This is an optimization exercise on Yosys and OpenROAD, whose aim is a short achievable clock period and few clock cycles, not a production implementation. Where RTL was checked, it was by simulation tests only, not by an equivalence proof against the original. The series may have gaps, and a smaller design here may also do less where the tests do not look. The RTL of runs 2, 3 and 5 was laid out without a check of its function. Power figures rest on the tool's default switching activity, not on a simulated workload.

==> design/flow/design.v <==
`timescale 1ns/1ns
module mux2x1( a, b, out, sel );
    input a, b, sel;
    output out;
    assign out = sel ? a : b;
endmodule
module mux2( sel, a, b, out );
    parameter bitwidth = 32 ;
    input  sel; 
    input  [bitwidth-1:0] a, b;
    output [bitwidth-1:0] out;
    assign out = sel ? a : b;
endmodule
module mux3( sel, a, b, c, out );
    parameter bitwidth = 32 ;
    input  [1:0]  sel; 
    input  [bitwidth-1:0] a, b, c;
    output [bitwidth-1:0] out;
    assign out = sel == 0 ? a : sel == 1 ? b : c;
endmodule
module add32(a, b, result);
    input  [31:0] a, b;
    output [31:0] result;
    assign result = a + b;
endmodule
module sign_extend( immed_in, ext_immed_out );
	input  [15:0] immed_in;
	output [31:0] ext_immed_out;
	assign ext_immed_out = { { 16{immed_in[15]} }, immed_in };
endmodule
module reg32(clk, rst, d_in, d_out );
    input  clk, rst;
    input  [31:0] d_in;
    output reg [31:0] d_out;
    always @(posedge clk) begin
        if (rst)
            d_out <= 32'b0;
      else 
            d_out <= d_in;
    end
endmodule
module ALU_Slice( a, b, cin, cout, inv, ctl, out );
    input a, b, cin, inv;
    input [2:0] ctl;
    output cout, out;
    wire and_out, or_out, fa_out;
    wire bx, e1, e2, e3;
    parameter ALU_add = 3'b010;
    parameter ALU_sub = 3'b110;
    parameter ALU_and = 3'b000;
    parameter ALU_or = 3'b001;
    parameter ALU_slt = 3'b111;
    and (and_out, a, b);
    or (or_out, a, b);
    xor (bx, b, inv);
    xor (e1, a, bx);
    and (e2, a, bx);
    and (e3, e1, cin);
    or (cout, e2, e3);
    xor (fa_out, e1, cin);
    assign out = ctl[1] ? fa_out : (ctl[0] ? or_out : and_out);
endmodule
`timescale 1ns/1ns
module Shifter( a, b, result );
    input [31:0] a, b;
    output [31:0] result;     
    wire[31:0] w[0:5];
    assign w[0] = a;
    genvar i, j;
    for( i = 0 ; i < 5 ; i = i + 1 ) begin
        for( j = 2**i-1 ; j >= 0 ; j = j - 1 )  
            mux2x1 mux( .a(1'b0), .b(w[i][j]), .out(w[i+1][j]), .sel(b[i]) );
        for( j = 2**i ; j < 32 ; j = j + 1 )
            mux2x1 mux( .a(w[i][j-2**i]), .b(w[i][j]), .out(w[i+1][j]), .sel(b[i]) );
    end
    assign result = w[5] ;  
endmodule
module ALU( ctl, a, b, result, zero );
    input [2:0]   ctl ;
    input [31:0]  a, b ;
    output [31:0] result ;
    output zero ;
    wire [31:0] c, ALUOut, ShifterOut;
    wire inv;
    parameter ALU_sll = 3'b011;
    parameter ALU_add = 3'b010;
    parameter ALU_sub = 3'b110;
    parameter ALU_and = 3'b000;
    parameter ALU_or = 3'b001;
    parameter ALU_slt = 3'b111;
    assign inv = (ctl == ALU_sub || ctl == ALU_slt);
    genvar i;
    ALU_Slice slice( .a(a[0]), .b(b[0]), .cin(inv), .cout(c[0]), .ctl(ctl), .out(ALUOut[0]), .inv(inv) );
    for(i = 1 ; i<32 ; i=i+1)
        ALU_Slice slice( .a(a[i]), .b(b[i]), .cin(c[i-1]), .cout(c[i]), .ctl(ctl), .out(ALUOut[i]), .inv(inv) );
    Shifter shifter( .a(a), .b(b), .result(ShifterOut) );
    assign result = ( ctl == ALU_sll ? ShifterOut :
                      ctl == ALU_slt ? {31'b0, ALUOut[31]} : ALUOut); 
    assign zero = (result == 32'b0);
endmodule
module alu_ctl(ALUOp, Funct, ALUOperation, DIVU, ALUSEL);
    input  [1:0] ALUOp;
    input  [5:0] Funct;
    output reg DIVU;
    output reg [1:0] ALUSEL;
    output reg [2:0] ALUOperation;
    parameter F_sll = 6'd0;
    parameter F_mfhi = 6'd10;
    parameter F_mflo = 6'd12;
    parameter F_divu = 6'd27;
    parameter F_add = 6'd32;
    parameter F_sub = 6'd34;
    parameter F_and = 6'd36;
    parameter F_or = 6'd37;
    parameter F_slt = 6'd42;
    parameter ALU_sll = 3'b011;
    parameter ALU_add = 3'b010;
    parameter ALU_sub = 3'b110;
    parameter ALU_and = 3'b000;
    parameter ALU_or = 3'b001;
    parameter ALU_slt = 3'b111;
    always @(*) begin
        ALUSEL = 2;
        DIVU = 1'b0;
        ALUOperation = ALU_and;
        case (ALUOp)
        2'b00 : ALUOperation = ALU_add;
        2'b01 : ALUOperation = ALU_sub;
        2'b11 : ALUOperation = ALU_or ;
        2'b10 : case (Funct)
                F_sll : ALUOperation = ALU_sll;
                F_add : ALUOperation = ALU_add;
                F_sub : ALUOperation = ALU_sub;
                F_and : ALUOperation = ALU_and;
                F_or : ALUOperation = ALU_or;
                F_slt : ALUOperation = ALU_slt;
                F_divu: DIVU = 1;
                F_mfhi: ALUSEL = 0;
                F_mflo: ALUSEL = 1;
                default : ALUOperation = ALU_and;
                endcase
        default ALUOperation = ALU_and;
        endcase
    end
endmodule
module control( opcode, RegDst, ALUSrc, MemtoReg, RegWrite, 
                MemRead, MemWrite, Branch, Jump, ALUOp, bne);
    input  [5:0] opcode;
    output reg RegDst, ALUSrc, MemtoReg, RegWrite, MemRead, MemWrite, Branch, Jump, bne;
    output reg [1:0] ALUOp;
    parameter R_FORMAT = 6'd0;
    parameter LW = 6'd35;
    parameter SW = 6'd43;
    parameter BEQ = 6'd4;
    parameter BNE = 6'd5;    
    parameter ORI = 6'd13;
	parameter J = 6'd2;
	parameter NOP = 6'd63;
    always @(*) begin
        case ( opcode )
            R_FORMAT : 
            begin
                RegDst = 1'b1; ALUSrc = 1'b0; MemtoReg = 1'b0; RegWrite = 1'b1; MemRead = 1'b0; 
                MemWrite = 1'b0; Branch = 1'b0; Jump = 1'b0; ALUOp = 2'b10; bne = 1'd0 ;
            end
            LW :
            begin
                RegDst = 1'b0; ALUSrc = 1'b1; MemtoReg = 1'b1; RegWrite = 1'b1; MemRead = 1'b1; 
                MemWrite = 1'b0; Branch = 1'b0; Jump = 1'b0; ALUOp = 2'b00; bne = 1'd0 ;
            end
            SW :
            begin
                RegDst = 1'b0; ALUSrc = 1'b1; MemtoReg = 1'b0; RegWrite = 1'b0; MemRead = 1'b0; 
                MemWrite = 1'b1; Branch = 1'b0; Jump = 1'b0; ALUOp = 2'b00; bne = 1'd0;
            end
            ORI :
            begin
                RegDst = 1'b0; ALUSrc = 1'b1; MemtoReg = 1'b0; RegWrite = 1'b1; MemRead = 1'b0; 
                MemWrite = 1'b0; Branch = 1'b0; Jump = 1'b0; ALUOp = 2'b11; bne = 1'd0;
            end
            BEQ :
            begin
                RegDst = 1'b0; ALUSrc = 1'b0; MemtoReg = 1'b0; RegWrite = 1'b0; MemRead = 1'b0; 
                MemWrite = 1'b0; Branch = 1'b1; Jump = 1'b0; ALUOp = 2'b01; bne = 1'd0;
            end
            BNE :
            begin
                RegDst = 1'b0; ALUSrc = 1'b0; MemtoReg = 1'b0; RegWrite = 1'b0; MemRead = 1'b0; 
                MemWrite = 1'b0; Branch = 1'b1; Jump = 1'b0; ALUOp = 2'b01; bne = 1'd1 ;
            end
            J :
            begin
                RegDst = 1'b0; ALUSrc = 1'b0; MemtoReg = 1'b0; RegWrite = 1'b0; MemRead = 1'b0; 
                MemWrite = 1'b0; Branch = 1'b0; Jump = 1'b1; ALUOp = 2'b01; bne = 1'd0 ;
            end
            NOP :
            begin
                RegDst=1'b0; ALUSrc=1'b0; MemtoReg=1'b0; RegWrite=1'b0; MemRead=1'b0; 
                MemWrite=1'b0; Branch=1'b0; Jump = 1'b0; ALUOp = 2'b00;  bne = 1'd0 ;
            end
            default
            begin
                RegDst=1'b0; ALUSrc=1'b0; MemtoReg=1'b0; RegWrite=1'b0; MemRead=1'b0; 
                MemWrite=1'b0; Branch=1'b0; Jump = 1'b0; ALUOp = 2'b00;  bne = 1'd0 ;
            end
        endcase
    end
endmodule
module Divider( clk, rst, a, b, result );
    input  clk, rst ;
    input  [31:0] a ;
    input  [31:0] b ;
    output [63:0] result ;
    reg [31:0] REM;
    reg [31:0] QUO;
    reg [31:0] div;
    reg [5:0]  counter;
    wire [32:0] part;
    wire [32:0] diff;
    assign part = {REM, QUO[31]};
    assign diff = part - {1'b0, div};
    always @( posedge clk ) begin
        if ( rst ) begin
            REM <= 32'd0;
            QUO <= a;
            div <= b;
            counter <= 6'd32;
        end
        else if ( counter != 6'd0 ) begin
            if ( part >= {1'b0, div} ) begin
                REM <= diff[31:0];
                QUO <= {QUO[30:0], 1'b1};
            end
            else begin
                REM <= part[31:0];
                QUO <= {QUO[30:0], 1'b0};
            end
            counter <= counter - 6'd1;
        end
    end
    assign result = {REM, QUO};
endmodule
module HiLo( clk, DivAns, HiOut, LoOut );
    input clk ;
    input [63:0] DivAns ;
    output [31:0] HiOut, LoOut ;
    reg [63:0] REM;
    always@( posedge clk )
        REM <= DivAns;
    assign HiOut = REM[63:32];
    assign LoOut = REM[31:0];
endmodule
module Hazard( clk, rst, stay, instr, instr_out );
    input clk, rst;
    input [31:0] instr;
    output [31:0] instr_out;
    output stay;
    reg [5:0] counter;
    reg [5:0] bubbles;
    wire [5:0] opcode;
    wire [5:0] funct;
    wire issue;
    assign opcode = instr[31:26];
    assign funct = instr[5:0];
    parameter instr_NOP = 32'hFC000000;
    always @(*) begin
        if (opcode == 6'd2 || opcode == 6'd4 || opcode == 6'd5)       
            bubbles = 6'd3;
        else if (opcode == 6'd0 && funct == 6'd27)                   
            bubbles = 6'd34;
        else if (opcode == 6'd0 || opcode == 6'd35 || opcode == 6'd13)  
            bubbles = 6'd3;
        else
            bubbles = 6'd0;
    end
    assign issue = (counter == 6'd0);
    assign instr_out = issue ? instr : instr_NOP;
    assign stay = ~issue;
    always @(posedge clk) begin
        if (rst)
            counter <= 6'd0;
        else if (issue)
            counter <= bubbles;
        else
            counter <= counter - 6'd1;
    end
endmodule
module reg_file(clk, RegWrite, RN1, RN2, WN, WD, RD1, RD2);
    input  clk, RegWrite;
    input  [4:0] RN1, RN2, WN;
    input  [31:0] WD;
    output [31:0] RD1, RD2; 
    wire[4:0] RN1, RN2;
    reg [31:0] RD1, RD2;
    reg [31:0] file_array[31:1];
    always @(*) begin
      RD1 = (RN1 == 5'd0) ? 32'd0 : file_array[RN1];
    end
    always @(*) begin
      RD2 = (RN2 == 5'd0) ? 32'd0 : file_array[RN2];
    end
    always @(posedge clk)
        if(RegWrite && WN != 0)
            file_array[WN] <= WD;
endmodule 
module reg_IF_ID( clk, rst, pc_incr, instr, pc_incr_out, instr_out );  
	input   clk, rst ;
	input  [31:0] pc_incr, instr;
    output reg [31:0] pc_incr_out, instr_out;
	always @(posedge clk)begin
		if (rst) begin
			pc_incr_out <= 32'd0;
			instr_out <= 32'd0;
		end
		else begin
			pc_incr_out <= pc_incr;
			instr_out <= instr;
		end
	end
endmodule
module reg_ID_EX( opcode, clk, rst, RegDst, ALUSrc, ALUOp, MemRead, MemWrite, Branch, MemtoReg, RegWrite, bne,
                  rfile_rd1, rfile_rd2, ext_immed, rt, rd, pc_incr,
                   opcode_out, RegDst_out, ALUSrc_out, ALUOp_out, MemRead_out, MemWrite_out, Branch_out, MemtoReg_out,RegWrite_out, bne_out,
                  rfile_rd1_out , rfile_rd2_out, ext_immed_out, rt_out, rd_out, pc_incr_out );
  input clk, rst, RegDst, ALUSrc, MemRead, MemWrite, Branch, MemtoReg, RegWrite, bne;
  input [1:0]  ALUOp;
  input [4:0]  rt, rd ;
  input [31:0] ext_immed, rfile_rd1, rfile_rd2, pc_incr ;  
  input[5:0] opcode;
  output reg [5:0] opcode_out;
  output reg RegDst_out, ALUSrc_out, MemRead_out, MemWrite_out, Branch_out, MemtoReg_out, RegWrite_out, bne_out;  
  output reg [1:0]  ALUOp_out;
  output reg [4:0] rt_out, rd_out ;
  output reg [31:0] ext_immed_out, rfile_rd1_out, rfile_rd2_out, pc_incr_out ;
    always @(posedge clk) begin
		if (rst) begin
			pc_incr_out <= 32'd0;
      opcode_out <= 6'd0;
            RegDst_out <= RegDst;
            ALUSrc_out <= 0;
            ALUOp_out <= 2'd0;
            MemWrite_out <=0;
            Branch_out <= 0;
            MemRead_out <= 0;
            MemtoReg_out <= 0;
            RegWrite_out <= 0;
            ext_immed_out <= 32;
            rt_out <= 5'd0;
            rd_out <= 5'd0;
            rfile_rd1_out <= 32'd0;
            rfile_rd2_out <= 32'd0;
            bne_out <= 1'd0;
		end
        else begin
  opcode_out <= opcode;
            RegDst_out <= RegDst;
            ALUSrc_out <= ALUSrc;
            ALUOp_out <= ALUOp;
            MemRead_out <= MemRead;
            MemWrite_out <= MemWrite;
            Branch_out <= Branch;
            MemtoReg_out <= MemtoReg;
            RegWrite_out <= RegWrite;
            ext_immed_out <= ext_immed;
            rt_out <= rt;
            rd_out <= rd;
            rfile_rd1_out <= rfile_rd1;
            rfile_rd2_out <= rfile_rd2;
            pc_incr_out <= pc_incr;  
            bne_out <= bne;
        end
	end
endmodule
module reg_EX_MEM( opcode, funct, clk,reset, 
                   RW, MtoR, MR, MW, Branch, bne,  
                   ext_immed, zero, aluANS, rd2, WN,b_tgt,   
                   opcode_out, funct_out, RW_out, MtoR_out, MR_out, MW_out, Branch_out, bne_out,  
                   ext_immed_out, zero_out, aluANS_out, rd2_out, WN_out, b_tgt_out );  
	input  clk,reset, bne;
	input RW, MtoR, MR, MW, Branch ;
  input[31:0] ext_immed, aluANS, rd2, b_tgt ;
  input[4:0] WN;
  input[5:0] funct, opcode ;
	input zero;
  output reg [5:0] funct_out, opcode_out ;
	output  RW_out, MtoR_out, MR_out, MW_out, Branch_out, bne_out;
    output[31:0] ext_immed_out, aluANS_out, rd2_out, b_tgt_out ;
    output[4:0] WN_out;
	output zero_out;
	reg  RW_out, MtoR_out, MR_out, MW_out, Branch_out;
	reg[31:0] ext_immed_out, aluANS_out, rd2_out, b_tgt_out;
  reg[4:0] WN_out;
  reg zero_out, bne_out ;  
    always @( posedge clk ) begin  
        opcode_out <= 5'd0;
        if(reset) begin
      funct_out <= 5'd0;
			ext_immed_out <=32'd0;
			zero_out <=1'd0;
			aluANS_out <=32'd0;
			rd2_out <=32'd0;
			WN_out <=5'd0;
			RW_out <=1'd0;
			MtoR_out <=1'd0;
			MR_out <=1'd0;
			MW_out <=1'd0;
            Branch_out <= 32'd0;
            bne_out <= 1'd0;
            b_tgt_out <= 1'd0;
		end
		else begin
      opcode_out <= opcode;
      funct_out <= funct;
			ext_immed_out<= ext_immed;
			zero_out<=zero;
			aluANS_out<=aluANS;
			rd2_out<=rd2;
			WN_out<=WN;
			RW_out<=RW;
			MtoR_out<=MtoR;
			MR_out<=MR;
			MW_out<=MW;
			Branch_out<=Branch;
            bne_out <= bne;
            b_tgt_out <= b_tgt;
		end
	end
endmodule
module reg_MEM_WB( opcode, funct, clk, rst, regWrite, memtoReg, dataMemrd, ALU_result, WN,
                   opcode_out, funct_out, regWrite_out, memtoReg_out, dataMemrd_out, ALU_result_out, WN_out) ;
    input clk, rst, regWrite, memtoReg ;
    input [4:0] WN;
    input [31:0] dataMemrd, ALU_result; 
  input[5:0] funct, opcode;
    output regWrite_out, memtoReg_out ;
    output [4:0] WN_out ;
    output [31:0] dataMemrd_out, ALU_result_out ;
  output reg [5:0] funct_out, opcode_out;
    reg  regWrite_out, memtoReg_out ;
    reg [4:0] WN_out ;
    reg [31:0] dataMemrd_out, ALU_result_out ;
    always@(posedge clk )begin
        if ( rst ) begin
          opcode_out <= 5'd0;
          funct_out <= 5'd0;
            regWrite_out <= 0;
            memtoReg_out <= 0; 
            dataMemrd_out <= 32'd0;
            ALU_result_out <= 32'd0;
            WN_out <= 5'd0;
        end 
        else begin
          opcode_out <= opcode;
            funct_out <= funct;
            regWrite_out <= regWrite;
            memtoReg_out <= memtoReg;
            dataMemrd_out <= dataMemrd;
            ALU_result_out <= ALU_result;
            WN_out <= WN;
        end
    end  
endmodule
    module mips_pipeline(clk, rst, imem_addr, imem_rdata, dmem_addr, dmem_wdata, dmem_we, dmem_rdata);
    input clk, rst;
    output [31:0] imem_addr;
    input  [31:0] imem_rdata;
    output [31:0] dmem_addr, dmem_wdata;
    output dmem_we;
    input  [31:0] dmem_rdata;
    wire [31:0] pc, pc_incr, ID_pc_incr, pc_next, dmem_rdata_w, jump_addr, branch_addr, wd;
    wire [31:0] instr, ID_instr, IF_instr;
    wire [31:0] alu_b, b_tgt, EX_b_tgt;
    wire RegWrite, Branch, PCSrc, RegDst, MemtoReg, MemRead, MemWrite, ALUSrc, Zero, Jump, bne, ID_RegWrite;
    wire [1:0] ALUOp;
    wire [2:0] Operation;
    reg32 PC( .clk(clk), .rst(rst), .d_in(pc_next), .d_out(pc) );
    wire stay;
    wire[31:0] pc_add;
    assign imem_addr = pc;
    assign IF_instr = imem_rdata;
    Hazard hazard( .clk(clk), .rst(rst), .stay(stay), .instr(IF_instr), .instr_out(instr) );
    add32 PCADD( .a(pc), .b(32'd4), .result(pc_incr) );  
    mux2 #(32) STMUX( .sel(stay), .a(pc), .b(pc_incr), .out(pc_add) );
    mux2 #(32) PCMUX( .sel(PCSrc), .a(b_tgt), .b(pc_add), .out(branch_addr) );
    mux2 #(32) JMUX( .sel(Jump), .a(jump_addr), .b(branch_addr), .out(pc_next) );
      reg_IF_ID REG_IF_ID( .clk(clk), .rst(rst), .pc_incr(pc_incr), .instr(instr), .pc_incr_out(ID_pc_incr),   .instr_out(ID_instr));
    wire [1:0] EX_ALUOp;
    wire [5:0] opcode;
    wire [4:0] rs, rt, rd, wn;
    wire [15:0] immed;
    wire [25:0] jumpoffset;
    wire [31:0] ext_immed, EX_pc_incr, EX_instr;
    wire [31:0] rd1, rd2;
    wire ID_MemWrite, EX_RegDst, EX_ALUSrc, EX_MemRead, EX_MemWrite, EX_Branch, EX_MemtoReg, EX_RegWrite;
    assign opcode = ID_instr[31:26];
    assign rs = ID_instr[25:21];
    assign rt = ID_instr[20:16];
    assign rd = ID_instr[15:11];
    assign immed = ID_instr[15:0];
    assign jumpoffset = ID_instr[25:0];
    assign jump_addr = { ID_pc_incr[31:28], jumpoffset, 2'b00 };
    sign_extend SignExtend( .immed_in(immed), .ext_immed_out(ext_immed) );
	reg_file RegFile( .clk(clk), .RegWrite(RegWrite), .RN1(rs), .RN2(rt), .WN(wn), 
					  .WD(wd), .RD1(rd1), .RD2(rd2) );
    control CTL(.opcode(opcode), .RegDst(RegDst), .ALUSrc(ALUSrc), .MemtoReg(MemtoReg), 
                .RegWrite(ID_RegWrite), .MemRead(MemRead), .MemWrite(ID_MemWrite), .Branch(Branch), 
              .Jump(Jump), .ALUOp(ALUOp), .bne(bne));
      wire [5:0] EX_opcode;
    wire EX_bne;
    wire [4:0]  EX_wn, EX_rd, EX_rt;
    wire [31:0] EX_ext_immed, EX_rd1, EX_rd2;
      reg_ID_EX REG_ID_EX(.opcode(opcode), .clk(clk), .rst(rst), .RegDst(RegDst), .ALUSrc(ALUSrc), .ALUOp(ALUOp), .MemRead(MemRead), .MemWrite(ID_MemWrite), .Branch(Branch), .MemtoReg(MemtoReg), .RegWrite(ID_RegWrite), .bne(bne), .rfile_rd1(rd1), .rfile_rd2(rd2), .ext_immed(ext_immed), .rt(rt), .rd(rd), .pc_incr(ID_pc_incr),
                         .opcode_out(EX_opcode),.RegDst_out(EX_RegDst), .ALUSrc_out(EX_ALUSrc), .ALUOp_out(EX_ALUOp), 
                         .MemRead_out(EX_MemRead), .MemWrite_out(EX_MemWrite), .Branch_out(EX_Branch),     
                         .MemtoReg_out(EX_MemtoReg),.RegWrite_out(EX_RegWrite), 
                        .bne_out(EX_bne) , .rfile_rd1_out(EX_rd1), .rfile_rd2_out(EX_rd2),   .ext_immed_out(EX_ext_immed), 
                         .rt_out(EX_rt), .rd_out(EX_rd), .pc_incr_out(EX_pc_incr) );
    wire MEM_zero, MEM_bne, DIVU ;
    wire [1:0] ALUSEL;
    wire [5:0] MEM_funct, funct, MEM_opcode;
    wire [4:0] MEM_shamt, shamt, MEM_wn;
    wire [31:0] MEM_ext_immed, MEM_pc_incr, MEM_instr;  
    wire [31:0] MEM_rd1, MEM_rd2, MEM_aluANS, MEM_result ;  
    wire MEM_RegDst, MEM_ALUSrc, MEM_MemRead, MEM_MemWrite, MEM_Branch, MEM_MemtoReg;
    wire [63:0] div_out ;
    wire [31:0] hi, lo, alu_out;
    wire [31:0] result, b_offset; 
    assign funct = EX_ext_immed[5:0]; 
    assign shamt = EX_ext_immed[10:6];
    assign b_offset = EX_ext_immed << 2;  
      add32 BRADD( .a(EX_pc_incr), .b(b_offset), .result(EX_b_tgt) ); 
    mux2 #(32) ALUMUX( .sel(EX_ALUSrc), .a(EX_ext_immed), .b(EX_rd2), .out(alu_b) );  
    alu_ctl ALUCTL( .ALUOp(EX_ALUOp), .Funct(funct), .ALUOperation(Operation), .DIVU(DIVU), .ALUSEL(ALUSEL) );  
    Divider divider( .clk(clk), .rst(DIVU), .a(EX_rd1), .b(EX_rd2), .result(div_out) );
    HiLo HILO( .clk(clk), .DivAns(div_out), .HiOut(hi), .LoOut(lo) );
      ALU alu( .ctl(Operation), .a(EX_rd1), .b(alu_b), .result(alu_out), .zero(Zero)); 
      mux3 ALURMUX( .sel(ALUSEL), .a(hi), .b(lo), .c(alu_out), .out(result) );     
      mux2 #(5)  RFMUX( .sel(EX_RegDst), .a(EX_rd), .b(EX_rt), .out(EX_wn) );  
      reg_EX_MEM REG_EX_MEM( .opcode(EX_opcode), .funct(funct),  .clk (clk) , .reset(rst), .RW(EX_RegWrite), .MtoR(EX_MemtoReg), .MR(EX_MemRead), .MW(EX_MemWrite),.Branch(EX_Branch), .bne(EX_bne), .ext_immed(EX_ext_immed), .zero(Zero), .rd2(EX_rd2), .WN(EX_wn), .aluANS(result), .b_tgt(EX_b_tgt), 
                            .opcode_out(MEM_opcode), .funct_out(MEM_funct), .RW_out(MEM_RegWrite), .MtoR_out(MEM_MemtoReg), .MR_out(MEM_MemRead), .MW_out(MEM_MemWrite), .Branch_out(MEM_Branch), .bne_out(MEM_bne),                       .ext_immed_out(MEM_ext_immed), .zero_out(MEM_zero), .aluANS_out(MEM_result), .rd2_out(MEM_rd2), .WN_out(MEM_wn), .b_tgt_out(b_tgt) ) ;
    wire[5:0]  WB_opcode;
    wire[31:0] WB_dataMemrd, WB_result;
    wire WB_Branch, WB_MemtoReg, MEM_cmp;
    wire [4:0] MUX;
      wire [5:0] WB_funct;
    xor (MEM_cmp, MEM_bne, MEM_zero);
    and BRAND(PCSrc, MEM_cmp, MEM_Branch);
      assign dmem_addr = MEM_result;
      assign dmem_wdata = MEM_rd2;
      assign dmem_we = MEM_MemWrite;
      assign dmem_rdata_w = dmem_rdata;
      reg_MEM_WB REG_MEM_WB( .opcode(MEM_opcode), .funct(MEM_funct), .clk(clk), .rst(rst), .regWrite(MEM_RegWrite), .memtoReg(MEM_MemtoReg), .dataMemrd(dmem_rdata_w), .ALU_result(MEM_result), .WN(MEM_wn), .opcode_out(WB_opcode), .funct_out(WB_funct), .regWrite_out(RegWrite), .memtoReg_out(WB_MemtoReg), .dataMemrd_out(WB_dataMemrd), .ALU_result_out(WB_result), .WN_out(wn) ) ;
    mux2 #(32) WRMUX(  .sel(WB_MemtoReg), .a(WB_dataMemrd), .b(WB_result), .out(wd) );  
endmodule
==> design/flow/run.sh <==
#!/bin/bash
# synth_recipe.tcl (not shown) runs the flow's synth.tcl, then flattens the netlist and writes it again
# the make line also repeats each setting of config.mk as NAME=value (left out here)
make -C /OpenROAD-flow-scripts/flow DESIGN_CONFIG=/design/flow/config.mk WORK_HOME=/design/flow/orfs CLKGATE_MAP_FILE= SYNTH_SCRIPT=/design/flow/synth_recipe.tcl finish
==> design/flow/config.mk <==
export PLATFORM = sky130hd
export DESIGN_NAME = mips_pipeline
export DESIGN_NICKNAME = mips_pipeline
export VERILOG_FILES = /design/flow/design.v
export SDC_FILE = /design/flow/constraint.sdc
export NUM_CORES = 4
export LEC_CHECK = 0
export CAP_MARGIN = 20
export CORE_MARGIN = 2
export CORE_UTILIZATION = 40
export PLACE_DENSITY = 0.6
export SLEW_MARGIN = 20
==> design/flow/constraint.sdc <==
create_clock -name core_clock -period 15.0 [get_ports {clk}]
set_input_delay 3.0000 -clock core_clock [delete_from_list [all_inputs] [get_ports {clk}]]
set_output_delay 3.0000 -clock core_clock [all_outputs]
set_load 0.01 [all_outputs]
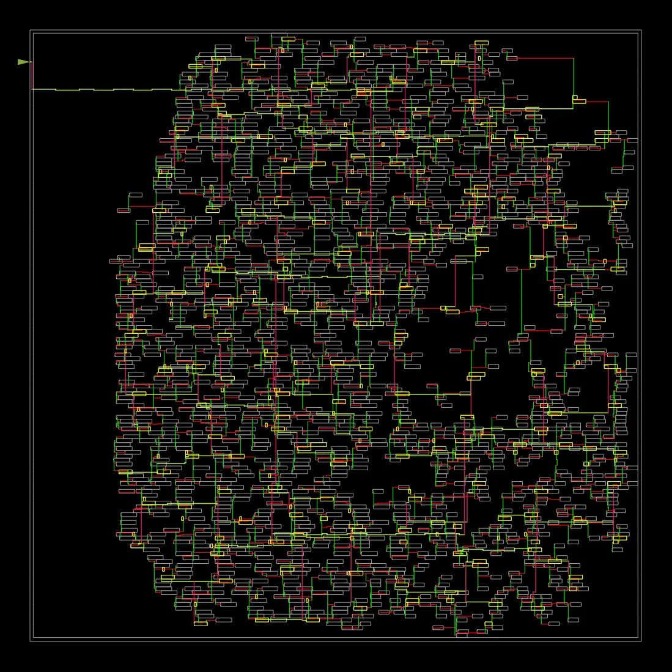
Run 1: clock nets
CTS Buf Count: 164
seq_cells: 1564
Clock Power: 0.00405 W
worst skew pair latency: 0.84 ns
clock skew: 0.0563 ns

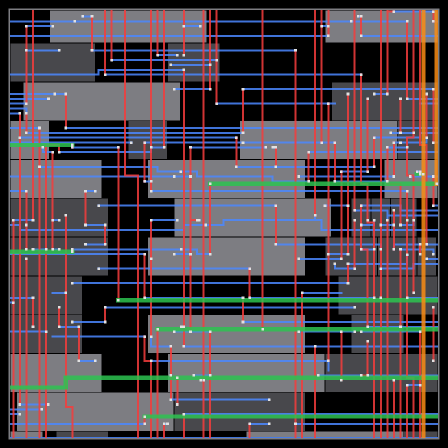
Run 1: close-up of the layout
Region (92, 92) to (122, 122) um. Cells in gray, sequential cells in the stronger gray; small squares are vias.
color	layer
red	metal 2
green	metal 3
blue	metal 1
orange	metal 4
netlist names of flops here include	RegFile.file_array (12)
cells with their middle in the window	31
most frequent	edfxtp_1 (12), mux4_2 (7), mux2i_1 (4)
sequential cells in the window	12

==> results by group, run 1 <==
Power
  – Highest-power group: sequential cells
  – Net Sw Frac: 0.320
  – Leakage: 26.8 nW
  – Peak VDD IR: 0.111 mV
  – Seq pwr: 0.00554 W
  – P_comb: 0.00328 W
  – P per Cell Area: 158 nW/um^2
  – Switching Power: 0.00412 W
  – Clock Power Share: 0.315

Route
  – DRT Pass-1 Iters: 8
  – Routed wire length: 226 mm
  – Post-route ant nets: 0
  – Residual DRC: 0
  – Drt wl/cell: 29.7 um
  – Via Count: 45400
  – Iter 0 DRT Violations: 4808

Yosys
  – Total of warnings raised by yosys: 13
  – Post-Synth Adder-Cell Area: 0.0234
  – Synth Instances: 5028
  – Post-synth ARST share: 0
  – Most common library cells after synthesis: edfxtp_1 (1056), dfxtp_1 (508), mux4_2 (505), nor2_1 (476), nand2_1 (307)
  – Compound-gate portion of the synthesized area: 0.0650
  – Most numerous cell in the Yosys netlist: edfxtp_1
  – Post-synthesis sequential area ratio: 0.586
  – Multiplexer area fraction after synthesis: 0.207
  – Post-Syn Area per Cell: 14.2 um^2
  – Post-synth EDFFs: 1056
  – Seq cells post-synth: 1564
  – Simple-gate share of the synthesized area: 0.0782

Critical path
  – Endpoint type of the worst setup path: flop
  – CP bufs+invs: 0
  – Most used cell, CP: fa_2
  – Arr. time, crit path: 15.22 ns
  – Crit-path leading delay family: adder cells
  – Crit-path max cell delay: 0.56 ns
  – Setup CP Type: flop to flop
  – Worst reg2reg endpoint: REG_EX_MEM.aluANS_out[0]$_SDFF_PP0_
  – Crit. Startpoint: REG_ID_EX.ALUOp_out[0]$_SDFF_PP0_
  – Largest fanout on the critical path: 2
  – WP data required: 15.69 ns
  – FF-to-FF setup slack: 0.47 ns
  – R2R depth: 42
  – CP endpoint: REG_EX_MEM.aluANS_out[0]$_SDFF_PP0_
  – Worst path slowest cell: or4_4

STA
  – Final Hold Viols: 0
  – Relative slew slack: 0.184
  – Slew @ Worst Pin: 1.19 ns
  – Slew Limit Fails: 0
  – Worst Slack Setup Final: 0.474 ns
  – RSZ-0062 raised after global routing: no

Placement
  – DP HPWL: 138 mm
  – Post-DP Area: 76000 um^2
  – Post-Place Setup Slack: -0.391 ns
  – Port Buf Inserts: 162
  – DP Cell Count: 7314

Layout
  – Register area: 41900 um^2
  – Max reg flops: 992
  – Final core utilization: 0.457
  – Multi-input combinational cell area: 28300 um^2
  – Fillcell total: 15500
  – Layout cell share with drive strength beyond 1: 0.188

CTS
  – Root Driver: clkbuf_16
  – H-Tree Level Count: 4
  – # Post-CTS Setup Buffers: 0
  – CTS clock-pin slew for the worst setup and hold paths: 0.06 ns
  – Clk buf depth: 3

Global route
  – Initial antenna violation count: 5
  – Congestion Overflow GR: 0
  – Vias in the first global route: 44900
  – Total GRT Usage: 0.248

Floorplanning
  – Initial Util: 0.402
  – # IOs: 163
  – Die ar.: 182000 um^2
  – # rows: 155

Flow run
  – Max-Cap Viols: 0

Min path
  – Hold path cells: 0

Status
  – Outcome: finished clean
Testbench counts for the RTL of run 1, summed over its fixed seeds: cycles 447,743.
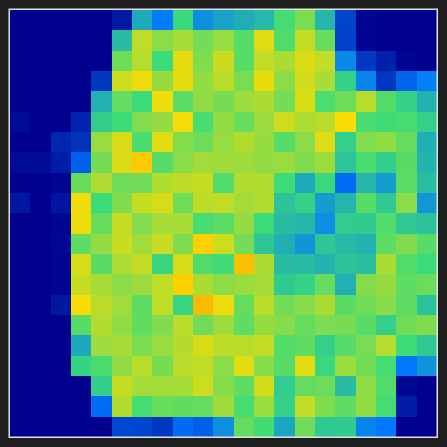
Run 1: cell density map
Scale: 1 px per um. 21 x 21 tiles, from dark blue (low) to red (high), 0 to 100% covered.
nearly empty tiles	19%
tiles over 75% full	1.1%
mean over tiles	43%
fullest tile	79%
emptiest ninth of the die	north-west

-- run 1: worst min path at each step --
| stage | startpoint | to | slack [ns] |
|---|---|---|---|
| floorplan | divider.QUO[0]$_DFFE_PP_ | HILO.REM[0]$_DFF_P_ | 0.35 |
| global placement | divider.QUO[5]$_DFFE_PP_ | HILO.REM[5]$_DFF_P_ | 0.35 |
| detailed placement | divider.QUO[5]$_DFFE_PP_ | HILO.REM[5]$_DFF_P_ | 0.36 |
| CTS | divider.QUO[3]$_DFFE_PP_ | HILO.REM[3]$_DFF_P_ | 0.34 |
| global route | divider.QUO[3]$_DFFE_PP_ | HILO.REM[3]$_DFF_P_ | 0.37 |
| finish | divider.QUO[3]$_DFFE_PP_ | HILO.REM[3]$_DFF_P_ | 0.35 |
-- run 1: cells in the final DEF, fill, tap and decap left out, types with 16 or more instances in the layout --
cell type,Yosys,routed
a211oi_1,63,63
a21o_1,32,32
a21oi_1,239,239
a221oi_1,41,41
a22oi_1,35,35
a31oi_1,20,19
and2_1,29,29
and3_1,19,19
buf_4,5,108
clkbuf_1,253,51
clkbuf_16,0,168
clkdlybuf4s50_1,0,161
clkinv_1,0,21
dfxtp_1,508,496
edfxtp_1,1056,1056
fa_2,0,18
ha_1,68,68
inv_1,86,84
maj3_1,18,18
mux2_2,39,39
mux2i_1,295,294
mux4_2,505,505
nand2_1,307,306
nand2b_1,16,16
nand3_1,61,61
nand4_1,19,19
nor2_1,476,442
nor2_4,0,34
nor2b_1,163,162
nor3_1,49,47
o211ai_1,44,44
o21ai_0,128,127
or3_1,23,22
xnor2_1,74,73
xor2_1,61,60
-- run 1: layer usage --
| layer | part of all wire | vias to the layer above | global-route usage |
|---|---|---|---|
| met2 | 0.48 | 1807 | 0.402 |
| met4 | 0.044 | 4 | 0.102 |
| li1 | - | 19500 | - |
| met5 | 0.00012 | - | 0 |
| met3 | 0.069 | 458 | 0.0416 |
| met1 | 0.41 | 23600 | 0.332 |
-- run 1: final cells by class --
cell class | instances | area share
Tap cell | 2355 | 0.0362
Antenna cell | 5 | 0.000154
Clock buffer | 231 | 0.0561
Timing Repair Buffer | 274 | 0.0309
Clock inverter | 68 | 0.00909
Multi-Input combinational cell | 3034 | 0.348
Inverter | 87 | 0.00401
Sequential cell | 1564 | 0.515
-- run 1: repair_timing --
item	in CTS	in global routing
pin swaps	3	4
endpoints found under the setup margin	3	3
gates resized for setup	8	9
## Run 2: files that changed since run 1, shown whole
==> design/flow/design.v <==
module Divider(clk, rst, start, a, b, busy, hi, lo);
    parameter STEPS = 2;
    localparam N = 16 / STEPS;
    input clk, rst, start;
    input [31:0] a, b;
    output reg busy;
    output [31:0] hi, lo;
    reg [31:0] R, Q, D;
    reg [33:0] D3;
    reg [4:0]  cnt;
    reg [31:0] r, q;
    reg [33:0] x;
    reg [34:0] s1, s2, s3;
    integer i;
    always @(*) begin
        r = R;
        q = Q;
        for (i = 0; i < STEPS; i = i + 1) begin
            x  = {r, q[31:30]};
            s1 = {1'b0, x} - {3'b0, D};
            s2 = {1'b0, x} - {2'b0, D, 1'b0};
            s3 = {1'b0, x} - {1'b0, D3};
            if (!s3[34])      begin r = s3[31:0]; q = {q[29:0], 2'd3}; end
            else if (!s2[34]) begin r = s2[31:0]; q = {q[29:0], 2'd2}; end
            else if (!s1[34]) begin r = s1[31:0]; q = {q[29:0], 2'd1}; end
            else              begin r = x[31:0];  q = {q[29:0], 2'd0}; end
        end
    end
    always @(posedge clk) begin
        if (rst)
            busy <= 1'b0;
        else if (start)
            busy <= 1'b1;
        else if (busy && cnt == 5'd1)
            busy <= 1'b0;
        if (start) begin
            R   <= 32'd0;
            Q   <= a;
            D   <= b;
            D3  <= {2'b0, b} + {1'b0, b, 1'b0};
            cnt <= N;
        end
        else if (busy) begin
            R   <= r;
            Q   <= q;
            cnt <= cnt - 5'd1;
        end
    end
    assign hi = R;
    assign lo = Q;
endmodule
module mips_pipeline(clk, rst, imem_addr, imem_rdata, dmem_addr, dmem_wdata, dmem_we, dmem_rdata);
    input clk, rst;
    output [31:0] imem_addr;
    input  [31:0] imem_rdata;
    output [31:0] dmem_addr, dmem_wdata;
    output dmem_we;
    input  [31:0] dmem_rdata;
    reg  [31:2] pc;
    reg         id_valid;
    reg  [31:0] id_instr;
    reg  [31:2] id_pc4;
    reg         ex_we, ex_lw, ex_sw, ex_beq, ex_bne, ex_pred, ex_divu;
    reg  [4:0]  ex_dst;
    reg  [31:0] ex_a, ex_b, ex_t;
    reg         ex_fa_mem, ex_fa_wb, ex_fb_mem, ex_fb_wb, ex_ft_mem, ex_ft_wb;
    reg         ex_op_add, ex_op_sub, ex_op_and, ex_op_or, ex_op_slt, ex_op_sll;
    reg  [31:2] ex_alt;
    reg         mem_we, mem_lw, mem_sw;
    reg  [4:0]  mem_dst;
    reg  [31:0] mem_res, mem_st;
    reg         wb_we;
    reg  [4:0]  wb_dst;
    reg  [31:0] wb_val;
    reg  [31:0] rf [1:31];
    wire [31:2] pc4 = pc + 30'd1;
    assign imem_addr = {pc, 2'b00};
    wire [5:0]  op  = id_instr[31:26];
    wire [4:0]  rs  = id_instr[25:21];
    wire [4:0]  rt  = id_instr[20:16];
    wire [4:0]  rd  = id_instr[15:11];
    wire [5:0]  fn  = id_instr[5:0];
    wire [31:0] simm = {{16{id_instr[15]}}, id_instr[15:0]};
    wire is_r   = (op == 6'd0);
    wire r_sll  = is_r & (fn == 6'd0);
    wire r_mfhi = is_r & (fn == 6'd10);
    wire r_mflo = is_r & (fn == 6'd12);
    wire r_divu = is_r & (fn == 6'd27);
    wire r_add  = is_r & (fn == 6'd32);
    wire r_sub  = is_r & (fn == 6'd34);
    wire r_and  = is_r & (fn == 6'd36);
    wire r_or   = is_r & (fn == 6'd37);
    wire r_slt  = is_r & (fn == 6'd42);
    wire i_j    = (op == 6'd2);
    wire i_beq  = (op == 6'd4);
    wire i_bne  = (op == 6'd5);
    wire i_ori  = (op == 6'd13);
    wire i_lw   = (op == 6'd35);
    wire i_sw   = (op == 6'd43);
    wire r_alu   = r_sll | r_add | r_sub | r_and | r_or | r_slt;
    wire wr_rd   = r_alu | r_mfhi | r_mflo;
    wire wr_rt   = i_ori | i_lw;
    wire [4:0] dst = wr_rd ? rd : rt;
    wire id_we   = id_valid & (wr_rd | wr_rt) & (dst != 5'd0);
    wire use_rs  = r_alu | r_divu | i_ori | i_lw | i_sw | i_beq | i_bne;
    wire use_rt  = r_alu | r_divu | i_sw | i_beq | i_bne;
    wire use_imm = i_ori | i_lw | i_sw;
    wire is_br   = i_beq | i_bne;
    wire pred    = is_br & id_instr[15];             
    wire [31:0] rf_rs = (rs == 5'd0) ? 32'd0 : (wb_we && wb_dst == rs) ? wb_val : rf[rs];
    wire [31:0] rf_rt = (rt == 5'd0) ? 32'd0 : (wb_we && wb_dst == rt) ? wb_val : rf[rt];
    wire fa_mem = use_rs & ex_we  & (ex_dst  == rs);
    wire fa_wb  = use_rs & mem_we & (mem_dst == rs) & ~fa_mem;
    wire ft_mem = use_rt & ex_we  & (ex_dst  == rt);
    wire ft_wb  = use_rt & mem_we & (mem_dst == rt) & ~ft_mem;
    wire        div_busy;
    wire [31:0] hi, lo;
    wire load_use = ex_lw & ((use_rs & ex_dst == rs) | (use_rt & ex_dst == rt));
    wire div_wait = (r_mfhi | r_mflo) & (div_busy | ex_divu);
    wire stall    = id_valid & (load_use | div_wait);
    wire [31:2] br_target = id_pc4 + simm[29:0];
    wire [31:2] id_target = i_j ? {id_pc4[31:28], id_instr[25:0]} : br_target;
    wire id_redirect = id_valid & (i_j | pred);
    wire [31:0] a = ex_fa_mem ? mem_res : ex_fa_wb ? wb_val : ex_a;
    wire [31:0] b = ex_fb_mem ? mem_res : ex_fb_wb ? wb_val : ex_b;
    wire [31:0] t = ex_ft_mem ? mem_res : ex_ft_wb ? wb_val : ex_t;
    wire [31:0] sum  = a + b;
    wire [31:0] diff = a - b;
    wire [31:0] shl  = a << b[4:0];
    wire [31:0] res  = ({32{ex_op_add}} & sum)
                     | ({32{ex_op_sub}} & diff)
                     | ({32{ex_op_and}} & (a & b))
                     | ({32{ex_op_or}}  & (a | b))
                     | ({32{ex_op_sll}} & shl)
                     | {31'd0, ex_op_slt & diff[31]};
    wire eq = (a == t);
    wire mispredict = ((ex_beq & eq) | (ex_bne & ~eq)) ^ ex_pred & (ex_beq | ex_bne);
    Divider divider(.clk(clk), .rst(rst), .start(ex_divu), .a(a), .b(t),
                    .busy(div_busy), .hi(hi), .lo(lo));
    assign dmem_addr  = mem_res;
    assign dmem_wdata = mem_st;
    assign dmem_we    = mem_sw;
    always @(posedge clk) begin
        if (rst)
            pc <= 30'd0;
        else if (mispredict)
            pc <= ex_alt;
        else if (stall)
            pc <= pc;
        else if (id_redirect)
            pc <= id_target;
        else
            pc <= pc4;
        if (rst || mispredict || (id_redirect && !stall))
            id_valid <= 1'b0;
        else if (!stall) begin
            id_valid <= 1'b1;
            id_instr <= imem_rdata;
            id_pc4   <= pc4;
        end
        if (rst || mispredict || stall || !id_valid) begin
            ex_we <= 1'b0; ex_lw <= 1'b0; ex_sw <= 1'b0;
            ex_beq <= 1'b0; ex_bne <= 1'b0; ex_divu <= 1'b0;
        end
        else begin
            ex_we <= id_we; ex_lw <= i_lw; ex_sw <= i_sw;
            ex_beq <= i_beq; ex_bne <= i_bne; ex_divu <= r_divu;
        end
        ex_pred   <= pred;
        ex_dst    <= dst;
        ex_a      <= r_mfhi ? hi : r_mflo ? lo : rf_rs;
        ex_b      <= use_imm ? simm : rf_rt;
        ex_t      <= rf_rt;
        ex_fa_mem <= fa_mem;
        ex_fa_wb  <= fa_wb;
        ex_fb_mem <= ft_mem & ~use_imm;
        ex_fb_wb  <= ft_wb & ~use_imm;
        ex_ft_mem <= ft_mem;
        ex_ft_wb  <= ft_wb;
        ex_op_add <= r_add | i_lw | i_sw;
        ex_op_sub <= r_sub;
        ex_op_and <= r_and;
        ex_op_or  <= r_or | i_ori | r_mfhi | r_mflo;
        ex_op_slt <= r_slt;
        ex_op_sll <= r_sll;
        ex_alt    <= pred ? id_pc4 : br_target;
        if (rst) begin
            mem_we <= 1'b0; mem_lw <= 1'b0; mem_sw <= 1'b0;
        end
        else begin
            mem_we <= ex_we; mem_lw <= ex_lw; mem_sw <= ex_sw;
        end
        mem_dst <= ex_dst;
        mem_res <= res;
        mem_st  <= t;
        if (rst)
            wb_we <= 1'b0;
        else
            wb_we <= mem_we;
        wb_dst <= mem_dst;
        wb_val <= mem_lw ? dmem_rdata : mem_res;
        if (wb_we)
            rf[wb_dst] <= wb_val;
    end
endmodule
==> results by group, run 2 <==
Route
  – Via Count: 62100 (+37%)
  – Met1 WL: 122 mm (+33%)
  – DRT Pass-1 Iters: 6 (-2)
  – Post-route ant nets: 0 (unchanged)
  – Drt via density: 6.25
  – Top Metal Used: met5
  – Residual DRC: 0 (unchanged)
  – Met2 routed WL: 134 mm (+24%)
  – Routed wire length: 300 mm (+32%)
  – Drt wl/cell: 30.2 um (+1.7%)
  – Met3 routed WL: 29.5 mm (+89%)
  – Iter 0 DRT Violations: 8018 (+67%)

STA
  – TNS Setup: 0 ns
  – Relative slew slack: 0.190 (+0.00595)
  – Max Clk Rate: 113 MHz
  – Final setup violation count: 0
  – Final min period: 8.85 ns
  – RSZ-0062 raised after global routing: no
  – Worst Slack Setup Final: 6.15 ns (+5.68 ns)
  – Slew Limit Fails: 0 (unchanged)
  – Tcrit/Tclk final: 0.590
  – Slew @ Worst Pin: 1.21 ns (+0.0170 ns)
  – Final Hold Viols: 0 (unchanged)
  – Clock skew: 0.0607 ns (+0.00446 ns)

Yosys
  – Synth Instances: 6864 (+37%)
  – Total of warnings raised by yosys: 2 (-11)
  – Post-synth EDFFs: 1151 (+9.0%)
  – Post-synth ARST share: 0 (unchanged)
  – Synth area leader: edfxtp_1
  – Unique cell type count in the Yosys netlist: 94
  – Seq cells post-synth: 1490 (-4.7%)
  – Most common library cells after synthesis: edfxtp_1 (1151), mux4_2 (559), nand2_1 (532), a21oi_1 (458), nor2_1 (444)
  – Top_reg_cell synth: edfxtp_1
  – Post-synthesis sequential area ratio: 0.486 (-0.100)
  – Most numerous cell in the Yosys netlist: edfxtp_1
  – Post-Syn Area per Cell: 12.4 um^2 (-13%)

Status
  – Outcome: finished clean

CTS
  – Root Driver: clkbuf_16
  – Clk buf depth: 3 (unchanged)
  – CTS clock-pin slew for the worst setup and hold paths: 0.06 ns (about the same)
  – CTS Buf Count: 166 (+1.2%)
  – Post-CTS Hold Fix Bufs: 0
  – H-Tree Level Count: 4 (unchanged)
  – Worst skew pair latency: 0.84 ns (about the same)
  – # Post-CTS Setup Buffers: 0 (unchanged)
  – Gates resized, CTS repair: 0 (-8)

Global route
  – GR peak layer: met2
  – Met2 GRT Util: 0.414 (+0.0121)
  – Vias in the first global route: 59900 (+33%)
  – Routing usage on met1: 0.375 (+0.0429)
  – Initial antenna violation count: 17 (+12)
  – Total GRT Usage: 0.271 (+0.0228)
  – Met3 usage: 0.0543 (+0.0127)
  – Congestion Overflow GR: 0 (unchanged)

Flow run
  – Max-Cap Viols: 0 (unchanged)

Placement
  – Post-DP Area: 90300 um^2 (+19%)
  – RePlAce Congestion: 0.985
  – Post-Place Setup Slack: 6.40 ns (+6.79 ns)
  – DP HPWL: 199 mm (+44%)
  – Port Buf Inserts: 160 (-1.2%)

Critical path
  – Largest fanout on the critical path: 29 (+27)
  – Crit-path leading delay family: compound AO/OA/AOI/OAI gates
  – CP bufs+invs: 1 (+1)
  – Worst path slowest cell: nor2_2
  – Crit-path max cell delay: 1.11 ns (+0.55 ns)
  – Most used cell, CP: o21ai_0
  – WP data required: 15.69 ns (about the same)
  – Setup CP Type: flop to flop
  – Endpoint type of the worst setup path: flop
  – Arr. time, crit path: 9.54 ns (-5.68 ns)

Floorplanning
  – # IOs: 163 (unchanged)
  – # rows: 169 (+9.0%)
  – Die ar.: 216000 um^2 (+19%)

Power
  – P per Cell Area: 129 nW/um^2 (-19%)
  – Peak VDD IR: 0.133 mV (+20%)
  – Leakage: 34.1 nW (+27%)

Layout
  – Register area: 41400 um^2 (-1.2%)
  – Commonest non-fill, non-tap cell in the layout: edfxtp_1
  – Most frequent cells in the layout: edfxtp_1 (1151), mux4_2 (559), nand2_1 (530)
  – Final net count: 7384
  – Fillcell total: 19000 (+23%)
  – Cell area after layout: 95800 um^2
  – Area Overhead vs Synth: 12.6%
  – Layout cell share with drive strength beyond 1: 0.171 (-0.0173)
  – Multi-input combinational cell area: 41600 um^2 (+47%)
  – Max reg flops: 992 (unchanged)
## run 2: cell types whose count changed in the layout (fill, tap and decap cells not counted), sizes merged, moves of 55 or more
cell / previous run / this run
ha: 68 / 355
o21ai: 130 / 373
nand2: 307 / 533
a21oi: 239 / 460
dfxtp: 508 / 339
inv: 95 / 243
xnor2: 74 / 191
a21o: 32 / 141
nor2b: 163 / 55
o21a: 9 / 105
edfxtp: 1056 / 1151
mux2: 39 / 118
a211oi: 63 / 129
buf: 113 / 168
## run 2: worst paths after layout
check | slack (ns) | cells past startpoint | end | from
hold reg to reg | 0.39 | 0 | mem_dst[1]$_DFF_P_ | ex_dst[1]$_DFF_P_
setup reg to reg | 6.15 | 26 | divider.R[21]$_SDFFE_PP0P_ | divider.Q[30]$_DFFE_PN_
hold / removal | 0.39 | 0 | mem_dst[1]$_DFF_P_ | ex_dst[1]$_DFF_P_
setup / recovery | 6.15 | 26 | divider.R[21]$_SDFFE_PP0P_ | divider.Q[30]$_DFFE_PN_
## run 2: cells by family after synthesis
group / after synthesis / synth area share
AOI/OAI and AO/OA: 1670 / 0.128
xor gates and xnor gates: 303 / 0.0312
adders and majority gates: 365 / 0.0546
buffers and inverters: 646 / 0.0293
DFF: 1490 / 0.486
muxes: 955 / 0.196
other: 1 / 0.0000441
and+or+nand+nor: 1434 / 0.0750
## run 2: report_power, final
group          internal, W  switching, W  leakage [nW]
sequential         0.00486      0.000199          13.4
clock              0.00235       0.00180          2.66
combinational      0.00113       0.00197          18.1
## run 2: per-stage QoR
| step | util | hold WS [ns] | total power, W | std cells |
|---|---|---|---|---|
| 3_5_place_dp | 0.427 | 0.383 | 0.00816 | 9606 |
| 6_report | 0.453 | 0.391 | 0.0123 | 9922 |
| 4_1_cts | 0.453 | 0.390 | 0.0123 | 9914 |
| 5_1_grt | 0.453 | 0.407 | 0.0127 | 9920 |
| 3_3_place_gp | 0.427 | 0.391 | 0.00813 | 9605 |
| 2_1_floorplan | - | 0.373 | 0.00696 | 6865 |
## run 2: cell type report
cell class | count | share of cell area
clock inverters | 101 | 0.0111
flip-flops and latches | 1490 | 0.432
diodes | 8 | 0.000209
clock buffers | 207 | 0.0462
well taps | 2821 | 0.0368
inverters | 239 | 0.00938
multi-input cells | 4729 | 0.434
repair buffers | 327 | 0.0301
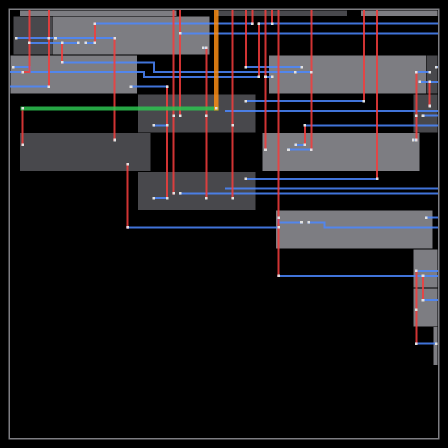
Run 2: close-up of the layout
Region (101, 101) to (131, 131) um. Cells in gray, sequential cells in the stronger gray; small squares are vias.
color	layer
green	metal 3
orange	metal 4
blue	metal 1
red	metal 2
cells with their middle in the window	9
most frequent	edfxtp_1 (5), mux4_2 (2)
sequential cells in the window	5
netlist names of flops here include	rf (5)

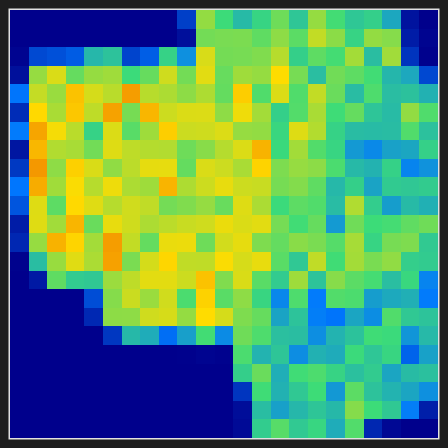
Run 2: cell density map
23 x 23 tiles, from dark blue (low) to red (high), 0 to 100% covered.
nearly empty tiles	19%
densest ninth of the die	center
mean over tiles	43%
fullest tile	83%
tiles over 75% full	4.7%
Initial Util: 0.402
final core utilization: 0.453
core footprint: 212000 um^2

==> run 3: changes to the inputs <==
--- a/design/flow/design.v
+++ b/design/flow/design.v
@@ -60,6 +60,11 @@
     reg         id_valid;
     reg  [31:0] id_instr;
     reg  [31:2] id_pc4;
+    reg         id_bp;           
+    reg  [3:0]  btb_v;
+    reg  [31:2] btb_tag [0:3];
+    reg  [31:2] btb_tgt [0:3];
+    reg  [1:0]  btb_ptr;
     reg         ex_we, ex_lw, ex_sw, ex_beq, ex_bne, ex_pred, ex_divu;
     reg  [4:0]  ex_dst;
     reg  [31:0] ex_a, ex_b, ex_t;
@@ -75,6 +80,17 @@
     reg  [31:0] rf [1:31];
     wire [31:2] pc4 = pc + 30'd1;
     assign imem_addr = {pc, 2'b00};
+    reg  [3:0]  btb_hit_i;
+    reg  [31:2] btb_pc;
+    integer k;
+    always @(*) begin
+        btb_pc = 30'd0;
+        for (k = 0; k < 4; k = k + 1) begin
+            btb_hit_i[k] = btb_v[k] & (btb_tag[k] == pc);
+            btb_pc = btb_pc | ({30{btb_hit_i[k]}} & btb_tgt[k]);
+        end
+    end
+    wire btb_hit = |btb_hit_i;
     wire [5:0]  op  = id_instr[31:26];
     wire [4:0]  rs  = id_instr[25:21];
     wire [4:0]  rt  = id_instr[20:16];
@@ -120,7 +136,9 @@
     wire stall    = id_valid & (load_use | div_wait);
     wire [31:2] br_target = id_pc4 + simm[29:0];
     wire [31:2] id_target = i_j ? {id_pc4[31:28], id_instr[25:0]} : br_target;
-    wire id_redirect = id_valid & (i_j | pred);
+    wire id_taken    = i_j | pred;
+    wire id_redirect = id_valid & (id_taken ^ id_bp);
+    wire [31:2] id_next = id_bp ? id_pc4 : id_target;
     wire [31:0] a = ex_fa_mem ? mem_res : ex_fa_wb ? wb_val : ex_a;
     wire [31:0] b = ex_fb_mem ? mem_res : ex_fb_wb ? wb_val : ex_b;
     wire [31:0] t = ex_ft_mem ? mem_res : ex_ft_wb ? wb_val : ex_t;
@@ -148,15 +166,28 @@
         else if (stall)
             pc <= pc;
         else if (id_redirect)
-            pc <= id_target;
+            pc <= id_next;
+        else if (btb_hit)
+            pc <= btb_pc;
         else
             pc <= pc4;
+        if (rst) begin
+            btb_v   <= 4'd0;
+            btb_ptr <= 2'd0;
+        end
+        else if (id_redirect && id_taken && !stall && !mispredict) begin
+            btb_v[btb_ptr]   <= 1'b1;
+            btb_tag[btb_ptr] <= id_pc4 - 30'd1;
+            btb_tgt[btb_ptr] <= id_target;
+            btb_ptr          <= btb_ptr + 2'd1;
+        end
         if (rst || mispredict || (id_redirect && !stall))
             id_valid <= 1'b0;
         else if (!stall) begin
             id_valid <= 1'b1;
             id_instr <= imem_rdata;
             id_pc4   <= pc4;
+            id_bp    <= btb_hit;
         end
         if (rst || mispredict || stall || !id_valid) begin
             ex_we <= 1'b0; ex_lw <= 1'b0; ex_sw <= 1'b0;
==> design/flow/flow/run.sh (new file) <==
#!/bin/bash
set -euo pipefail
bash standard.sh SETUP_SLACK_MARGIN=${FLOW_SETUP_MARGIN:-11} finish > standard_flow.log 2>&1
==> design/flow/standard.sh (new file) <==
#!/bin/bash
# synth_recipe.tcl (not shown) runs the flow's synth.tcl, then flattens the netlist and writes it again
# the make line also repeats each setting of config.mk as NAME=value (left out here)
make -C /OpenROAD-flow-scripts/flow DESIGN_CONFIG=/design/flow/config.mk WORK_HOME=/design/flow/orfs CLKGATE_MAP_FILE= SYNTH_SCRIPT=/design/flow/synth_recipe.tcl "${@:-finish}"
--- a/design/flow/config.mk
+++ b/design/flow/config.mk
@@ -5,6 +5,7 @@
 export SDC_FILE = /design/flow/constraint.sdc
 export NUM_CORES = 4
 export LEC_CHECK = 0
+export ABC_CLOCK_PERIOD_IN_PS = 4000
 export CAP_MARGIN = 20
 export CORE_MARGIN = 2
 export CORE_UTILIZATION = 40
removed: design/flow/run.sh
==> results by group, run 3 <==
Layout
  – Area Overhead vs Synth: 22.6%
  – Commonest non-fill, non-tap cell in the layout: edfxtp_1
  – Fillcell total: 20700 (+9.2%)
  – Most frequent cells in the layout: edfxtp_1 (1392), mux4_2 (549), nand2_1 (525)
  – Non-Filler Instances: 11700 (+18%)
  – Register area: 49100 um^2 (+19%)
  – Multi-input combinational cell area: 48900 um^2 (+18%)
  – Max reg flops: 992 (unchanged)
  – Final net count: 8753 (+19%)

Global route
  – Vias in the first global route: 71000 (+18%)
  – Met3 usage: 0.0593 (+0.00507)
  – Total GRT Usage: 0.304 (+0.0329)
  – Met2 GRT Util: 0.475 (+0.0615)
  – GR peak layer: met2
  – Congestion Overflow GR: 0 (unchanged)
  – Initial antenna violation count: 24 (+7)

Power
  – P per Cell Area: 125 nW/um^2 (-3.1%)
  – Tot Pwr: 0.0148 W (+20%)
  – Peak VDD IR: 0.109 mV (-18%)

Critical path
  – WP data required: 15.75 ns (+0.06 ns)
  – Worst path slowest cell: edfxtp_1
  – Worst reg2reg endpoint: divider.R[25]$_SDFFE_PP0P_
  – Endpoint type of the worst setup path: flop
  – Most used cell, CP: a21oi_4
  – Crit. Startpoint: divider.Q[31]$_DFFE_PN_
  – Setup CP Type: flop to flop
  – CP endpoint: divider.R[25]$_SDFFE_PP0P_
  – R2R depth: 30 (+15%)
  – FF-to-FF setup slack: 8.59 ns (+2.43 ns)
  – Crit-path max cell delay: 0.47 ns (-0.64 ns)

CTS
  – Clk buf depth: 3 (unchanged)
  – CTS clock-pin slew for the worst setup and hold paths: 0.06 ns (about the same)
  – Root Driver: clkbuf_16
  – H-Tree Level Count: 4 (unchanged)
  – Worst skew pair latency: 0.92 ns (+0.08 ns)

Yosys
  – Most numerous cell in the Yosys netlist: edfxtp_1
  – Post-Syn Area per Cell: 12.5 um^2 (+0.50%)
  – Most common library cells after synthesis: edfxtp_1 (1392), mux4_2 (549), nor2_1 (541), nand2_1 (535), a21oi_1 (460)
  – Top_reg_cell synth: edfxtp_1
  – Post-synthesis sequential area ratio: 0.504 (+0.0180)
  – Seq cells post-synth: 1737 (+17%)
  – Total of warnings raised by yosys: 2 (unchanged)
  – Synth Instances: 7758 (+13%)
  – Post-synth EDFFs: 1392 (+21%)

STA
  – Final min period: 6.41 ns (-2.43 ns)
  – Final Hold Viols: 0 (unchanged)
  – TNS Setup: 0 ns (unchanged)
  – RSZ-0062 raised after global routing: yes
  – Max Clk Rate: 156 MHz (+38%)
  – Tcrit/Tclk final: 0.427 (-0.162)

Min path
  – Hold path cells: 0 (unchanged)
  – Worst Hold End: wb_dst[3]$_DFF_P_
  – Hold_sp: mem_dst[3]$_DFF_P_

Floorplanning
  – Initial Util: 0.402 (about the same)
  – Die ar.: 246000 um^2 (+13%)
  – Core footprint: 240000 um^2 (+14%)
  – # IOs: 163 (unchanged)
  – # rows: 180 (+6.5%)

Route
  – Met3 routed WL: 37.1 mm (+26%)
  – Post-route ant nets: 0 (unchanged)
  – Top Metal Used: met5
  – DRT Pass-1 Iters: 6 (unchanged)
  – Routed wire length: 383 mm (+28%)
  – Via Count: 74000 (+19%)
  – Met2 routed WL: 174 mm (+30%)
  – Iter 0 DRT Violations: 9789 (+22%)

Status
  – Outcome: finished clean

Placement
  – RePlAce Congestion: 0.968 (-1.7%)
run 3: cell types whose count changed in the layout (fill, tap and decap cells not counted), sizes merged, moves of 27 or more:
| cell | previous run | this run |
|---|---|---|
| xnor2 | 191 | 296 |
| a22oi | 41 | 79 |
| nor2 | 444 | 547 |
| clkbuf | 207 | 239 |
| nand4 | 35 | 63 |
| inv | 243 | 286 |
| buf | 168 | 723 |
| edfxtp | 1151 | 1392 |
| clkdlybuf4s50 | 159 | 64 |
| clkinv | 77 | 104 |
| a211oi | 129 | 200 |
run 3: power by group:
part           total (W)  switching, W  leakage (nW)  internal, W
Clock            0.00487       0.00213          3.16      0.00274
Sequential       0.00591      0.000268          15.6      0.00564
Combinational    0.00398       0.00236          23.7      0.00162
Total             0.0148       0.00476          42.5       0.0100
run 3: critical path: cells and delay by family, from the launching register on:
kind,cells,cell delay [ns]
compound gates,16,3.64
xor+xnor,1,0.13
flops,1,0.47
buf+inv,6,0.83
simple gates,4,0.45
fa+ha+maj,3,0.76
run 3: cell type report:
| cell class | instances | share of cell area |
|---|---|---|
| sequential | 1737 | 0.414 |
| inverter | 289 | 0.00961 |
| timing repair inverter | 2 | 0.0000845 |
| clock inverter | 130 | 0.0122 |
| antenna | 13 | 0.000275 |
| timing repair buffer | 813 | 0.0746 |
| clock buffer | 228 | 0.0428 |
| tap | 3185 | 0.0336 |
| multi-input combinational | 5285 | 0.412 |
run 3: timing repair:
item	CTS	global route
resized for setup	1206	277
hold buffers	0	0
setup endpoints to repair	672	526
pin swaps	157	168
gates cloned	38	10
setup buffers	295	132
run 3: cell families after synthesis:
| group | count (synthesis) | share of synthesized area |
|---|---|---|
| adder cells (fa/ha/maj) | 370 | 0.0487 |
| AND/OR/NAND/NOR | 1697 | 0.0812 |
| buffers and inverters | 754 | 0.0304 |
| XOR/XNOR | 431 | 0.0391 |
| flip-flops | 1737 | 0.504 |
| AO/OA/AOI/OAI | 1808 | 0.124 |
| other | 1 | 0.0000388 |
| multiplexers | 960 | 0.172 |
run 3: metrics by stage:
stage	area [um^2]	hold WS, ns	setup WS (ns)	util
after global placement	103000	0.388	6.89	0.427
after floorplan	97300	0.373	9.52	-
after global routing	118000	0.408	8.51	0.493
after detailed placement	103000	0.383	6.83	0.427
final	119000	0.399	8.59	0.493
after CTS	116000	0.398	8.84	0.481
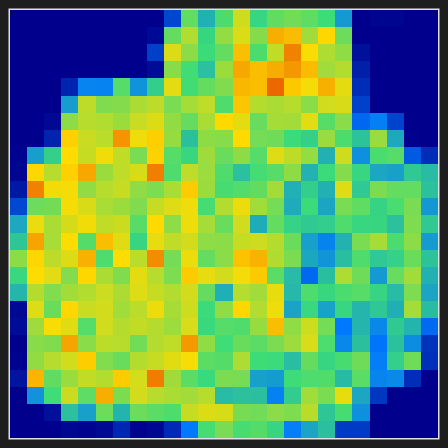
Run 3: cell density map
25 x 25 tiles, from dark blue (low) to red (high), 0 to 100% covered.
tiles over 75% full	7.8%
nearly empty tiles	17%
emptiest ninth of the die	north-west
fullest tile	88%

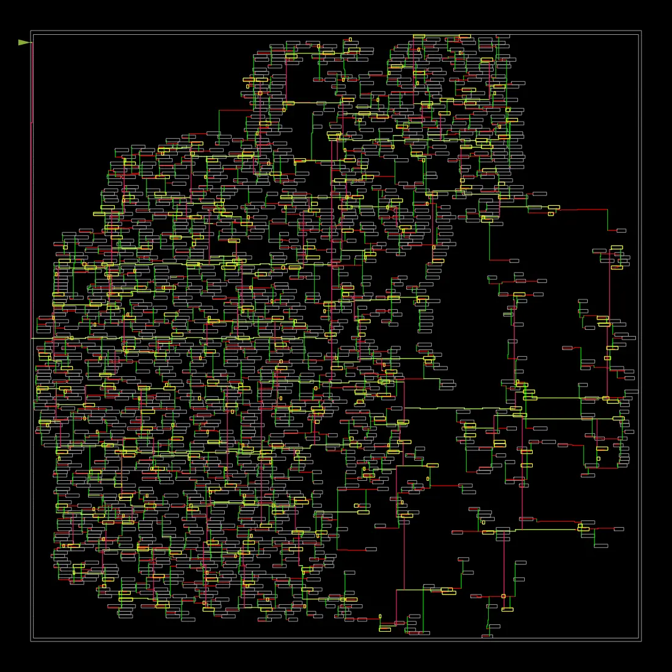
Run 3: clock nets
CTS Buf Count: 189
clkbuf count: 228
clock skew: 0.105 ns

==> run 4: changes to the inputs <==
--- a/design/flow/design.v
+++ b/design/flow/design.v
@@ -1,5 +1,5 @@
 module Divider(clk, rst, start, a, b, busy, hi, lo);
-    parameter STEPS = 2;
+    parameter STEPS = 1;
     localparam N = 16 / STEPS;
     input clk, rst, start;
     input [31:0] a, b;
==> results by group, run 4 <==
Status
  – Outcome: finished clean

CTS
  – CTS tree: done
  – Worst skew pair latency: 0.87 ns (-0.05 ns)
  – Root Driver: clkbuf_16
  – CTS Buf Count: 184 (-2.6%)
  – Clk buf depth: 3 (unchanged)
  – CTS clock-pin slew for the worst setup and hold paths: 0.06 ns (about the same)
  – H-Tree Level Count: 4 (unchanged)
  – Clock sink count: 1737

Min path
  – Hold path cells: 0 (unchanged)
  – Worst Hold End: wb_dst[3]$_DFF_P_
  – Worst Hold Class: flop to flop
  – Hold_sp: mem_dst[3]$_DFF_P_

Yosys
  – Top cells by area, synth: edfxtp_1 (46%), mux4_2 (14%), dfxtp_1 (7.5%)
  – Post-Syn Area: 91700 um^2
  – Synth area leader: edfxtp_1
  – Post-synth ARST share: 0
  – Post-Syn Area per Cell: 13.2 um^2 (+5.7%)
  – Most numerous cell in the Yosys netlist: edfxtp_1
  – Post-synth EDFFs: 1392 (unchanged)
  – Post-synthesis sequential area ratio: 0.531 (+0.0273)
  – Unique cell type count in the Yosys netlist: 115
  – Synth Instances: 6963 (-10%)
  – Yosys top cell area share: 0.456
  – Total of warnings raised by yosys: 2 (unchanged)
  – Seq cells post-synth: 1737 (unchanged)
  – Most common library cells after synthesis: edfxtp_1 (1392), mux4_2 (558), nand2_1 (515), nor2_1 (416), a21oi_1 (384)
  – Top_reg_cell synth: edfxtp_1

Layout
  – Register area: 49100 um^2 (about the same)
  – Layout cell share with drive strength beyond 1: 0.274
  – Max reg flops: 992 (unchanged)
  – Area Overhead vs Synth: 19.6%
  – Multi-input combinational cell area: 42400 um^2 (-13%)
  – Fillcell total: 19600 (-5.5%)
  – Cell area after layout: 110000 um^2 (-7.5%)
  – Most frequent cells in the layout: edfxtp_1 (1392), mux4_2 (558), nand2_1 (515)
  – Commonest non-fill, non-tap cell in the layout: edfxtp_1
  – Final net count: 7705 (-12%)
  – Final core utilization: 0.481 (-0.0119)

Power
  – Clock Power: 0.00470 W (-3%)
  – P_comb: 0.00406 W (+2%)
  – Clock Power Share: 0.323 (-0.007)
  – Leakage: 38.2 nW
  – Reg power frac: 0.399 (about the same)
  – Tot Pwr: 0.0146 W (-1.3%)
  – Int Power: 0.00992 W (-0.78%)
  – Peak VDD IR: 0.0898 mV (-18%)
  – Highest-power group: sequential cells
  – Seq pwr: 0.00581 W (-2%)
  – Gate power share: 0.279 (+0.009)
  – Switching Power: 0.00465 W (-2.3%)
  – Net Sw Frac: 0.319 (-0.00326)
  – P per Cell Area: 133 nW/um^2 (+6.8%)

Route
  – Residual DRC: 0
  – Drt via density: 6.24
  – Routed wire length: 332 mm (-13%)
  – Via Count: 65800 (-11%)
  – Drt wl/cell: 31.5 um
  – Iter 0 DRT Violations: 8412 (-14%)
  – DRT Pass-1 Iters: 9 (+3)
  – Post-route ant nets: 0 (unchanged)

Placement
  – Port Buf Inserts: 160
  – RePlAce Congestion: 0.952 (-1.6%)
  – DP HPWL: 204 mm
  – Post-Place Setup Slack: 9.33 ns (+2.50 ns)
  – Post-DP Area: 96700 um^2 (-5.9%)

Critical path
  – CP bufs+invs: 2 (-4)
  – R2R depth: 15 (-50%)
  – Crit. Startpoint: pc[6]$_SDFFE_PP0P_
  – Crit-path max cell delay: 0.32 ns (-0.15 ns)
  – FF-to-FF setup slack: 10.91 ns (+2.32 ns)
  – Worst setup SP type: flop
  – Arr. time, crit path: 1.42 ns
  – R2r startpoint: ex_fb_wb$_DFF_P_
  – Worst reg2reg endpoint: mem_res[31]$_DFF_P_
  – Worst path cell trace: buf_8 -> buf_6
  – Worst path slowest cell: dfxtp_2
  – Largest fanout on the critical path: 5
  – Setup CP Type: flop to primary output
  – Endpoint type of the worst setup path: primary output
  – Crit-path leading delay family: flip-flops
  – WP data required: 12.00 ns (-3.75 ns)

Floorplanning
  – Die Ht: 483 um
  – # rows: 175 (-2.8%)
  – Die ar.: 233000 um^2 (-5.1%)
  – # IOs: 163 (unchanged)
  – Die width: 483 um
  – Initial Util: 0.403 (about the same)
  – Core footprint: 228000 um^2 (-5.2%)

Global route
  – Largest net degree at the start of global routing: 126
  – Vias in the first global route: 63100 (-11%)
  – Total GRT Usage: 0.275 (-0.0292)
  – Congestion Overflow GR: 0 (unchanged)
  – Initial antenna violation count: 10 (-58%)
  – Global-route wire length before repair: 461 mm

STA
  – Final Hold Viols: 0 (unchanged)
  – Tcrit/Tclk final: 0.295 (-0.133)
  – Relative slew slack: 0.213
  – Max Clk Rate: 226 MHz (+45%)
  – TNS Setup: 0 ns (unchanged)
  – Slew Limit Fails: 0
  – Final min period: 4.42 ns (-1.99 ns)
  – Clock skew: 0.0768 ns (-0.0285 ns)
  – Worst Slack Setup Final: 10.58 ns (+1.99 ns)
  – RSZ-0062 raised after global routing: yes

Flow run
  – Max-Cap Viols: 0
Testbench counts for the RTL of run 4, summed over its fixed seeds: cycles 134,033.
-- run 4: changes by cell type in the layout (fill, tap and decap cells not counted), moves of 29 or more --
cell | previous run | this run
a21oi_2 | 43 | 10
o21ai_1 | 67 | 24
buf_4 | 431 | 342
a21oi_1 | 403 | 366
inv_1 | 259 | 225
nor2_1 | 491 | 381
ha_1 | 297 | 232
buf_6 | 152 | 121
a211oi_1 | 173 | 105
xor2_1 | 133 | 91
buf_12 | 88 | 59
a21o_1 | 124 | 63
-- run 4: layer usage --
metal,up-vias,global-route usage,wire length (um)
met2,3673,0.438,154000
met3,713,0.0458,30400
li1,27900,-,-
met5,-,0,20
met4,2,0.123,17200
met1,33500,0.369,130000
-- run 4: cells by family after synthesis --
family / after synthesis / synth area share
DFF: 1737 / 0.531
and+or+nand+nor: 1479 / 0.0763
AOI/OAI and AO/OA: 1450 / 0.105
muxes: 943 / 0.181
buffers and inverters: 690 / 0.0313
xor gates and xnor gates: 393 / 0.0376
adders and majority gates: 270 / 0.0374
other: 1 / 0.0000409
-- run 4: through the flow --
stage               hold WS [ns]  cells
finish                     0.391  10500
global route               0.402  10500
CTS                        0.390  10400
detailed placement         0.386   9838
global placement           0.386   9838
floorplan                  0.373   6964
-- run 4: cell type report --
cell class,count,area share
inverters,248,0.00878
multi-input cells,4556,0.387
clock buffers,213,0.0436
well taps,3009,0.0344
diodes,4,0.0000913
repair inverters,1,0.0000685
flip-flops and latches,1737,0.448
repair buffers,641,0.0643
clock inverters,127,0.0131
-- run 4: worst max-delay path by stage --
stage                     slack (ns)                  endpoint  cells past startpoint
after floorplan                10.84                      flop                      5
after CTS                      10.52              imem_addr[6]                      2
final                          10.58              imem_addr[6]                      2
after global placement          9.22  btb_tag[3][28]$_DFFE_PP_                     11
after detailed placement        9.33  btb_tag[0][28]$_DFFE_PP_                     11
after global routing           10.55              imem_addr[6]                      2
-- run 4: timing repair --
action                     CTS  global route
gates resized for setup    982           267
hold buffers                 0             0
setup buffers              176           124
setup endpoints to repair  611           497
gates cloned                29            24
pin swaps                   59           101
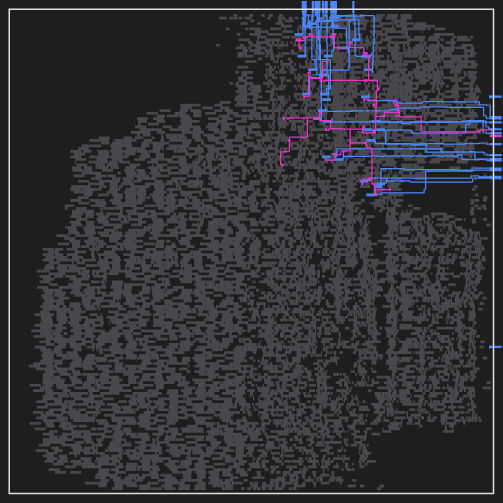
Run 4: I/O nets highlighted
Scale: 1 px per um.
color	port	bits	direction	edge	end cells	buffers	wire
blue	imem_addr	32	output	17 north, 15 east	32	31	3060 um
magenta	rst	1	input	east	39	2	877 um

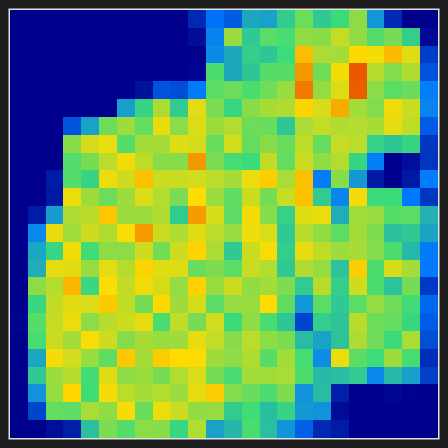
Run 4: cell density map
24 x 24 tiles, from dark blue (low) to red (high), 0 to 100% covered.
fullest tile	90%
mean over tiles	45%
tiles over 75% full	5.0%

==> run 5: changes to the inputs <==
--- a/design/flow/design.v
+++ b/design/flow/design.v
@@ -60,11 +60,7 @@
     reg         id_valid;
     reg  [31:0] id_instr;
     reg  [31:2] id_pc4;
-    reg         id_bp;           
-    reg  [3:0]  btb_v;
-    reg  [31:2] btb_tag [0:3];
-    reg  [31:2] btb_tgt [0:3];
-    reg  [1:0]  btb_ptr;
+    reg         id_pred;         
     reg         ex_we, ex_lw, ex_sw, ex_beq, ex_bne, ex_pred, ex_divu;
     reg  [4:0]  ex_dst;
     reg  [31:0] ex_a, ex_b, ex_t;
@@ -80,17 +76,11 @@
     reg  [31:0] rf [1:31];
     wire [31:2] pc4 = pc + 30'd1;
     assign imem_addr = {pc, 2'b00};
-    reg  [3:0]  btb_hit_i;
-    reg  [31:2] btb_pc;
-    integer k;
-    always @(*) begin
-        btb_pc = 30'd0;
-        for (k = 0; k < 4; k = k + 1) begin
-            btb_hit_i[k] = btb_v[k] & (btb_tag[k] == pc);
-            btb_pc = btb_pc | ({30{btb_hit_i[k]}} & btb_tgt[k]);
-        end
-    end
-    wire btb_hit = |btb_hit_i;
+    wire [5:0]  f_op    = imem_rdata[31:26];
+    wire        f_j     = (f_op == 6'd2);
+    wire        f_pred  = ((f_op == 6'd4) | (f_op == 6'd5)) & imem_rdata[15];
+    wire [31:2] f_btgt  = pc4 + {{14{imem_rdata[15]}}, imem_rdata[15:0]};
+    wire [31:2] f_next  = f_j ? {pc4[31:28], imem_rdata[25:0]} : f_pred ? f_btgt : pc4;
     wire [5:0]  op  = id_instr[31:26];
     wire [4:0]  rs  = id_instr[25:21];
     wire [4:0]  rt  = id_instr[20:16];
@@ -122,7 +112,7 @@
     wire use_rt  = r_alu | r_divu | i_sw | i_beq | i_bne;
     wire use_imm = i_ori | i_lw | i_sw;
     wire is_br   = i_beq | i_bne;
-    wire pred    = is_br & id_instr[15];             
+    wire pred    = id_pred;
     wire [31:0] rf_rs = (rs == 5'd0) ? 32'd0 : (wb_we && wb_dst == rs) ? wb_val : rf[rs];
     wire [31:0] rf_rt = (rt == 5'd0) ? 32'd0 : (wb_we && wb_dst == rt) ? wb_val : rf[rt];
     wire fa_mem = use_rs & ex_we  & (ex_dst  == rs);
@@ -135,10 +125,6 @@
     wire div_wait = (r_mfhi | r_mflo) & (div_busy | ex_divu);
     wire stall    = id_valid & (load_use | div_wait);
     wire [31:2] br_target = id_pc4 + simm[29:0];
-    wire [31:2] id_target = i_j ? {id_pc4[31:28], id_instr[25:0]} : br_target;
-    wire id_taken    = i_j | pred;
-    wire id_redirect = id_valid & (id_taken ^ id_bp);
-    wire [31:2] id_next = id_bp ? id_pc4 : id_target;
     wire [31:0] a = ex_fa_mem ? mem_res : ex_fa_wb ? wb_val : ex_a;
     wire [31:0] b = ex_fb_mem ? mem_res : ex_fb_wb ? wb_val : ex_b;
     wire [31:0] t = ex_ft_mem ? mem_res : ex_ft_wb ? wb_val : ex_t;
@@ -165,29 +151,15 @@
             pc <= ex_alt;
         else if (stall)
             pc <= pc;
-        else if (id_redirect)
-            pc <= id_next;
-        else if (btb_hit)
-            pc <= btb_pc;
         else
-            pc <= pc4;
-        if (rst) begin
-            btb_v   <= 4'd0;
-            btb_ptr <= 2'd0;
-        end
-        else if (id_redirect && id_taken && !stall && !mispredict) begin
-            btb_v[btb_ptr]   <= 1'b1;
-            btb_tag[btb_ptr] <= id_pc4 - 30'd1;
-            btb_tgt[btb_ptr] <= id_target;
-            btb_ptr          <= btb_ptr + 2'd1;
-        end
-        if (rst || mispredict || (id_redirect && !stall))
+            pc <= f_next;
+        if (rst || mispredict)
             id_valid <= 1'b0;
         else if (!stall) begin
             id_valid <= 1'b1;
             id_instr <= imem_rdata;
             id_pc4   <= pc4;
-            id_bp    <= btb_hit;
+            id_pred  <= f_pred;
         end
         if (rst || mispredict || stall || !id_valid) begin
             ex_we <= 1'b0; ex_lw <= 1'b0; ex_sw <= 1'b0;
--- a/design/flow/config.mk
+++ b/design/flow/config.mk
@@ -8,6 +8,8 @@
 export ABC_CLOCK_PERIOD_IN_PS = 4000
 export CAP_MARGIN = 20
 export CORE_MARGIN = 2
-export CORE_UTILIZATION = 40
-export PLACE_DENSITY = 0.6
+export CORE_UTILIZATION = 65
+export CTS_CLUSTER_DIAMETER = 80
+export CTS_CLUSTER_SIZE = 30
+export PLACE_DENSITY = 0.75
 export SLEW_MARGIN = 20
==> results by group, run 5 <==
Status
  – Outcome: finished clean

Critical path
  – Endpoint type of the worst setup path: flop
  – Setup CP Type: primary input to flop
  – FF-to-FF setup slack: 10.52 ns (-0.39 ns)
  – R2r startpoint: pc[2]$_SDFFE_PP0P_
  – Worst path slowest cell: or4_1
  – Worst setup SP type: primary input
  – Worst path cell trace: buf_8 -> ha_4 -> fa_2 -> a211oi_4 -> o21ai_2 -> nand4bb_1 -> a21oi_2 -> a211o_1 -> a31oi_4 -> a21oi_2 -> or4_1 -> a32o_1
  – Crit-path max cell delay: 0.40 ns (+0.08 ns)
  – Crit. Startpoint: imem_rdata[0]
  – Arr. time, crit path: 5.67 ns (+4.25 ns)
  – Worst reg2reg endpoint: pc[31]$_SDFFE_PP0P_
  – WP data required: 15.60 ns (+3.60 ns)
  – Largest fanout on the critical path: 3 (-2)
  – CP endpoint: pc[30]$_SDFFE_PP0P_

CTS
  – Root Driver: clkbuf_16
  – CTS Buf Count: 76 (-59%)
  – Post-CTS Hold Fix Bufs: 0 (unchanged)
  – CTS tree: done
  – Clk buf depth: 3 (unchanged)
  – Clock sink count: 1491 (-14%)
  – H-Tree Level Count: 3 (-1)
  – CTS clock-pin slew for the worst setup and hold paths: 0.11 ns (+0.05 ns)
  – Worst skew pair latency: 0.76 ns (-0.11 ns)

Yosys
  – Post-synth ARST share: 0 (unchanged)
  – Synth area leader: edfxtp_1
  – Post-Syn Area: 81600 um^2 (-11%)
  – Top cells by area, synth: edfxtp_1 (42%), mux4_2 (15%), dfxtp_1 (8.3%)
  – Simple-gate share of the synthesized area: 0.0706 (-0.00576)
  – Largest family of logic cells by synthesized area: multiplexers
  – Total of warnings raised by yosys: 2 (unchanged)
  – Most numerous cell in the Yosys netlist: edfxtp_1
  – Multiplexer area fraction after synthesis: 0.203 (+0.0220)
  – Post-synthesis sequential area ratio: 0.507 (-0.0243)
  – Yosys top cell area share: 0.424 (-0.0321)
  – Post-Synth Adder-Cell Area: 0.0460 (+0.00854)
  – Post-Syn Area per Cell: 12.9 um^2 (-2.3%)
  – Post-synth EDFFs: 1152 (-17%)
  – Most common library cells after synthesis: edfxtp_1 (1152), mux4_2 (546), nor2_1 (426), nand2_1 (420), a21oi_1 (352)
  – Seq cells post-synth: 1491 (-14%)
  – Compound-gate portion of the synthesized area: 0.117 (+0.0123)
  – Synth Instances: 6345 (-8.9%)

Layout
  – Register area: 41800 um^2 (-15%)
  – Max reg flops: 992 (unchanged)
  – Register share of the cell area: 0.452 (+0.00312)
  – Multi-input comb cells: 4217 (-7.4%)
  – Commonest non-fill, non-tap cell in the layout: edfxtp_1
  – Area Overhead vs Synth: 13.4%
  – Layout cell share with drive strength beyond 1: 0.260 (-0.0145)
  – Seq_cells: 1491 (-14%)
  – Invs w/o clock: 255 (+2.4%)
  – Fraction of area in multi-input gates: 0.430 (+0.0428)
  – Leading cell kind: sequential cells
  – ClkCell Share: 0.0265 (-0.0302)
  – Clkbuf count: 82 (-62%)
  – Diode count: 7 (+3)
  – Plain + repair buffers: 535 (-17%)
  – Most frequent cells in the layout: edfxtp_1 (1152), mux4_2 (546), nand2_1 (417)
  – Multi-input combinational cell area: 39800 um^2 (-6.2%)

Flow run
  – Max-Cap Viols: 0 (unchanged)

Global route
  – Global-route wire length before repair: 405 mm (-12%)
  – Vias in the first global route: 59000 (-6.5%)
  – Congestion Overflow GR: 0 (unchanged)
  – Total GRT Usage: 0.441 (+0.166)
  – Largest net degree at the start of global routing: 117 (-7.1%)
  – Initial antenna violation count: 9 (-1)

Power
  – Int Power: 0.00687 W (-31%)
  – Switching Power: 0.00331 W (-29%)
  – Reg power frac: 0.489 (+0.090)
  – Gate power share: 0.267 (-0.012)
  – P per Cell Area: 110 nW/um^2 (-17%)
  – Peak VDD IR: 0.0952 mV (+6.0%)
  – Net Sw Frac: 0.325 (+0.00623)

Route
  – Via Count: 61400 (-6.7%)
  – Top Metal Used: met5
  – Drt wl/cell: 34.7 um (+10%)
  – Met1 WL: 96.5 mm (-26%)
  – Post-route ant nets: 0 (unchanged)
  – Residual DRC: 0 (unchanged)
  – Met2 routed WL: 131 mm (-15%)

Min path
  – Worst Hold Class: flop to flop

Placement
  – DP HPWL: 178 mm (-12%)
  – RePlAce Congestion: 1.03 (+7.7%)

STA
  – Final min period: 5.07 ns (+0.654 ns)
  – Relative slew slack: 0.186 (-0.0267)
  – Tcrit/Tclk final: 0.338 (+0.0436)
  – Max Clk Rate: 197 MHz (-13%)
  – RSZ-0062 raised after global routing: yes
  – Clock skew: 0.0860 ns (+0.00918 ns)
  – Final Hold Viols: 0 (unchanged)

Floorplanning
  – Number of well taps: 1650 (-45%)
  – Core footprint: 125000 um^2 (-45%)
  – Initial Util: 0.652 (+0.250)
==> run 5: cell count changes in the layout (fill, tap and decap cells not counted), sizes merged, moves of 70 or more <==
| cell | change |
|---|---|
| clkbuf | -146 |
| clkinv | -70 |
| xnor2 | -151 |
| nand2 | -95 |
| buf | -83 |
| edfxtp | -240 |
==> run 5: power by group through the flow <==
| stage | Combinational (W) | Clock (W) | Sequential (W) |
|---|---|---|---|
| floorplan | 0.00149 | 0 | 0.00497 |
| global placement | 0.00220 | 0 | 0.00508 |
| detailed placement | 0.00223 | 0 | 0.00508 |
| CTS | 0.00244 | 0.00248 | 0.00497 |
| global route | 0.00285 | 0.00260 | 0.00498 |
| finish | 0.00272 | 0.00249 | 0.00497 |
==> run 5: what timing repair did <==
item,in CTS,in global routing
pin swaps,81,119
endpoints found under the setup margin,347,269
gates resized for setup,973,221
buffers inserted,138,87
gates cloned,13,4
==> run 5: metal layers <==
layer	track usage	vias to the layer above
met5	0	-
met4	0.320	12
met3	0.101	1155
met2	0.679	4819
met1	0.551	30300
li1	-	25100
==> run 5: stage by stage <==
stage | setup WS [ns] | instance area (um^2) | power, W | hold slack (ns) | std cells
floorplan | 9.65 | 81900 | 0.00646 | 0.373 | 6346
global placement | 8.60 | 85400 | 0.00728 | 0.386 | 7906
detailed placement | 8.55 | 85400 | 0.00730 | 0.384 | 7906
CTS | 10.03 | 90700 | 0.00989 | 0.403 | 8181
global route | 9.85 | 92500 | 0.0104 | 0.414 | 8272
finish | 9.93 | 92500 | 0.0102 | 0.405 | 8279
==> run 5: critical path, delay by kind of cell <==
kind                       cells  cell delay [ns]
AOI/OAI and AO/OA              7             1.39
adders and majority gates      2             0.54
buffers and inverters          1             0.11
and+or+nand+nor                2             0.61
==> run 5: worst min path at each step <==
stage / to / depth (start not counted) / startpoint / slack (ns)
after global placement: wb_dst[2]$_DFF_P_ / 0 / mem_dst[2]$_DFF_P_ / 0.39
final: wb_dst[2]$_DFF_P_ / 0 / mem_dst[2]$_DFF_P_ / 0.40
after floorplan: mem_dst[0]$_DFF_P_ / 0 / ex_dst[0]$_DFF_P_ / 0.37
after CTS: wb_dst[2]$_DFF_P_ / 0 / mem_dst[2]$_DFF_P_ / 0.40
after global routing: wb_dst[2]$_DFF_P_ / 0 / mem_dst[2]$_DFF_P_ / 0.41
after detailed placement: wb_dst[2]$_DFF_P_ / 0 / mem_dst[2]$_DFF_P_ / 0.38
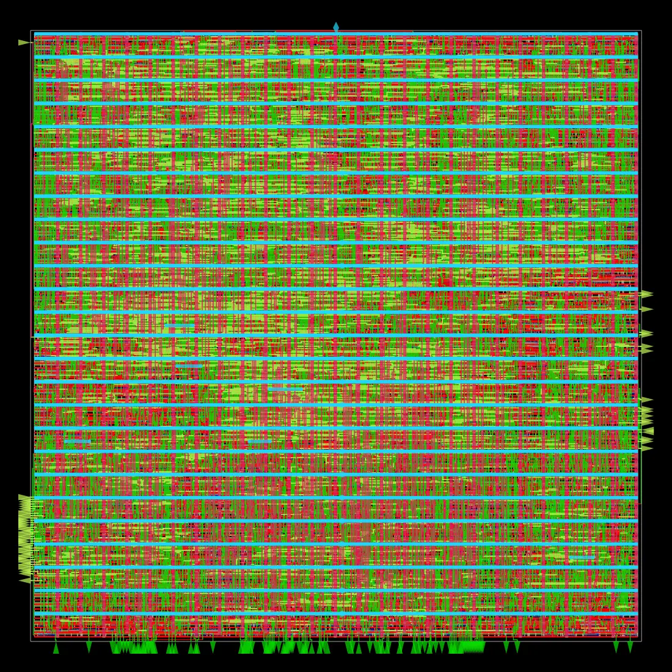
Run 5: final layout
final core utilization: 0.740
Die ar.: 128000 um^2
# IOs: 163
die width: 358 um
routed wire length: 288 mm

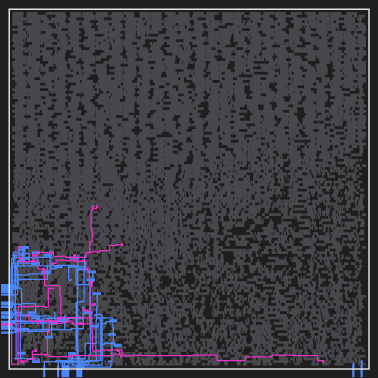
Run 5: I/O nets highlighted
Scale: 1 px per um.
color	port	bits	direction	edge	end cells	buffers	wire
blue	imem_addr	32	output	20 west, 12 south	32	30	2620 um
magenta	rst	1	input	west	32	3	1170 um
Port Buf Inserts: 160

## Run 6: large edit since run 5, in outline
design/flow/design.v: 208 -> 478 lines; modules unchanged: 0
  add32: new, 21 lines
  Divider: edited, 51 -> 75 lines
  mips_pipeline: edited, 157 -> 382 lines
==> module Divider as of run 6 <==
module Divider(clk, rst, start, a, b, busy, hi, lo);
    input clk, rst, start;
    input [31:0] a, b;
    output reg busy;
    output [31:0] hi, lo;
    reg [31:0] R;
    reg [32:0] Q;
    reg [34:0] M1, M3, M5, M7;
    reg [3:0]  cnt;
    reg        prep;
    wire [34:0] m [1:7];
    assign m[1] = M1;
    assign m[2] = {M1[33:0], 1'b0};
    assign m[3] = M3;
    assign m[4] = {M1[32:0], 2'b0};
    assign m[5] = M5;
    assign m[6] = {M3[33:0], 1'b0};
    assign m[7] = M7;
    wire [34:0] x = {R, Q[32:30]};
    wire [34:0] diff [1:7];
    wire [7:1]  cout;
    genvar gk;
    generate
        for (gk = 1; gk < 8; gk = gk + 1) begin : step
            add32 #(35) SUB(.a(x), .b(~m[gk]), .cin(1'b1), .s(diff[gk]), .co(cout[gk]));
        end
    endgenerate
    reg  [7:0]  ge;
    reg  [31:0] r_n;
    reg  [2:0]  q_n;
    integer k;
    always @(*) begin
        ge[0] = 1'b1;
        for (k = 1; k < 8; k = k + 1)
            ge[k] = cout[k];           
        r_n = ge[1] ? 32'd0 : x[31:0];
        q_n = 3'd0;
        for (k = 1; k < 8; k = k + 1) begin
            if (ge[k] & ~((k < 7) ? ge[k + 1] : 1'b0)) begin
                r_n = r_n | diff[k][31:0];
                q_n = q_n | k[2:0];
            end
        end
    end
    always @(posedge clk) begin
        if (rst)
            busy <= 1'b0;
        else if (start)
            busy <= 1'b1;
        else if (busy && cnt == 4'd1)
            busy <= 1'b0;
        if (start) begin
            R    <= 32'd0;
            Q    <= {1'b0, a};
            M1   <= {3'd0, b};
            cnt  <= 4'd12;
            prep <= 1'b1;
        end
        else if (busy) begin
            if (prep) begin
                M3   <= M1 + {M1[33:0], 1'b0};
                M5   <= M1 + {M1[32:0], 2'b0};
                M7   <= {M1[31:0], 3'b0} - M1;
                prep <= 1'b0;
            end
            else begin
                R <= r_n;
                Q <= {Q[29:0], q_n};
            end
            cnt <= cnt - 4'd1;
        end
    end
    assign hi = R;
    assign lo = Q[31:0];
endmodule
==> module add32 as of run 6 <==
module add32 #(parameter W = 32) (a, b, cin, s, co);
    input  [W-1:0] a, b;
    input          cin;
    output [W-1:0] s;
    output         co;
    reg [W-1:0] p, G, P;
    integer i, d;
    always @(*) begin
        p = a ^ b;
        G = a & b;
        P = p;
        G[0] = G[0] | (p[0] & cin);
        for (d = 1; d < W; d = d * 2)
            for (i = W - 1; i >= d; i = i - 1) begin
                G[i] = G[i] | (P[i] & G[i - d]);
                P[i] = P[i] & P[i - d];
            end
    end
    assign s  = p ^ {G[W-2:0], cin};
    assign co = G[W-1];
endmodule
--- a/design/flow/config.mk
+++ b/design/flow/config.mk
@@ -9,7 +9,6 @@
 export CAP_MARGIN = 20
 export CORE_MARGIN = 2
-export CORE_UTILIZATION = 65
-export CTS_CLUSTER_DIAMETER = 80
-export CTS_CLUSTER_SIZE = 30
-export PLACE_DENSITY = 0.75
+export CORE_UTILIZATION = 30
+export PLACE_DENSITY = 0.5
 export SLEW_MARGIN = 20
+export SYNTH_HIERARCHICAL = 1
==> results by group, run 6 <==
Status
  – Outcome: finished clean

Global route
  – Largest net degree at the start of global routing: 82 (-30%)
  – Vias in the first global route: 240000 (+310%)
  – Initial antenna violation count: 165 (+156)
  – Global-route wire length before repair: 2150 mm (+430%)
  – Congestion Overflow GR: 0 (unchanged)
  – Total GRT Usage: 0.303 (-0.138)

Layout
  – Commonest non-fill, non-tap cell in the layout: edfxtp_1
  – Final net count: 26000
  – Max reg flops: 1024 (+3.2%)
  – Cell area after layout: 372000 um^2 (+300%)
  – Area Overhead vs Synth: 22.2%
  – Layout cell share with drive strength beyond 1: 0.287 (+0.0270)
  – Most frequent cells in the layout: edfxtp_1 (4483), a22oi_1 (1999), mux4_2 (1412)
  – Final core utilization: 0.367 (-0.373)

Critical path
  – Endpoint type of the worst setup path: flop
  – Largest fanout on the critical path: 8 (+5)
  – WP data required: 16.05 ns (+0.45 ns)
  – Arr. time, crit path: 6.16 ns (+0.49 ns)
  – Setup CP Type: flop to flop
  – Worst setup SP type: flop

Floorplanning
  – Initial Util: 0.301 (-0.352)
  – Die Ht: 1.01 mm
  – # IOs: 163 (unchanged)
  – Die width: 1.01 mm (+180%)
  – # rows: 370
  – Core footprint: 1010000 um^2 (+710%)

Route
  – Via Count: 259000 (+320%)
  – Residual DRC: 0 (unchanged)
  – Drt wl/cell: 41.5 um (+19%)
  – Iter 0 DRT Violations: 46700
  – DRT Pass-1 Iters: 12
  – Post-route ant nets: 0 (unchanged)
  – Drt via density: 6.59
  – Routed wire length: 1630 mm (+470%)

STA
  – RSZ-0062 raised after global routing: yes
  – Final hold slack: 0.402 ns (-0.00272 ns)
  – Final min period: 5.10 ns (+0.0301 ns)
  – Final setup violation count: 0
  – Slew @ Worst Pin: 1.34 ns
  – Tcrit/Tclk final: 0.340 (+0.00201)
  – Max Clk Rate: 196 MHz (-0.59%)
  – TNS Setup: 0 ns
  – Relative slew slack: 0.100 (-0.0858)
  – Slew Limit Fails: 0
  – Final Hold Viols: 0 (unchanged)
  – Clock skew: 0.149 ns (+0.0626 ns)
  – Worst Slack Setup Final: 9.90 ns (-0.0301 ns)

Flow run
  – Max-Cap Viols: 0 (unchanged)

CTS
  – Worst skew pair latency: 1.15 ns (+0.39 ns)
  – CTS tree: done
  – CTS Buf Count: 614 (+710%)
  – H-Tree Level Count: 6 (+3)
  – Clock sink count: 5320 (+260%)
  – CTS clock-pin slew for the worst setup and hold paths: 0.06 ns (-0.05 ns)
  – Clk buf depth: 5 (+2)
  – Root Driver: clkbuf_16

Power
  – Leakage: 128 nW
  – Reg power frac: 0.328 (-0.161)
  – P per Cell Area: 154 nW/um^2 (+40%)
  – Switching Power: 0.0224 W (+570%)
  – Int Power: 0.0351 W (+410%)
  – Gate power share: 0.399 (+0.132)
  – Tot Pwr: 0.0574 W (+460%)
  – Net Sw Frac: 0.389 (+0.0638)
  – Clock Power Share: 0.274
  – Peak VDD IR: 0.167 mV (+76%)

Placement
  – DP HPWL: 972 mm (+450%)
  – Port Buf Inserts: 160 (unchanged)
  – Post-Place Setup Slack: 7.82 ns (-0.737 ns)
  – Post-DP Area: 324000 um^2 (+280%)
  – DP Cell Count: 36800 (+370%)
  – RePlAce Congestion: 0.996 (-2.8%)

Yosys
  – Synth Instances: 24500 (+290%)
  – Post-Syn Area per Cell: 12.4 um^2 (-3.4%)
  – Post-Syn Area: 305000 um^2 (+270%)
  – Total of warnings raised by yosys: 12 (+10)

Min path
  – Worst Hold Class: flop to flop
Testbench counts for the RTL of run 6, summed over its fixed seeds: cycles 94,241.
==> run 6: worst paths after layout <==
check / startpoint / to / slack (ns) / cells past startpoint
hold reg to reg: ex_lw1$_SDFF_PP0_ / mem_lw1$_DFF_P_ / 0.40 / 0
setup reg to reg: ex_fa1[2]$_DFF_P_ / pc_oh1[0]$_SDFF_PN0_ / 9.90 / 18
setup / recovery: ex_fa1[2]$_DFF_P_ / pc_oh1[0]$_SDFF_PN0_ / 9.90 / 18
hold / removal: ex_lw1$_SDFF_PP0_ / mem_lw1$_DFF_P_ / 0.40 / 0
==> run 6: worst max-delay path, stage by stage (launching register included) <==
cell and delay, ns:
dfxtp_4 0.42, buf_12 0.14, nor4_4 0.04, buf_6 0.12, buf_6 0.13, buf_16 0.15
a211o_4 0.38, xor2_4 0.22, nand4_1 0.30, nor4_4 0.37, nand4_1 0.75, mux2i_2 0.55
a21oi_4 0.10, buf_12 0.18, buf_8 0.13, a211o_1 0.28, a21oi_4 0.27, nand3_4 0.22
nor4b_4 0.32
==> run 6: metal layers <==
metal / track usage / vias to the layer above / wire length (um)
li1: - / 99700 / -
met1: 0.381 / 131000 / 589000
met2: 0.445 / 22500 / 682000
met3: 0.103 / 5632 / 224000
met4: 0.194 / 92 / 135000
met5: 0 / - / 815
==> run 6: what timing repair did <==
item / CTS / global route
hold buffers: 0 / 0
buffers inserted: 821 / 225
pin swaps: 428 / 293
resized for setup: 2657 / 468
setup endpoints to repair: 1923 / 1121
gates cloned: 182 / 21
==> run 6: layout make-up <==
class,instances,area [um^2]
clock inverters,304,3430
inverters,550,2120
fillers,96600,641000
multi-input cells,16500,153000
repair buffers,2223,27700
clock buffers,794,16800
flip-flops and latches,5320,152000
well taps,13400,16800
repair inverters,3,17.5
diodes,192,480
==> run 6: power by group through the flow <==
stage                     registers, W  logic (W)  clock network, W
after CTS                       0.0188     0.0215            0.0158
after detailed placement        0.0192     0.0189                 0
final                           0.0188     0.0229            0.0157
after floorplan                 0.0182     0.0116                 0
after global placement          0.0192     0.0189                 0
after global routing            0.0188     0.0234            0.0163
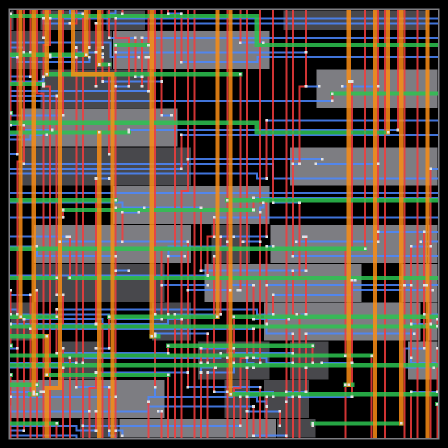
Run 6: close-up of the layout
Region (238, 238) to (268, 268) um. Cells in gray, sequential cells in the stronger gray; small squares are vias.
color	layer
red	metal 2
blue	metal 1
green	metal 3
orange	metal 4
most frequent	edfxtp_1 (11), a22oi_1 (7)
sequential cells in the window	11
netlist names of flops here include	ic_data (8), ic_pd (3)
cells with their middle in the window	30

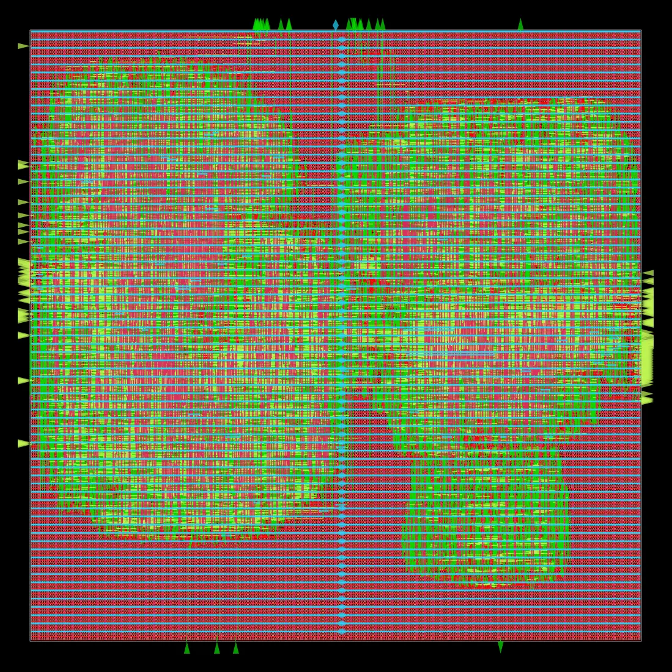
Run 6: final layout
Non-Filler Instances: 39300
Die ar.: 1020000 um^2

==> run 7: changes to the inputs <==
--- a/design/flow/design.v
+++ b/design/flow/design.v
@@ -361,7 +361,13 @@
     assign dmem_wdata = mem_st;
     assign dmem_we    = mem_sw;
     wire [31:2] pc_n = rst ? 30'd0 : mispredict ? alt : (!stall && have0) ? f_next : pc;
-    wire [31:0] pc_noh = 32'd1 << pc_n[6:2];
+    wire [31:0] oh_pc4 = pc_oh1;
+    wire [31:0] oh_pc8 = {pc_oh1[30:0], pc_oh1[31]};
+    wire [31:0] oh_tg0 = 32'd1 << tg0[6:2];
+    wire [31:0] oh_tg1 = 32'd1 << tg1[6:2];
+    wire [31:0] oh_alt = 32'd1 << alt[6:2];
+    wire [31:0] oh_fnx = pair ? ((pd1[P_J] | pd1[P_P]) ? oh_tg1 : oh_pc8) : (ctl0 ? oh_tg0 : oh_pc4);
+    wire [31:0] pc_noh = rst ? 32'd1 : mispredict ? oh_alt : (!stall && have0) ? oh_fnx : pc_oh0;
     always @(posedge clk) begin
         flush_q <= ~rst & mispredict;
         pc     <= pc_n;
==> results by group, run 7 <==
Status
  – Outcome: finished clean

Critical path
  – Worst setup SP type: flop
  – Largest fanout on the critical path: 2 (-6)
  – R2R depth: 16 (-2)
  – Endpoint type of the worst setup path: primary output
  – R2r startpoint: wb_val1[19]$_DFF_P_
  – FF-to-FF setup slack: 10.44 ns (+0.54 ns)
  – Worst reg2reg endpoint: fa[9]$_SDFF_PP0_

STA
  – Clock skew: 0.162 ns (+0.0131 ns)
  – Final setup violation count: 0 (unchanged)
  – Final min period: 4.81 ns (-0.290 ns)
  – RSZ-0062 raised after global routing: yes
  – Final Hold Viols: 0 (unchanged)
  – Tcrit/Tclk final: 0.321 (-0.0193)
  – Max Clk Rate: 208 MHz (+6.0%)
  – Relative slew slack: 0.112 (+0.0121)
  – Slew @ Worst Pin: 1.33 ns (-0.0123 ns)

Power
  – Switching Power: 0.0210 W (-6.2%)
  – Leakage: 127 nW (-0.75%)
  – Reg power frac: 0.335 (+0.007)
  – Tot Pwr: 0.0558 W (-2.9%)
  – Peak VDD IR: 0.150 mV (-10%)

Yosys
  – Synth Instances: 24600 (+0.35%)
  – Post-Syn Area: 303000 um^2 (-0.38%)
  – Total of warnings raised by yosys: 12 (unchanged)

Route
  – Routed wire length: 1600 mm (-1.8%)
  – DRT Pass-1 Iters: 8 (-4)
  – Drt via density: 6.58 (-0.12%)
  – Post-route ant nets: 0 (unchanged)
  – Drt wl/cell: 40.9 um (-1.4%)

Global route
  – Largest net degree at the start of global routing: 86 (+4.9%)
  – Vias in the first global route: 238000 (-0.73%)
  – Routing usage on met1: 0.374 (-0.00698)
  – Initial antenna violation count: 185 (+12%)
  – Met3 usage: 0.111 (+0.00885)

Layout
  – Area Overhead vs Synth: 21.7%
  – Most frequent cells in the layout: edfxtp_1 (4483), a22oi_1 (2027), mux4_2 (1335)
  – Commonest non-fill, non-tap cell in the layout: edfxtp_1
  – Final net count: 25800 (-0.46%)
  – Fillcell total: 96400 (-0.20%)
  – Layout cell share with drive strength beyond 1: 0.278 (-0.00921)

CTS
  – Clk buf depth: 5 (unchanged)

Min path
  – Worst Hold End: wb_dst1[3]$_DFF_P_
  – Hold_sp: mem_dst1[3]$_DFF_P_
  – Worst Hold Class: flop to flop

Placement
  – RePlAce Congestion: 0.988 (-0.84%)

Floorplanning
  – Die ar.: 1020000 um^2 (-0.38%)
  – Die width: 1.01 mm (-0.19%)
  – # rows: 369 (-0.27%)
  – Initial Util: 0.301 (about the same)
Testbench counts for the RTL of run 7, summed over its fixed seeds: cycles 94,241.
[run 7: power groups by stage]
stage | Combinational [W] | Clock, W | Sequential, W
detailed placement | 0.0163 | 0 | 0.0190
finish | 0.0212 | 0.0159 | 0.0187
global placement | 0.0163 | 0 | 0.0190
CTS | 0.0193 | 0.0159 | 0.0186
global route | 0.0217 | 0.0165 | 0.0187
floorplan | 0.0101 | 0 | 0.0182
[run 7: stage by stage]
step | util | cells | hold WS, ns | cell area [um^2]
after global routing | 0.366 | 39000 | 0.394 | 369000
after CTS | 0.359 | 38700 | 0.381 | 362000
after floorplan | - | 24700 | 0.329 | 304000
after global placement | 0.319 | 36700 | 0.386 | 321000
after detailed placement | 0.319 | 36700 | 0.387 | 322000
final | 0.366 | 39100 | 0.380 | 369000
[run 7: worst max-delay path by stage]
stage	start	end	slack (ns)	depth (start not counted)
2_1_floorplan	fq_a[2]$_DFF_P_	ic_data[10][0]$_DFFE_PP_	9.32	5
3_3_place_gp	ex_alt[3]$_DFF_P_	fa[2]$_SDFF_PP0_	8.51	14
3_5_place_dp	ex_alt[3]$_DFF_P_	fa[11]$_SDFF_PP0_	8.57	14
4_1_cts	fa[25]$_SDFF_PP0_	imem_addr[25]	10.18	2
5_1_grt	fa[11]$_SDFF_PP0_	imem_addr[11]	10.18	2
6_report	fa[11]$_SDFF_PP0_	imem_addr[11]	10.19	2
[run 7: area by class of cell]
class	count	share of cell area
tap	13400	0.0453
timing repair buffer	2073	0.0697
inverter	575	0.00634
antenna	159	0.00108
clock inverter	299	0.00862
multi-input combinational	16500	0.410
sequential	5320	0.412
timing repair inverter	10	0.000396
clock buffer	815	0.0467
[run 7: timing repair]
action,4_1_cts,5_1_grt
setup endpoints to repair,1993,1535
gates cloned,155,34
buffers inserted,726,252
pin swaps,340,429
gates resized for setup,2433,742
[run 7: worst max-delay path, stage by stage (launching register included)]
cell and delay (ns):
dfxtp_2 0.35, buf_12 0.16, buf_8 0.12
[run 7: per-layer routing]
metal | part of all wire | routed length, um
met1 | 0.36 | 584000
met2 | 0.41 | 662000
met3 | 0.14 | 226000
met4 | 0.080 | 128000
met5 | 0.0010 | 1640
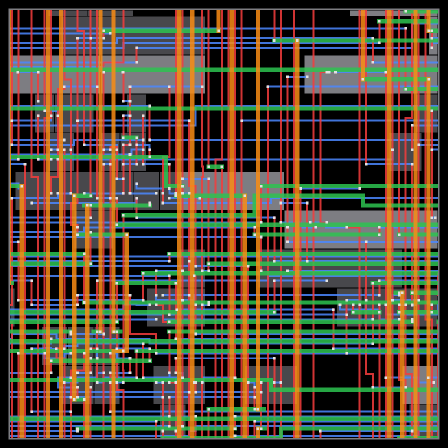
Run 7: close-up of the layout
Region (237, 237) to (267, 267) um. Cells in gray, sequential cells in the stronger gray; small squares are vias.
color	layer
orange	metal 4
green	metal 3
blue	metal 1
red	metal 2
most frequent	nand3_1 (13)
netlist names of flops here include	ic_v (3), ic_tag (2)
sequential cells in the window	5
cells with their middle in the window	34

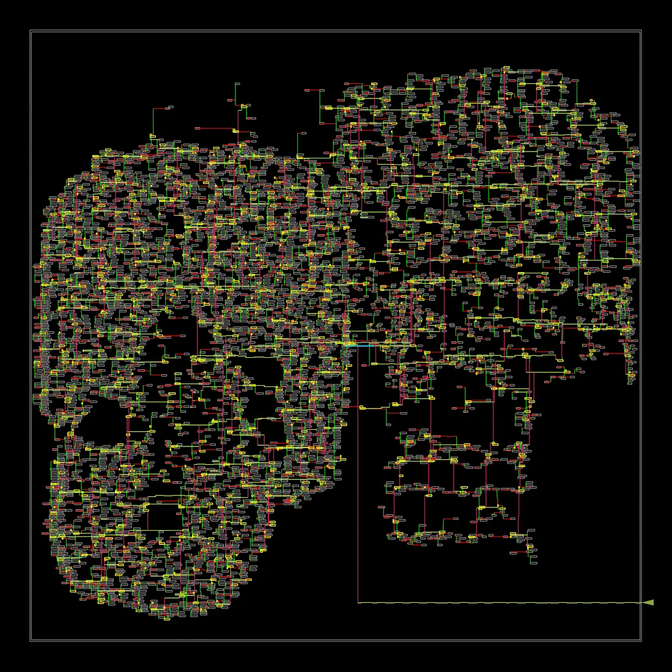
Run 7: clock nets
seq_cells: 5320
CTS Buf Count: 629
clkbuf count: 815
worst skew pair latency: 1.17 ns

==> run 8: changes to the inputs <==
--- a/design/flow/config.mk
+++ b/design/flow/config.mk
@@ -8,7 +8,7 @@
 export ABC_CLOCK_PERIOD_IN_PS = 4000
 export CAP_MARGIN = 20
 export CORE_MARGIN = 2
-export CORE_UTILIZATION = 30
-export PLACE_DENSITY = 0.5
+export CORE_UTILIZATION = 38
+export PLACE_DENSITY = 0.55
 export SLEW_MARGIN = 20
 export SYNTH_HIERARCHICAL = 1
==> results by group, run 8 <==
Power
  – Leakage: 126 nW (-1.2%)
  – Gate power share: 0.373
  – Clock Power Share: 0.286
  – Switching Power: 0.0207 W (-1.1%)
  – Peak VDD IR: 0.193 mV (+28%)
  – Net Sw Frac: 0.378
  – Reg power frac: 0.340 (+0.005)
  – Int Power: 0.0342 W
  – P per Cell Area: 152 nW/um^2

Route
  – Residual DRC: 0
  – Via Count: 256000
  – Iter 0 DRT Violations: 46000
  – Routed wire length: 1540 mm (-4.0%)
  – DRT Pass-1 Iters: 13 (+5)
  – Post-route ant nets: 0 (unchanged)
  – Drt via density: 7.07 (+7.5%)
  – Drt wl/cell: 42.4 um (+3.7%)

Flow run
  – Max-Cap Viols: 0

Critical path
  – Largest fanout on the critical path: 2 (unchanged)
  – WP data required: 12.00 ns
  – Endpoint type of the worst setup path: primary output
  – Setup CP Type: flop to primary output
  – R2R depth: 21 (+5)
  – Worst path cell trace: buf_8 -> buf_6
  – CP endpoint: imem_addr[11]
  – CP bufs+invs: 2 (unchanged)
  – Arr. time, crit path: 1.84 ns
  – Crit-path max cell delay: 0.35 ns (about the same)
  – CP Depth: 2 (unchanged)
  – Worst setup SP type: flop
  – Crit-path leading delay family: flip-flops
  – R2r startpoint: ex_ft1[2]$_DFF_P_
  – Worst reg2reg endpoint: pc_oh1[2]$_SDFFE_PP0P_
  – Crit. Startpoint: fa[11]$_SDFF_PP0_
  – Worst path slowest cell: dfxtp_2
  – FF-to-FF setup slack: 10.54 ns (+0.10 ns)

Floorplanning
  – Initial Util: 0.381 (+0.0801)
  – # rows: 328 (-11%)
  – Core footprint: 797000 um^2
  – Die ar.: 806000 um^2 (-21%)
  – # IOs: 163
  – Die Ht: 898 um
  – Die width: 898 um (-11%)

STA
  – Max Clk Rate: 207 MHz (-0.53%)
  – Slew Limit Fails: 0
  – TNS Setup: 0 ns
  – Final hold slack: 0.409 ns (+0.0285 ns)
  – RSZ-0062 raised after global routing: yes
  – Slew @ Worst Pin: 1.31 ns (-0.0163 ns)
  – Final Hold Viols: 0 (unchanged)
  – Clock skew: 0.0989 ns (-0.0628 ns)
  – Relative slew slack: 0.124 (+0.0118)
  – Final min period: 4.84 ns (+0.0257 ns)
  – Tcrit/Tclk final: 0.323 (+0.00171)
  – Final setup violation count: 0 (unchanged)

Min path
  – Hold_sp: mem_dst1[1]$_DFF_P_
  – Worst Hold Class: flop to flop

Yosys
  – Post-Syn Area: 303000 um^2 (unchanged)
  – Total of warnings raised by yosys: 12 (unchanged)
  – Synth Instances: 24600 (unchanged)
  – Post-Syn Area per Cell: 12.3 um^2

Placement
  – RePlAce Congestion: 1.02 (+2.8%)
  – Port Buf Inserts: 160
  – DP HPWL: 919 mm
  – Post-DP Area: 318000 um^2 (-1.1%)

Global route
  – Largest net degree at the start of global routing: 88 (+2.3%)
  – Congestion Overflow GR: 0
  – Global-route wire length before repair: 2040 mm
  – Vias in the first global route: 238000 (-0.024%)
  – Total GRT Usage: 0.361
  – Initial antenna violation count: 152 (-18%)

Layout
  – Layout cell share with drive strength beyond 1: 0.271 (-0.00619)
  – Cell area after layout: 362000 um^2 (-1.9%)
  – Final net count: 25700 (-0.46%)
  – Area Overhead vs Synth: 19.5%
  – Commonest non-fill, non-tap cell in the layout: edfxtp_1
  – Max reg flops: 1024
  – Most frequent cells in the layout: edfxtp_1 (4483), a22oi_1 (2035), mux4_2 (1335)
  – Fillcell total: 71300 (-26%)

CTS
  – CTS clock-pin slew for the worst setup and hold paths: 0.06 ns
  – Clock sink count: 5320
  – CTS tree: done
  – Worst skew pair latency: 1.21 ns (+0.04 ns)
  – CTS Buf Count: 614 (-2.4%)
  – Clk buf depth: 4 (-1)
  – Root Driver: clkbuf_16
  – H-Tree Level Count: 6

Status
  – Outcome: finished clean
[run 8: area by class of cell]
cell class              count  area (um^2)  share of cell area
flip-flops and latches   5320       152000               0.420
multi-input cells       16500       150000               0.414
repair buffers           1978        23600              0.0652
clock buffers             775        16600              0.0458
well taps               10600        13200              0.0365
clock inverters           350         4100              0.0113
inverters                 575         2320             0.00641
diodes                    136          340            0.000939
repair inverters            5         32.5           0.0000898
[run 8: worst min-delay path by stage]
stage	to	slack, ns	cells after the start
finish	wb_dst1[1]$_DFF_P_	0.41	0
CTS	mem_lw0$_DFF_P_	0.40	0
global route	mem_lw1$_DFF_P_	0.41	0
detailed placement	mem_lw1$_DFF_P_	0.39	0
global placement	mem_lw1$_DFF_P_	0.39	0
floorplan	mem_dst0[4]$_DFF_P_	0.33	0
[run 8: per-layer routing]
layer | routed length, um | GRT usage | up-vias | part of all wire
met3 | 222000 | 0.130 | 5795 | 0.14
li1 | - | - | 98900 | -
met4 | 136000 | 0.250 | 120 | 0.088
met5 | 1630 | 0.00587 | - | 0.0011
met1 | 542000 | 0.453 | 129000 | 0.35
met2 | 635000 | 0.517 | 22900 | 0.41
[run 8: per-stage QoR]
| stage | power, W | instances | utilization | worst slack (ns) |
|---|---|---|---|---|
| floorplan | 0.0283 | 24700 | - | 9.32 |
| global placement | 0.0352 | 33900 | 0.399 | 8.30 |
| detailed placement | 0.0351 | 33900 | 0.399 | 8.32 |
| CTS | 0.0531 | 35800 | 0.447 | 10.13 |
| global route | 0.0559 | 36100 | 0.455 | 10.15 |
| finish | 0.0550 | 36200 | 0.455 | 10.16 |
[run 8: repair_timing]
action                                   CTS  global route
resized for setup                       2344           587
pin swaps                                349           293
endpoints found under the setup margin  2011          1049
hold buffers                               0             0
setup buffers                            653           248
gates cloned                             120            33
[run 8: power by group through the flow]
stage	combinational, W	clock [W]	sequential [W]
floorplan	0.0101	0	0.0182
global placement	0.0162	0	0.0190
detailed placement	0.0162	0	0.0190
CTS	0.0187	0.0158	0.0186
global route	0.0209	0.0163	0.0187
finish	0.0205	0.0157	0.0187
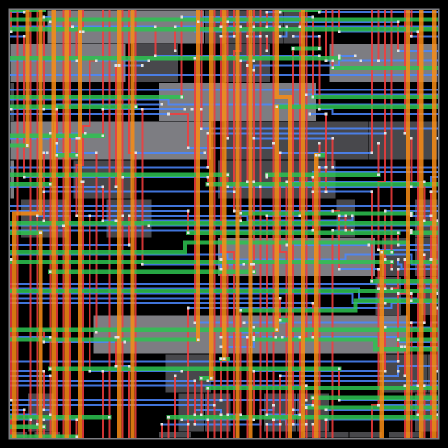
Run 8: close-up of the layout
Region (209, 209) to (239, 239) um. Cells in gray, sequential cells in the stronger gray; small squares are vias.
color	layer
orange	metal 4
blue	metal 1
red	metal 2
green	metal 3
netlist names of flops here include	ic_tag (8)
sequential cells in the window	8
cells with their middle in the window	31
most frequent	xnor2_1 (9), edfxtp_1 (8), nand3_1 (5)

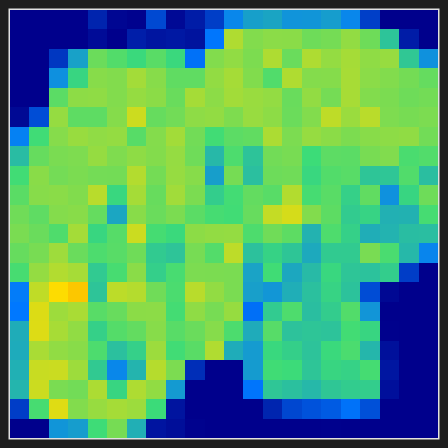
Run 8: cell density map
22 x 22 tiles, from dark blue (low) to red (high), 0 to 100% covered.
nearly empty tiles	14%
tiles over 75% full	0.20%
emptiest ninth of the die	south-east
mean over tiles	43%
fullest tile	77%


==> screenshots <==
I/O nets highlighted.
Plate I
Scale: 1 px per um.
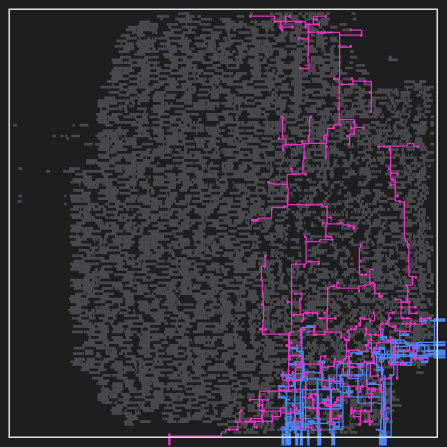
Plate II
Scale: 1 px per um.
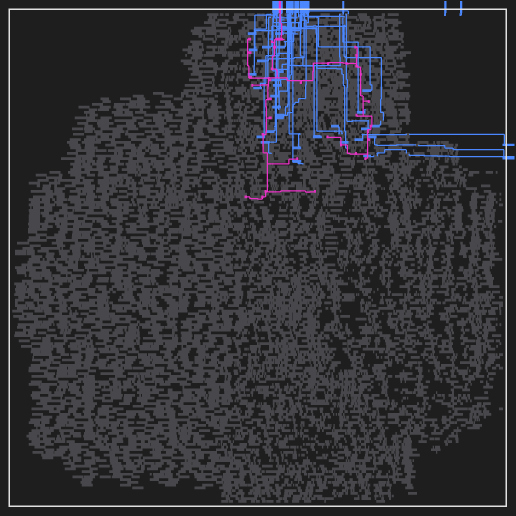
Plate III
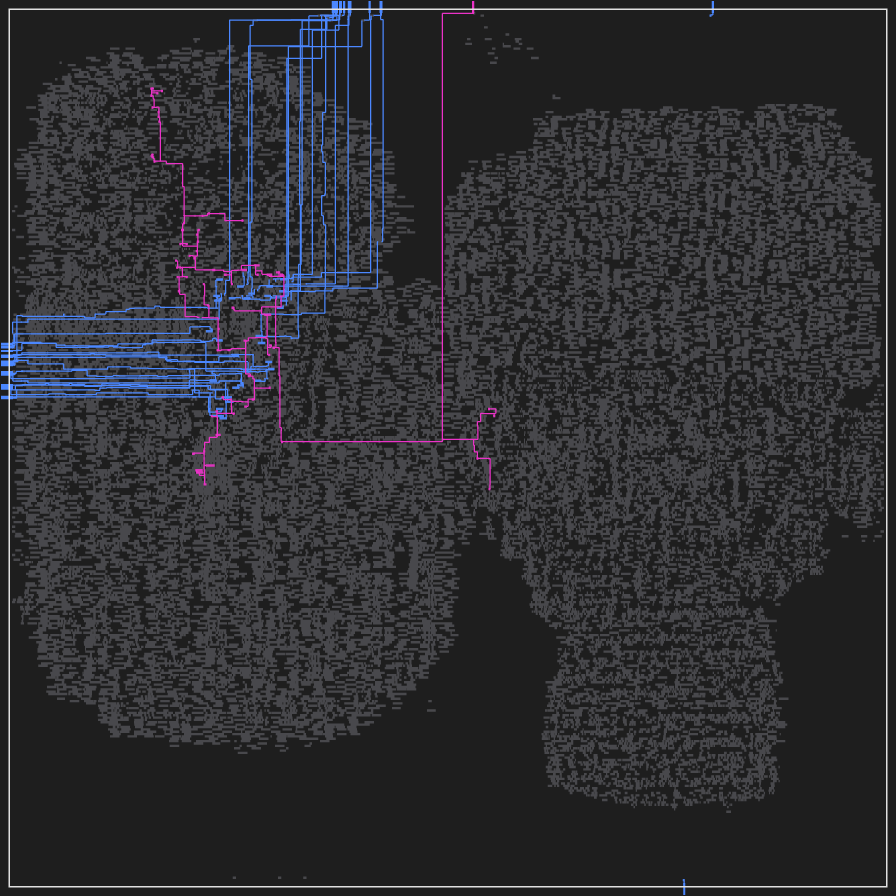
Plate IV
Scale: 1 px per um.
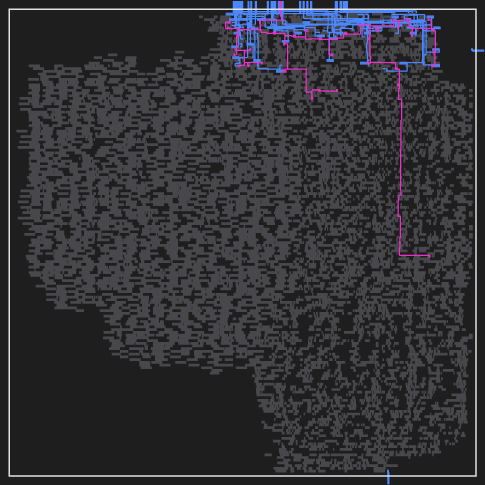
Plate V
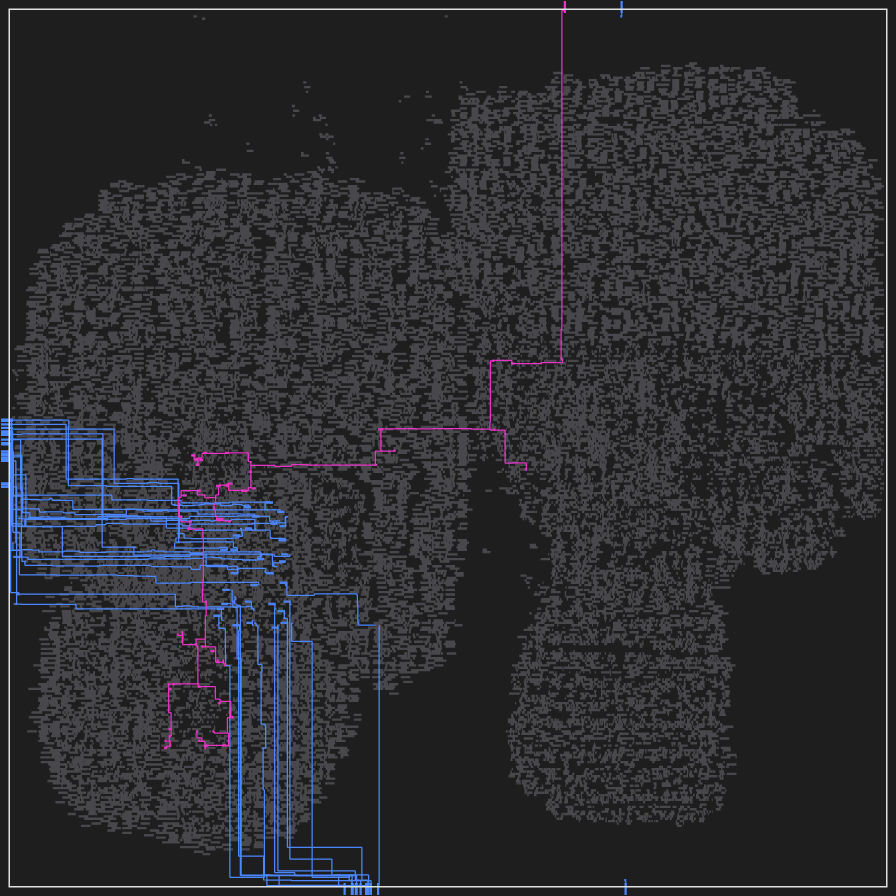
run 3: Plate II
run 1: Plate I
run 6: Plate III
run 7: Plate V
run 2: Plate IV
- fewest cells: Plate I
- smallest die: Plate I

Key to Plate V:
color	port	bits	direction	edge	end cells	buffers	wire
blue	imem_addr	32	output	19 west, 12 south, 1 north	32	42	12800 um
magenta	rst	1	input	north	59	2	2030 um


==> gallery <==
Cell density map.
panel A
25 x 25 tiles, from dark blue (low) to red (high), 0 to 100% covered.
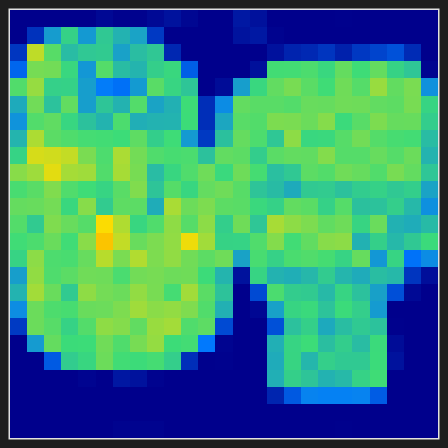
panel B
Scale: 1 px per um. 36 x 36 tiles, from dark blue (low) to red (high), 0 to 100% covered.
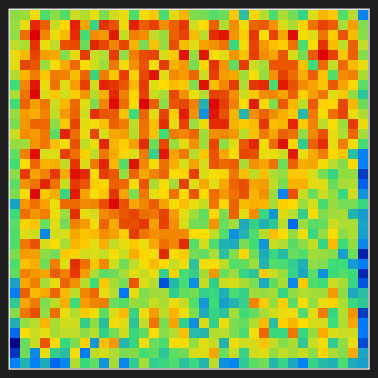
panel C
25 x 25 tiles, from dark blue (low) to red (high), 0 to 100% covered.
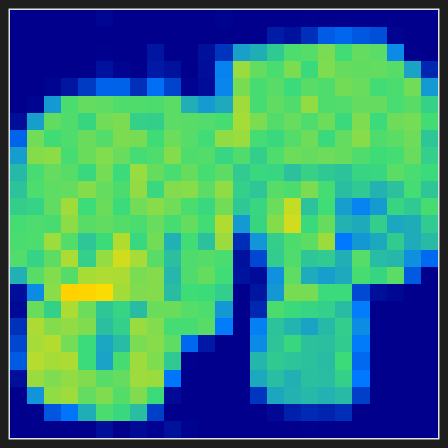
Panel A comes from run 6.
Panel B comes from run 5.
Panel C comes from run 7.

-- port drivers added, routing unchanged --
In the flow no input, the clock included, has a driving cell. The finished layouts below were timed again as built, in two steps. Step 1, drivers: a clkbuf_16 drives clk and a buf_2 each remaining input, both assumed. Step 2, shift: input delay + t, output delay - t, t = (earliest + latest rising clock arrival at the registers) / 2. This alone moves slack from input paths to output paths. Slacks: no drivers / after step 1 / after step 2; pairs: no drivers / after step 1.
| run | shift t [ns] | slack for setup (ns) | worst register clock-pin slew, ns |
|---|---|---|---|
| run 1 | 0.904 | 0.474 / 0.474 / 0.474 | 0.07 / 0.07 |
| run 2 | 0.909 | 6.154 / 6.154 / 6.154 | 0.07 / 0.07 |
| run 3 | 0.961 | 8.588 / 8.588 / 8.588 | 0.07 / 0.07 |
| run 4 | 0.919 | 10.581 / 10.494 / 10.175 | 0.07 / 0.07 |
| run 5 | 0.800 | 9.927 / 9.972 / 9.172 | 0.12 / 0.12 |
| run 6 | 1.244 | 9.897 / 9.897 / 9.720 | 0.08 / 0.08 |
| run 7 | 1.223 | 10.187 / 10.050 / 9.638 | 0.08 / 0.08 |
| run 8 | 1.308 | 10.161 / 10.011 / 9.921 | 0.07 / 0.07 |
After both steps setup and hold are still met in every run listed. For run 5, which loses most, drivers alone change the setup slack by +0.045 ns; drivers and shift together by -0.755 ns.
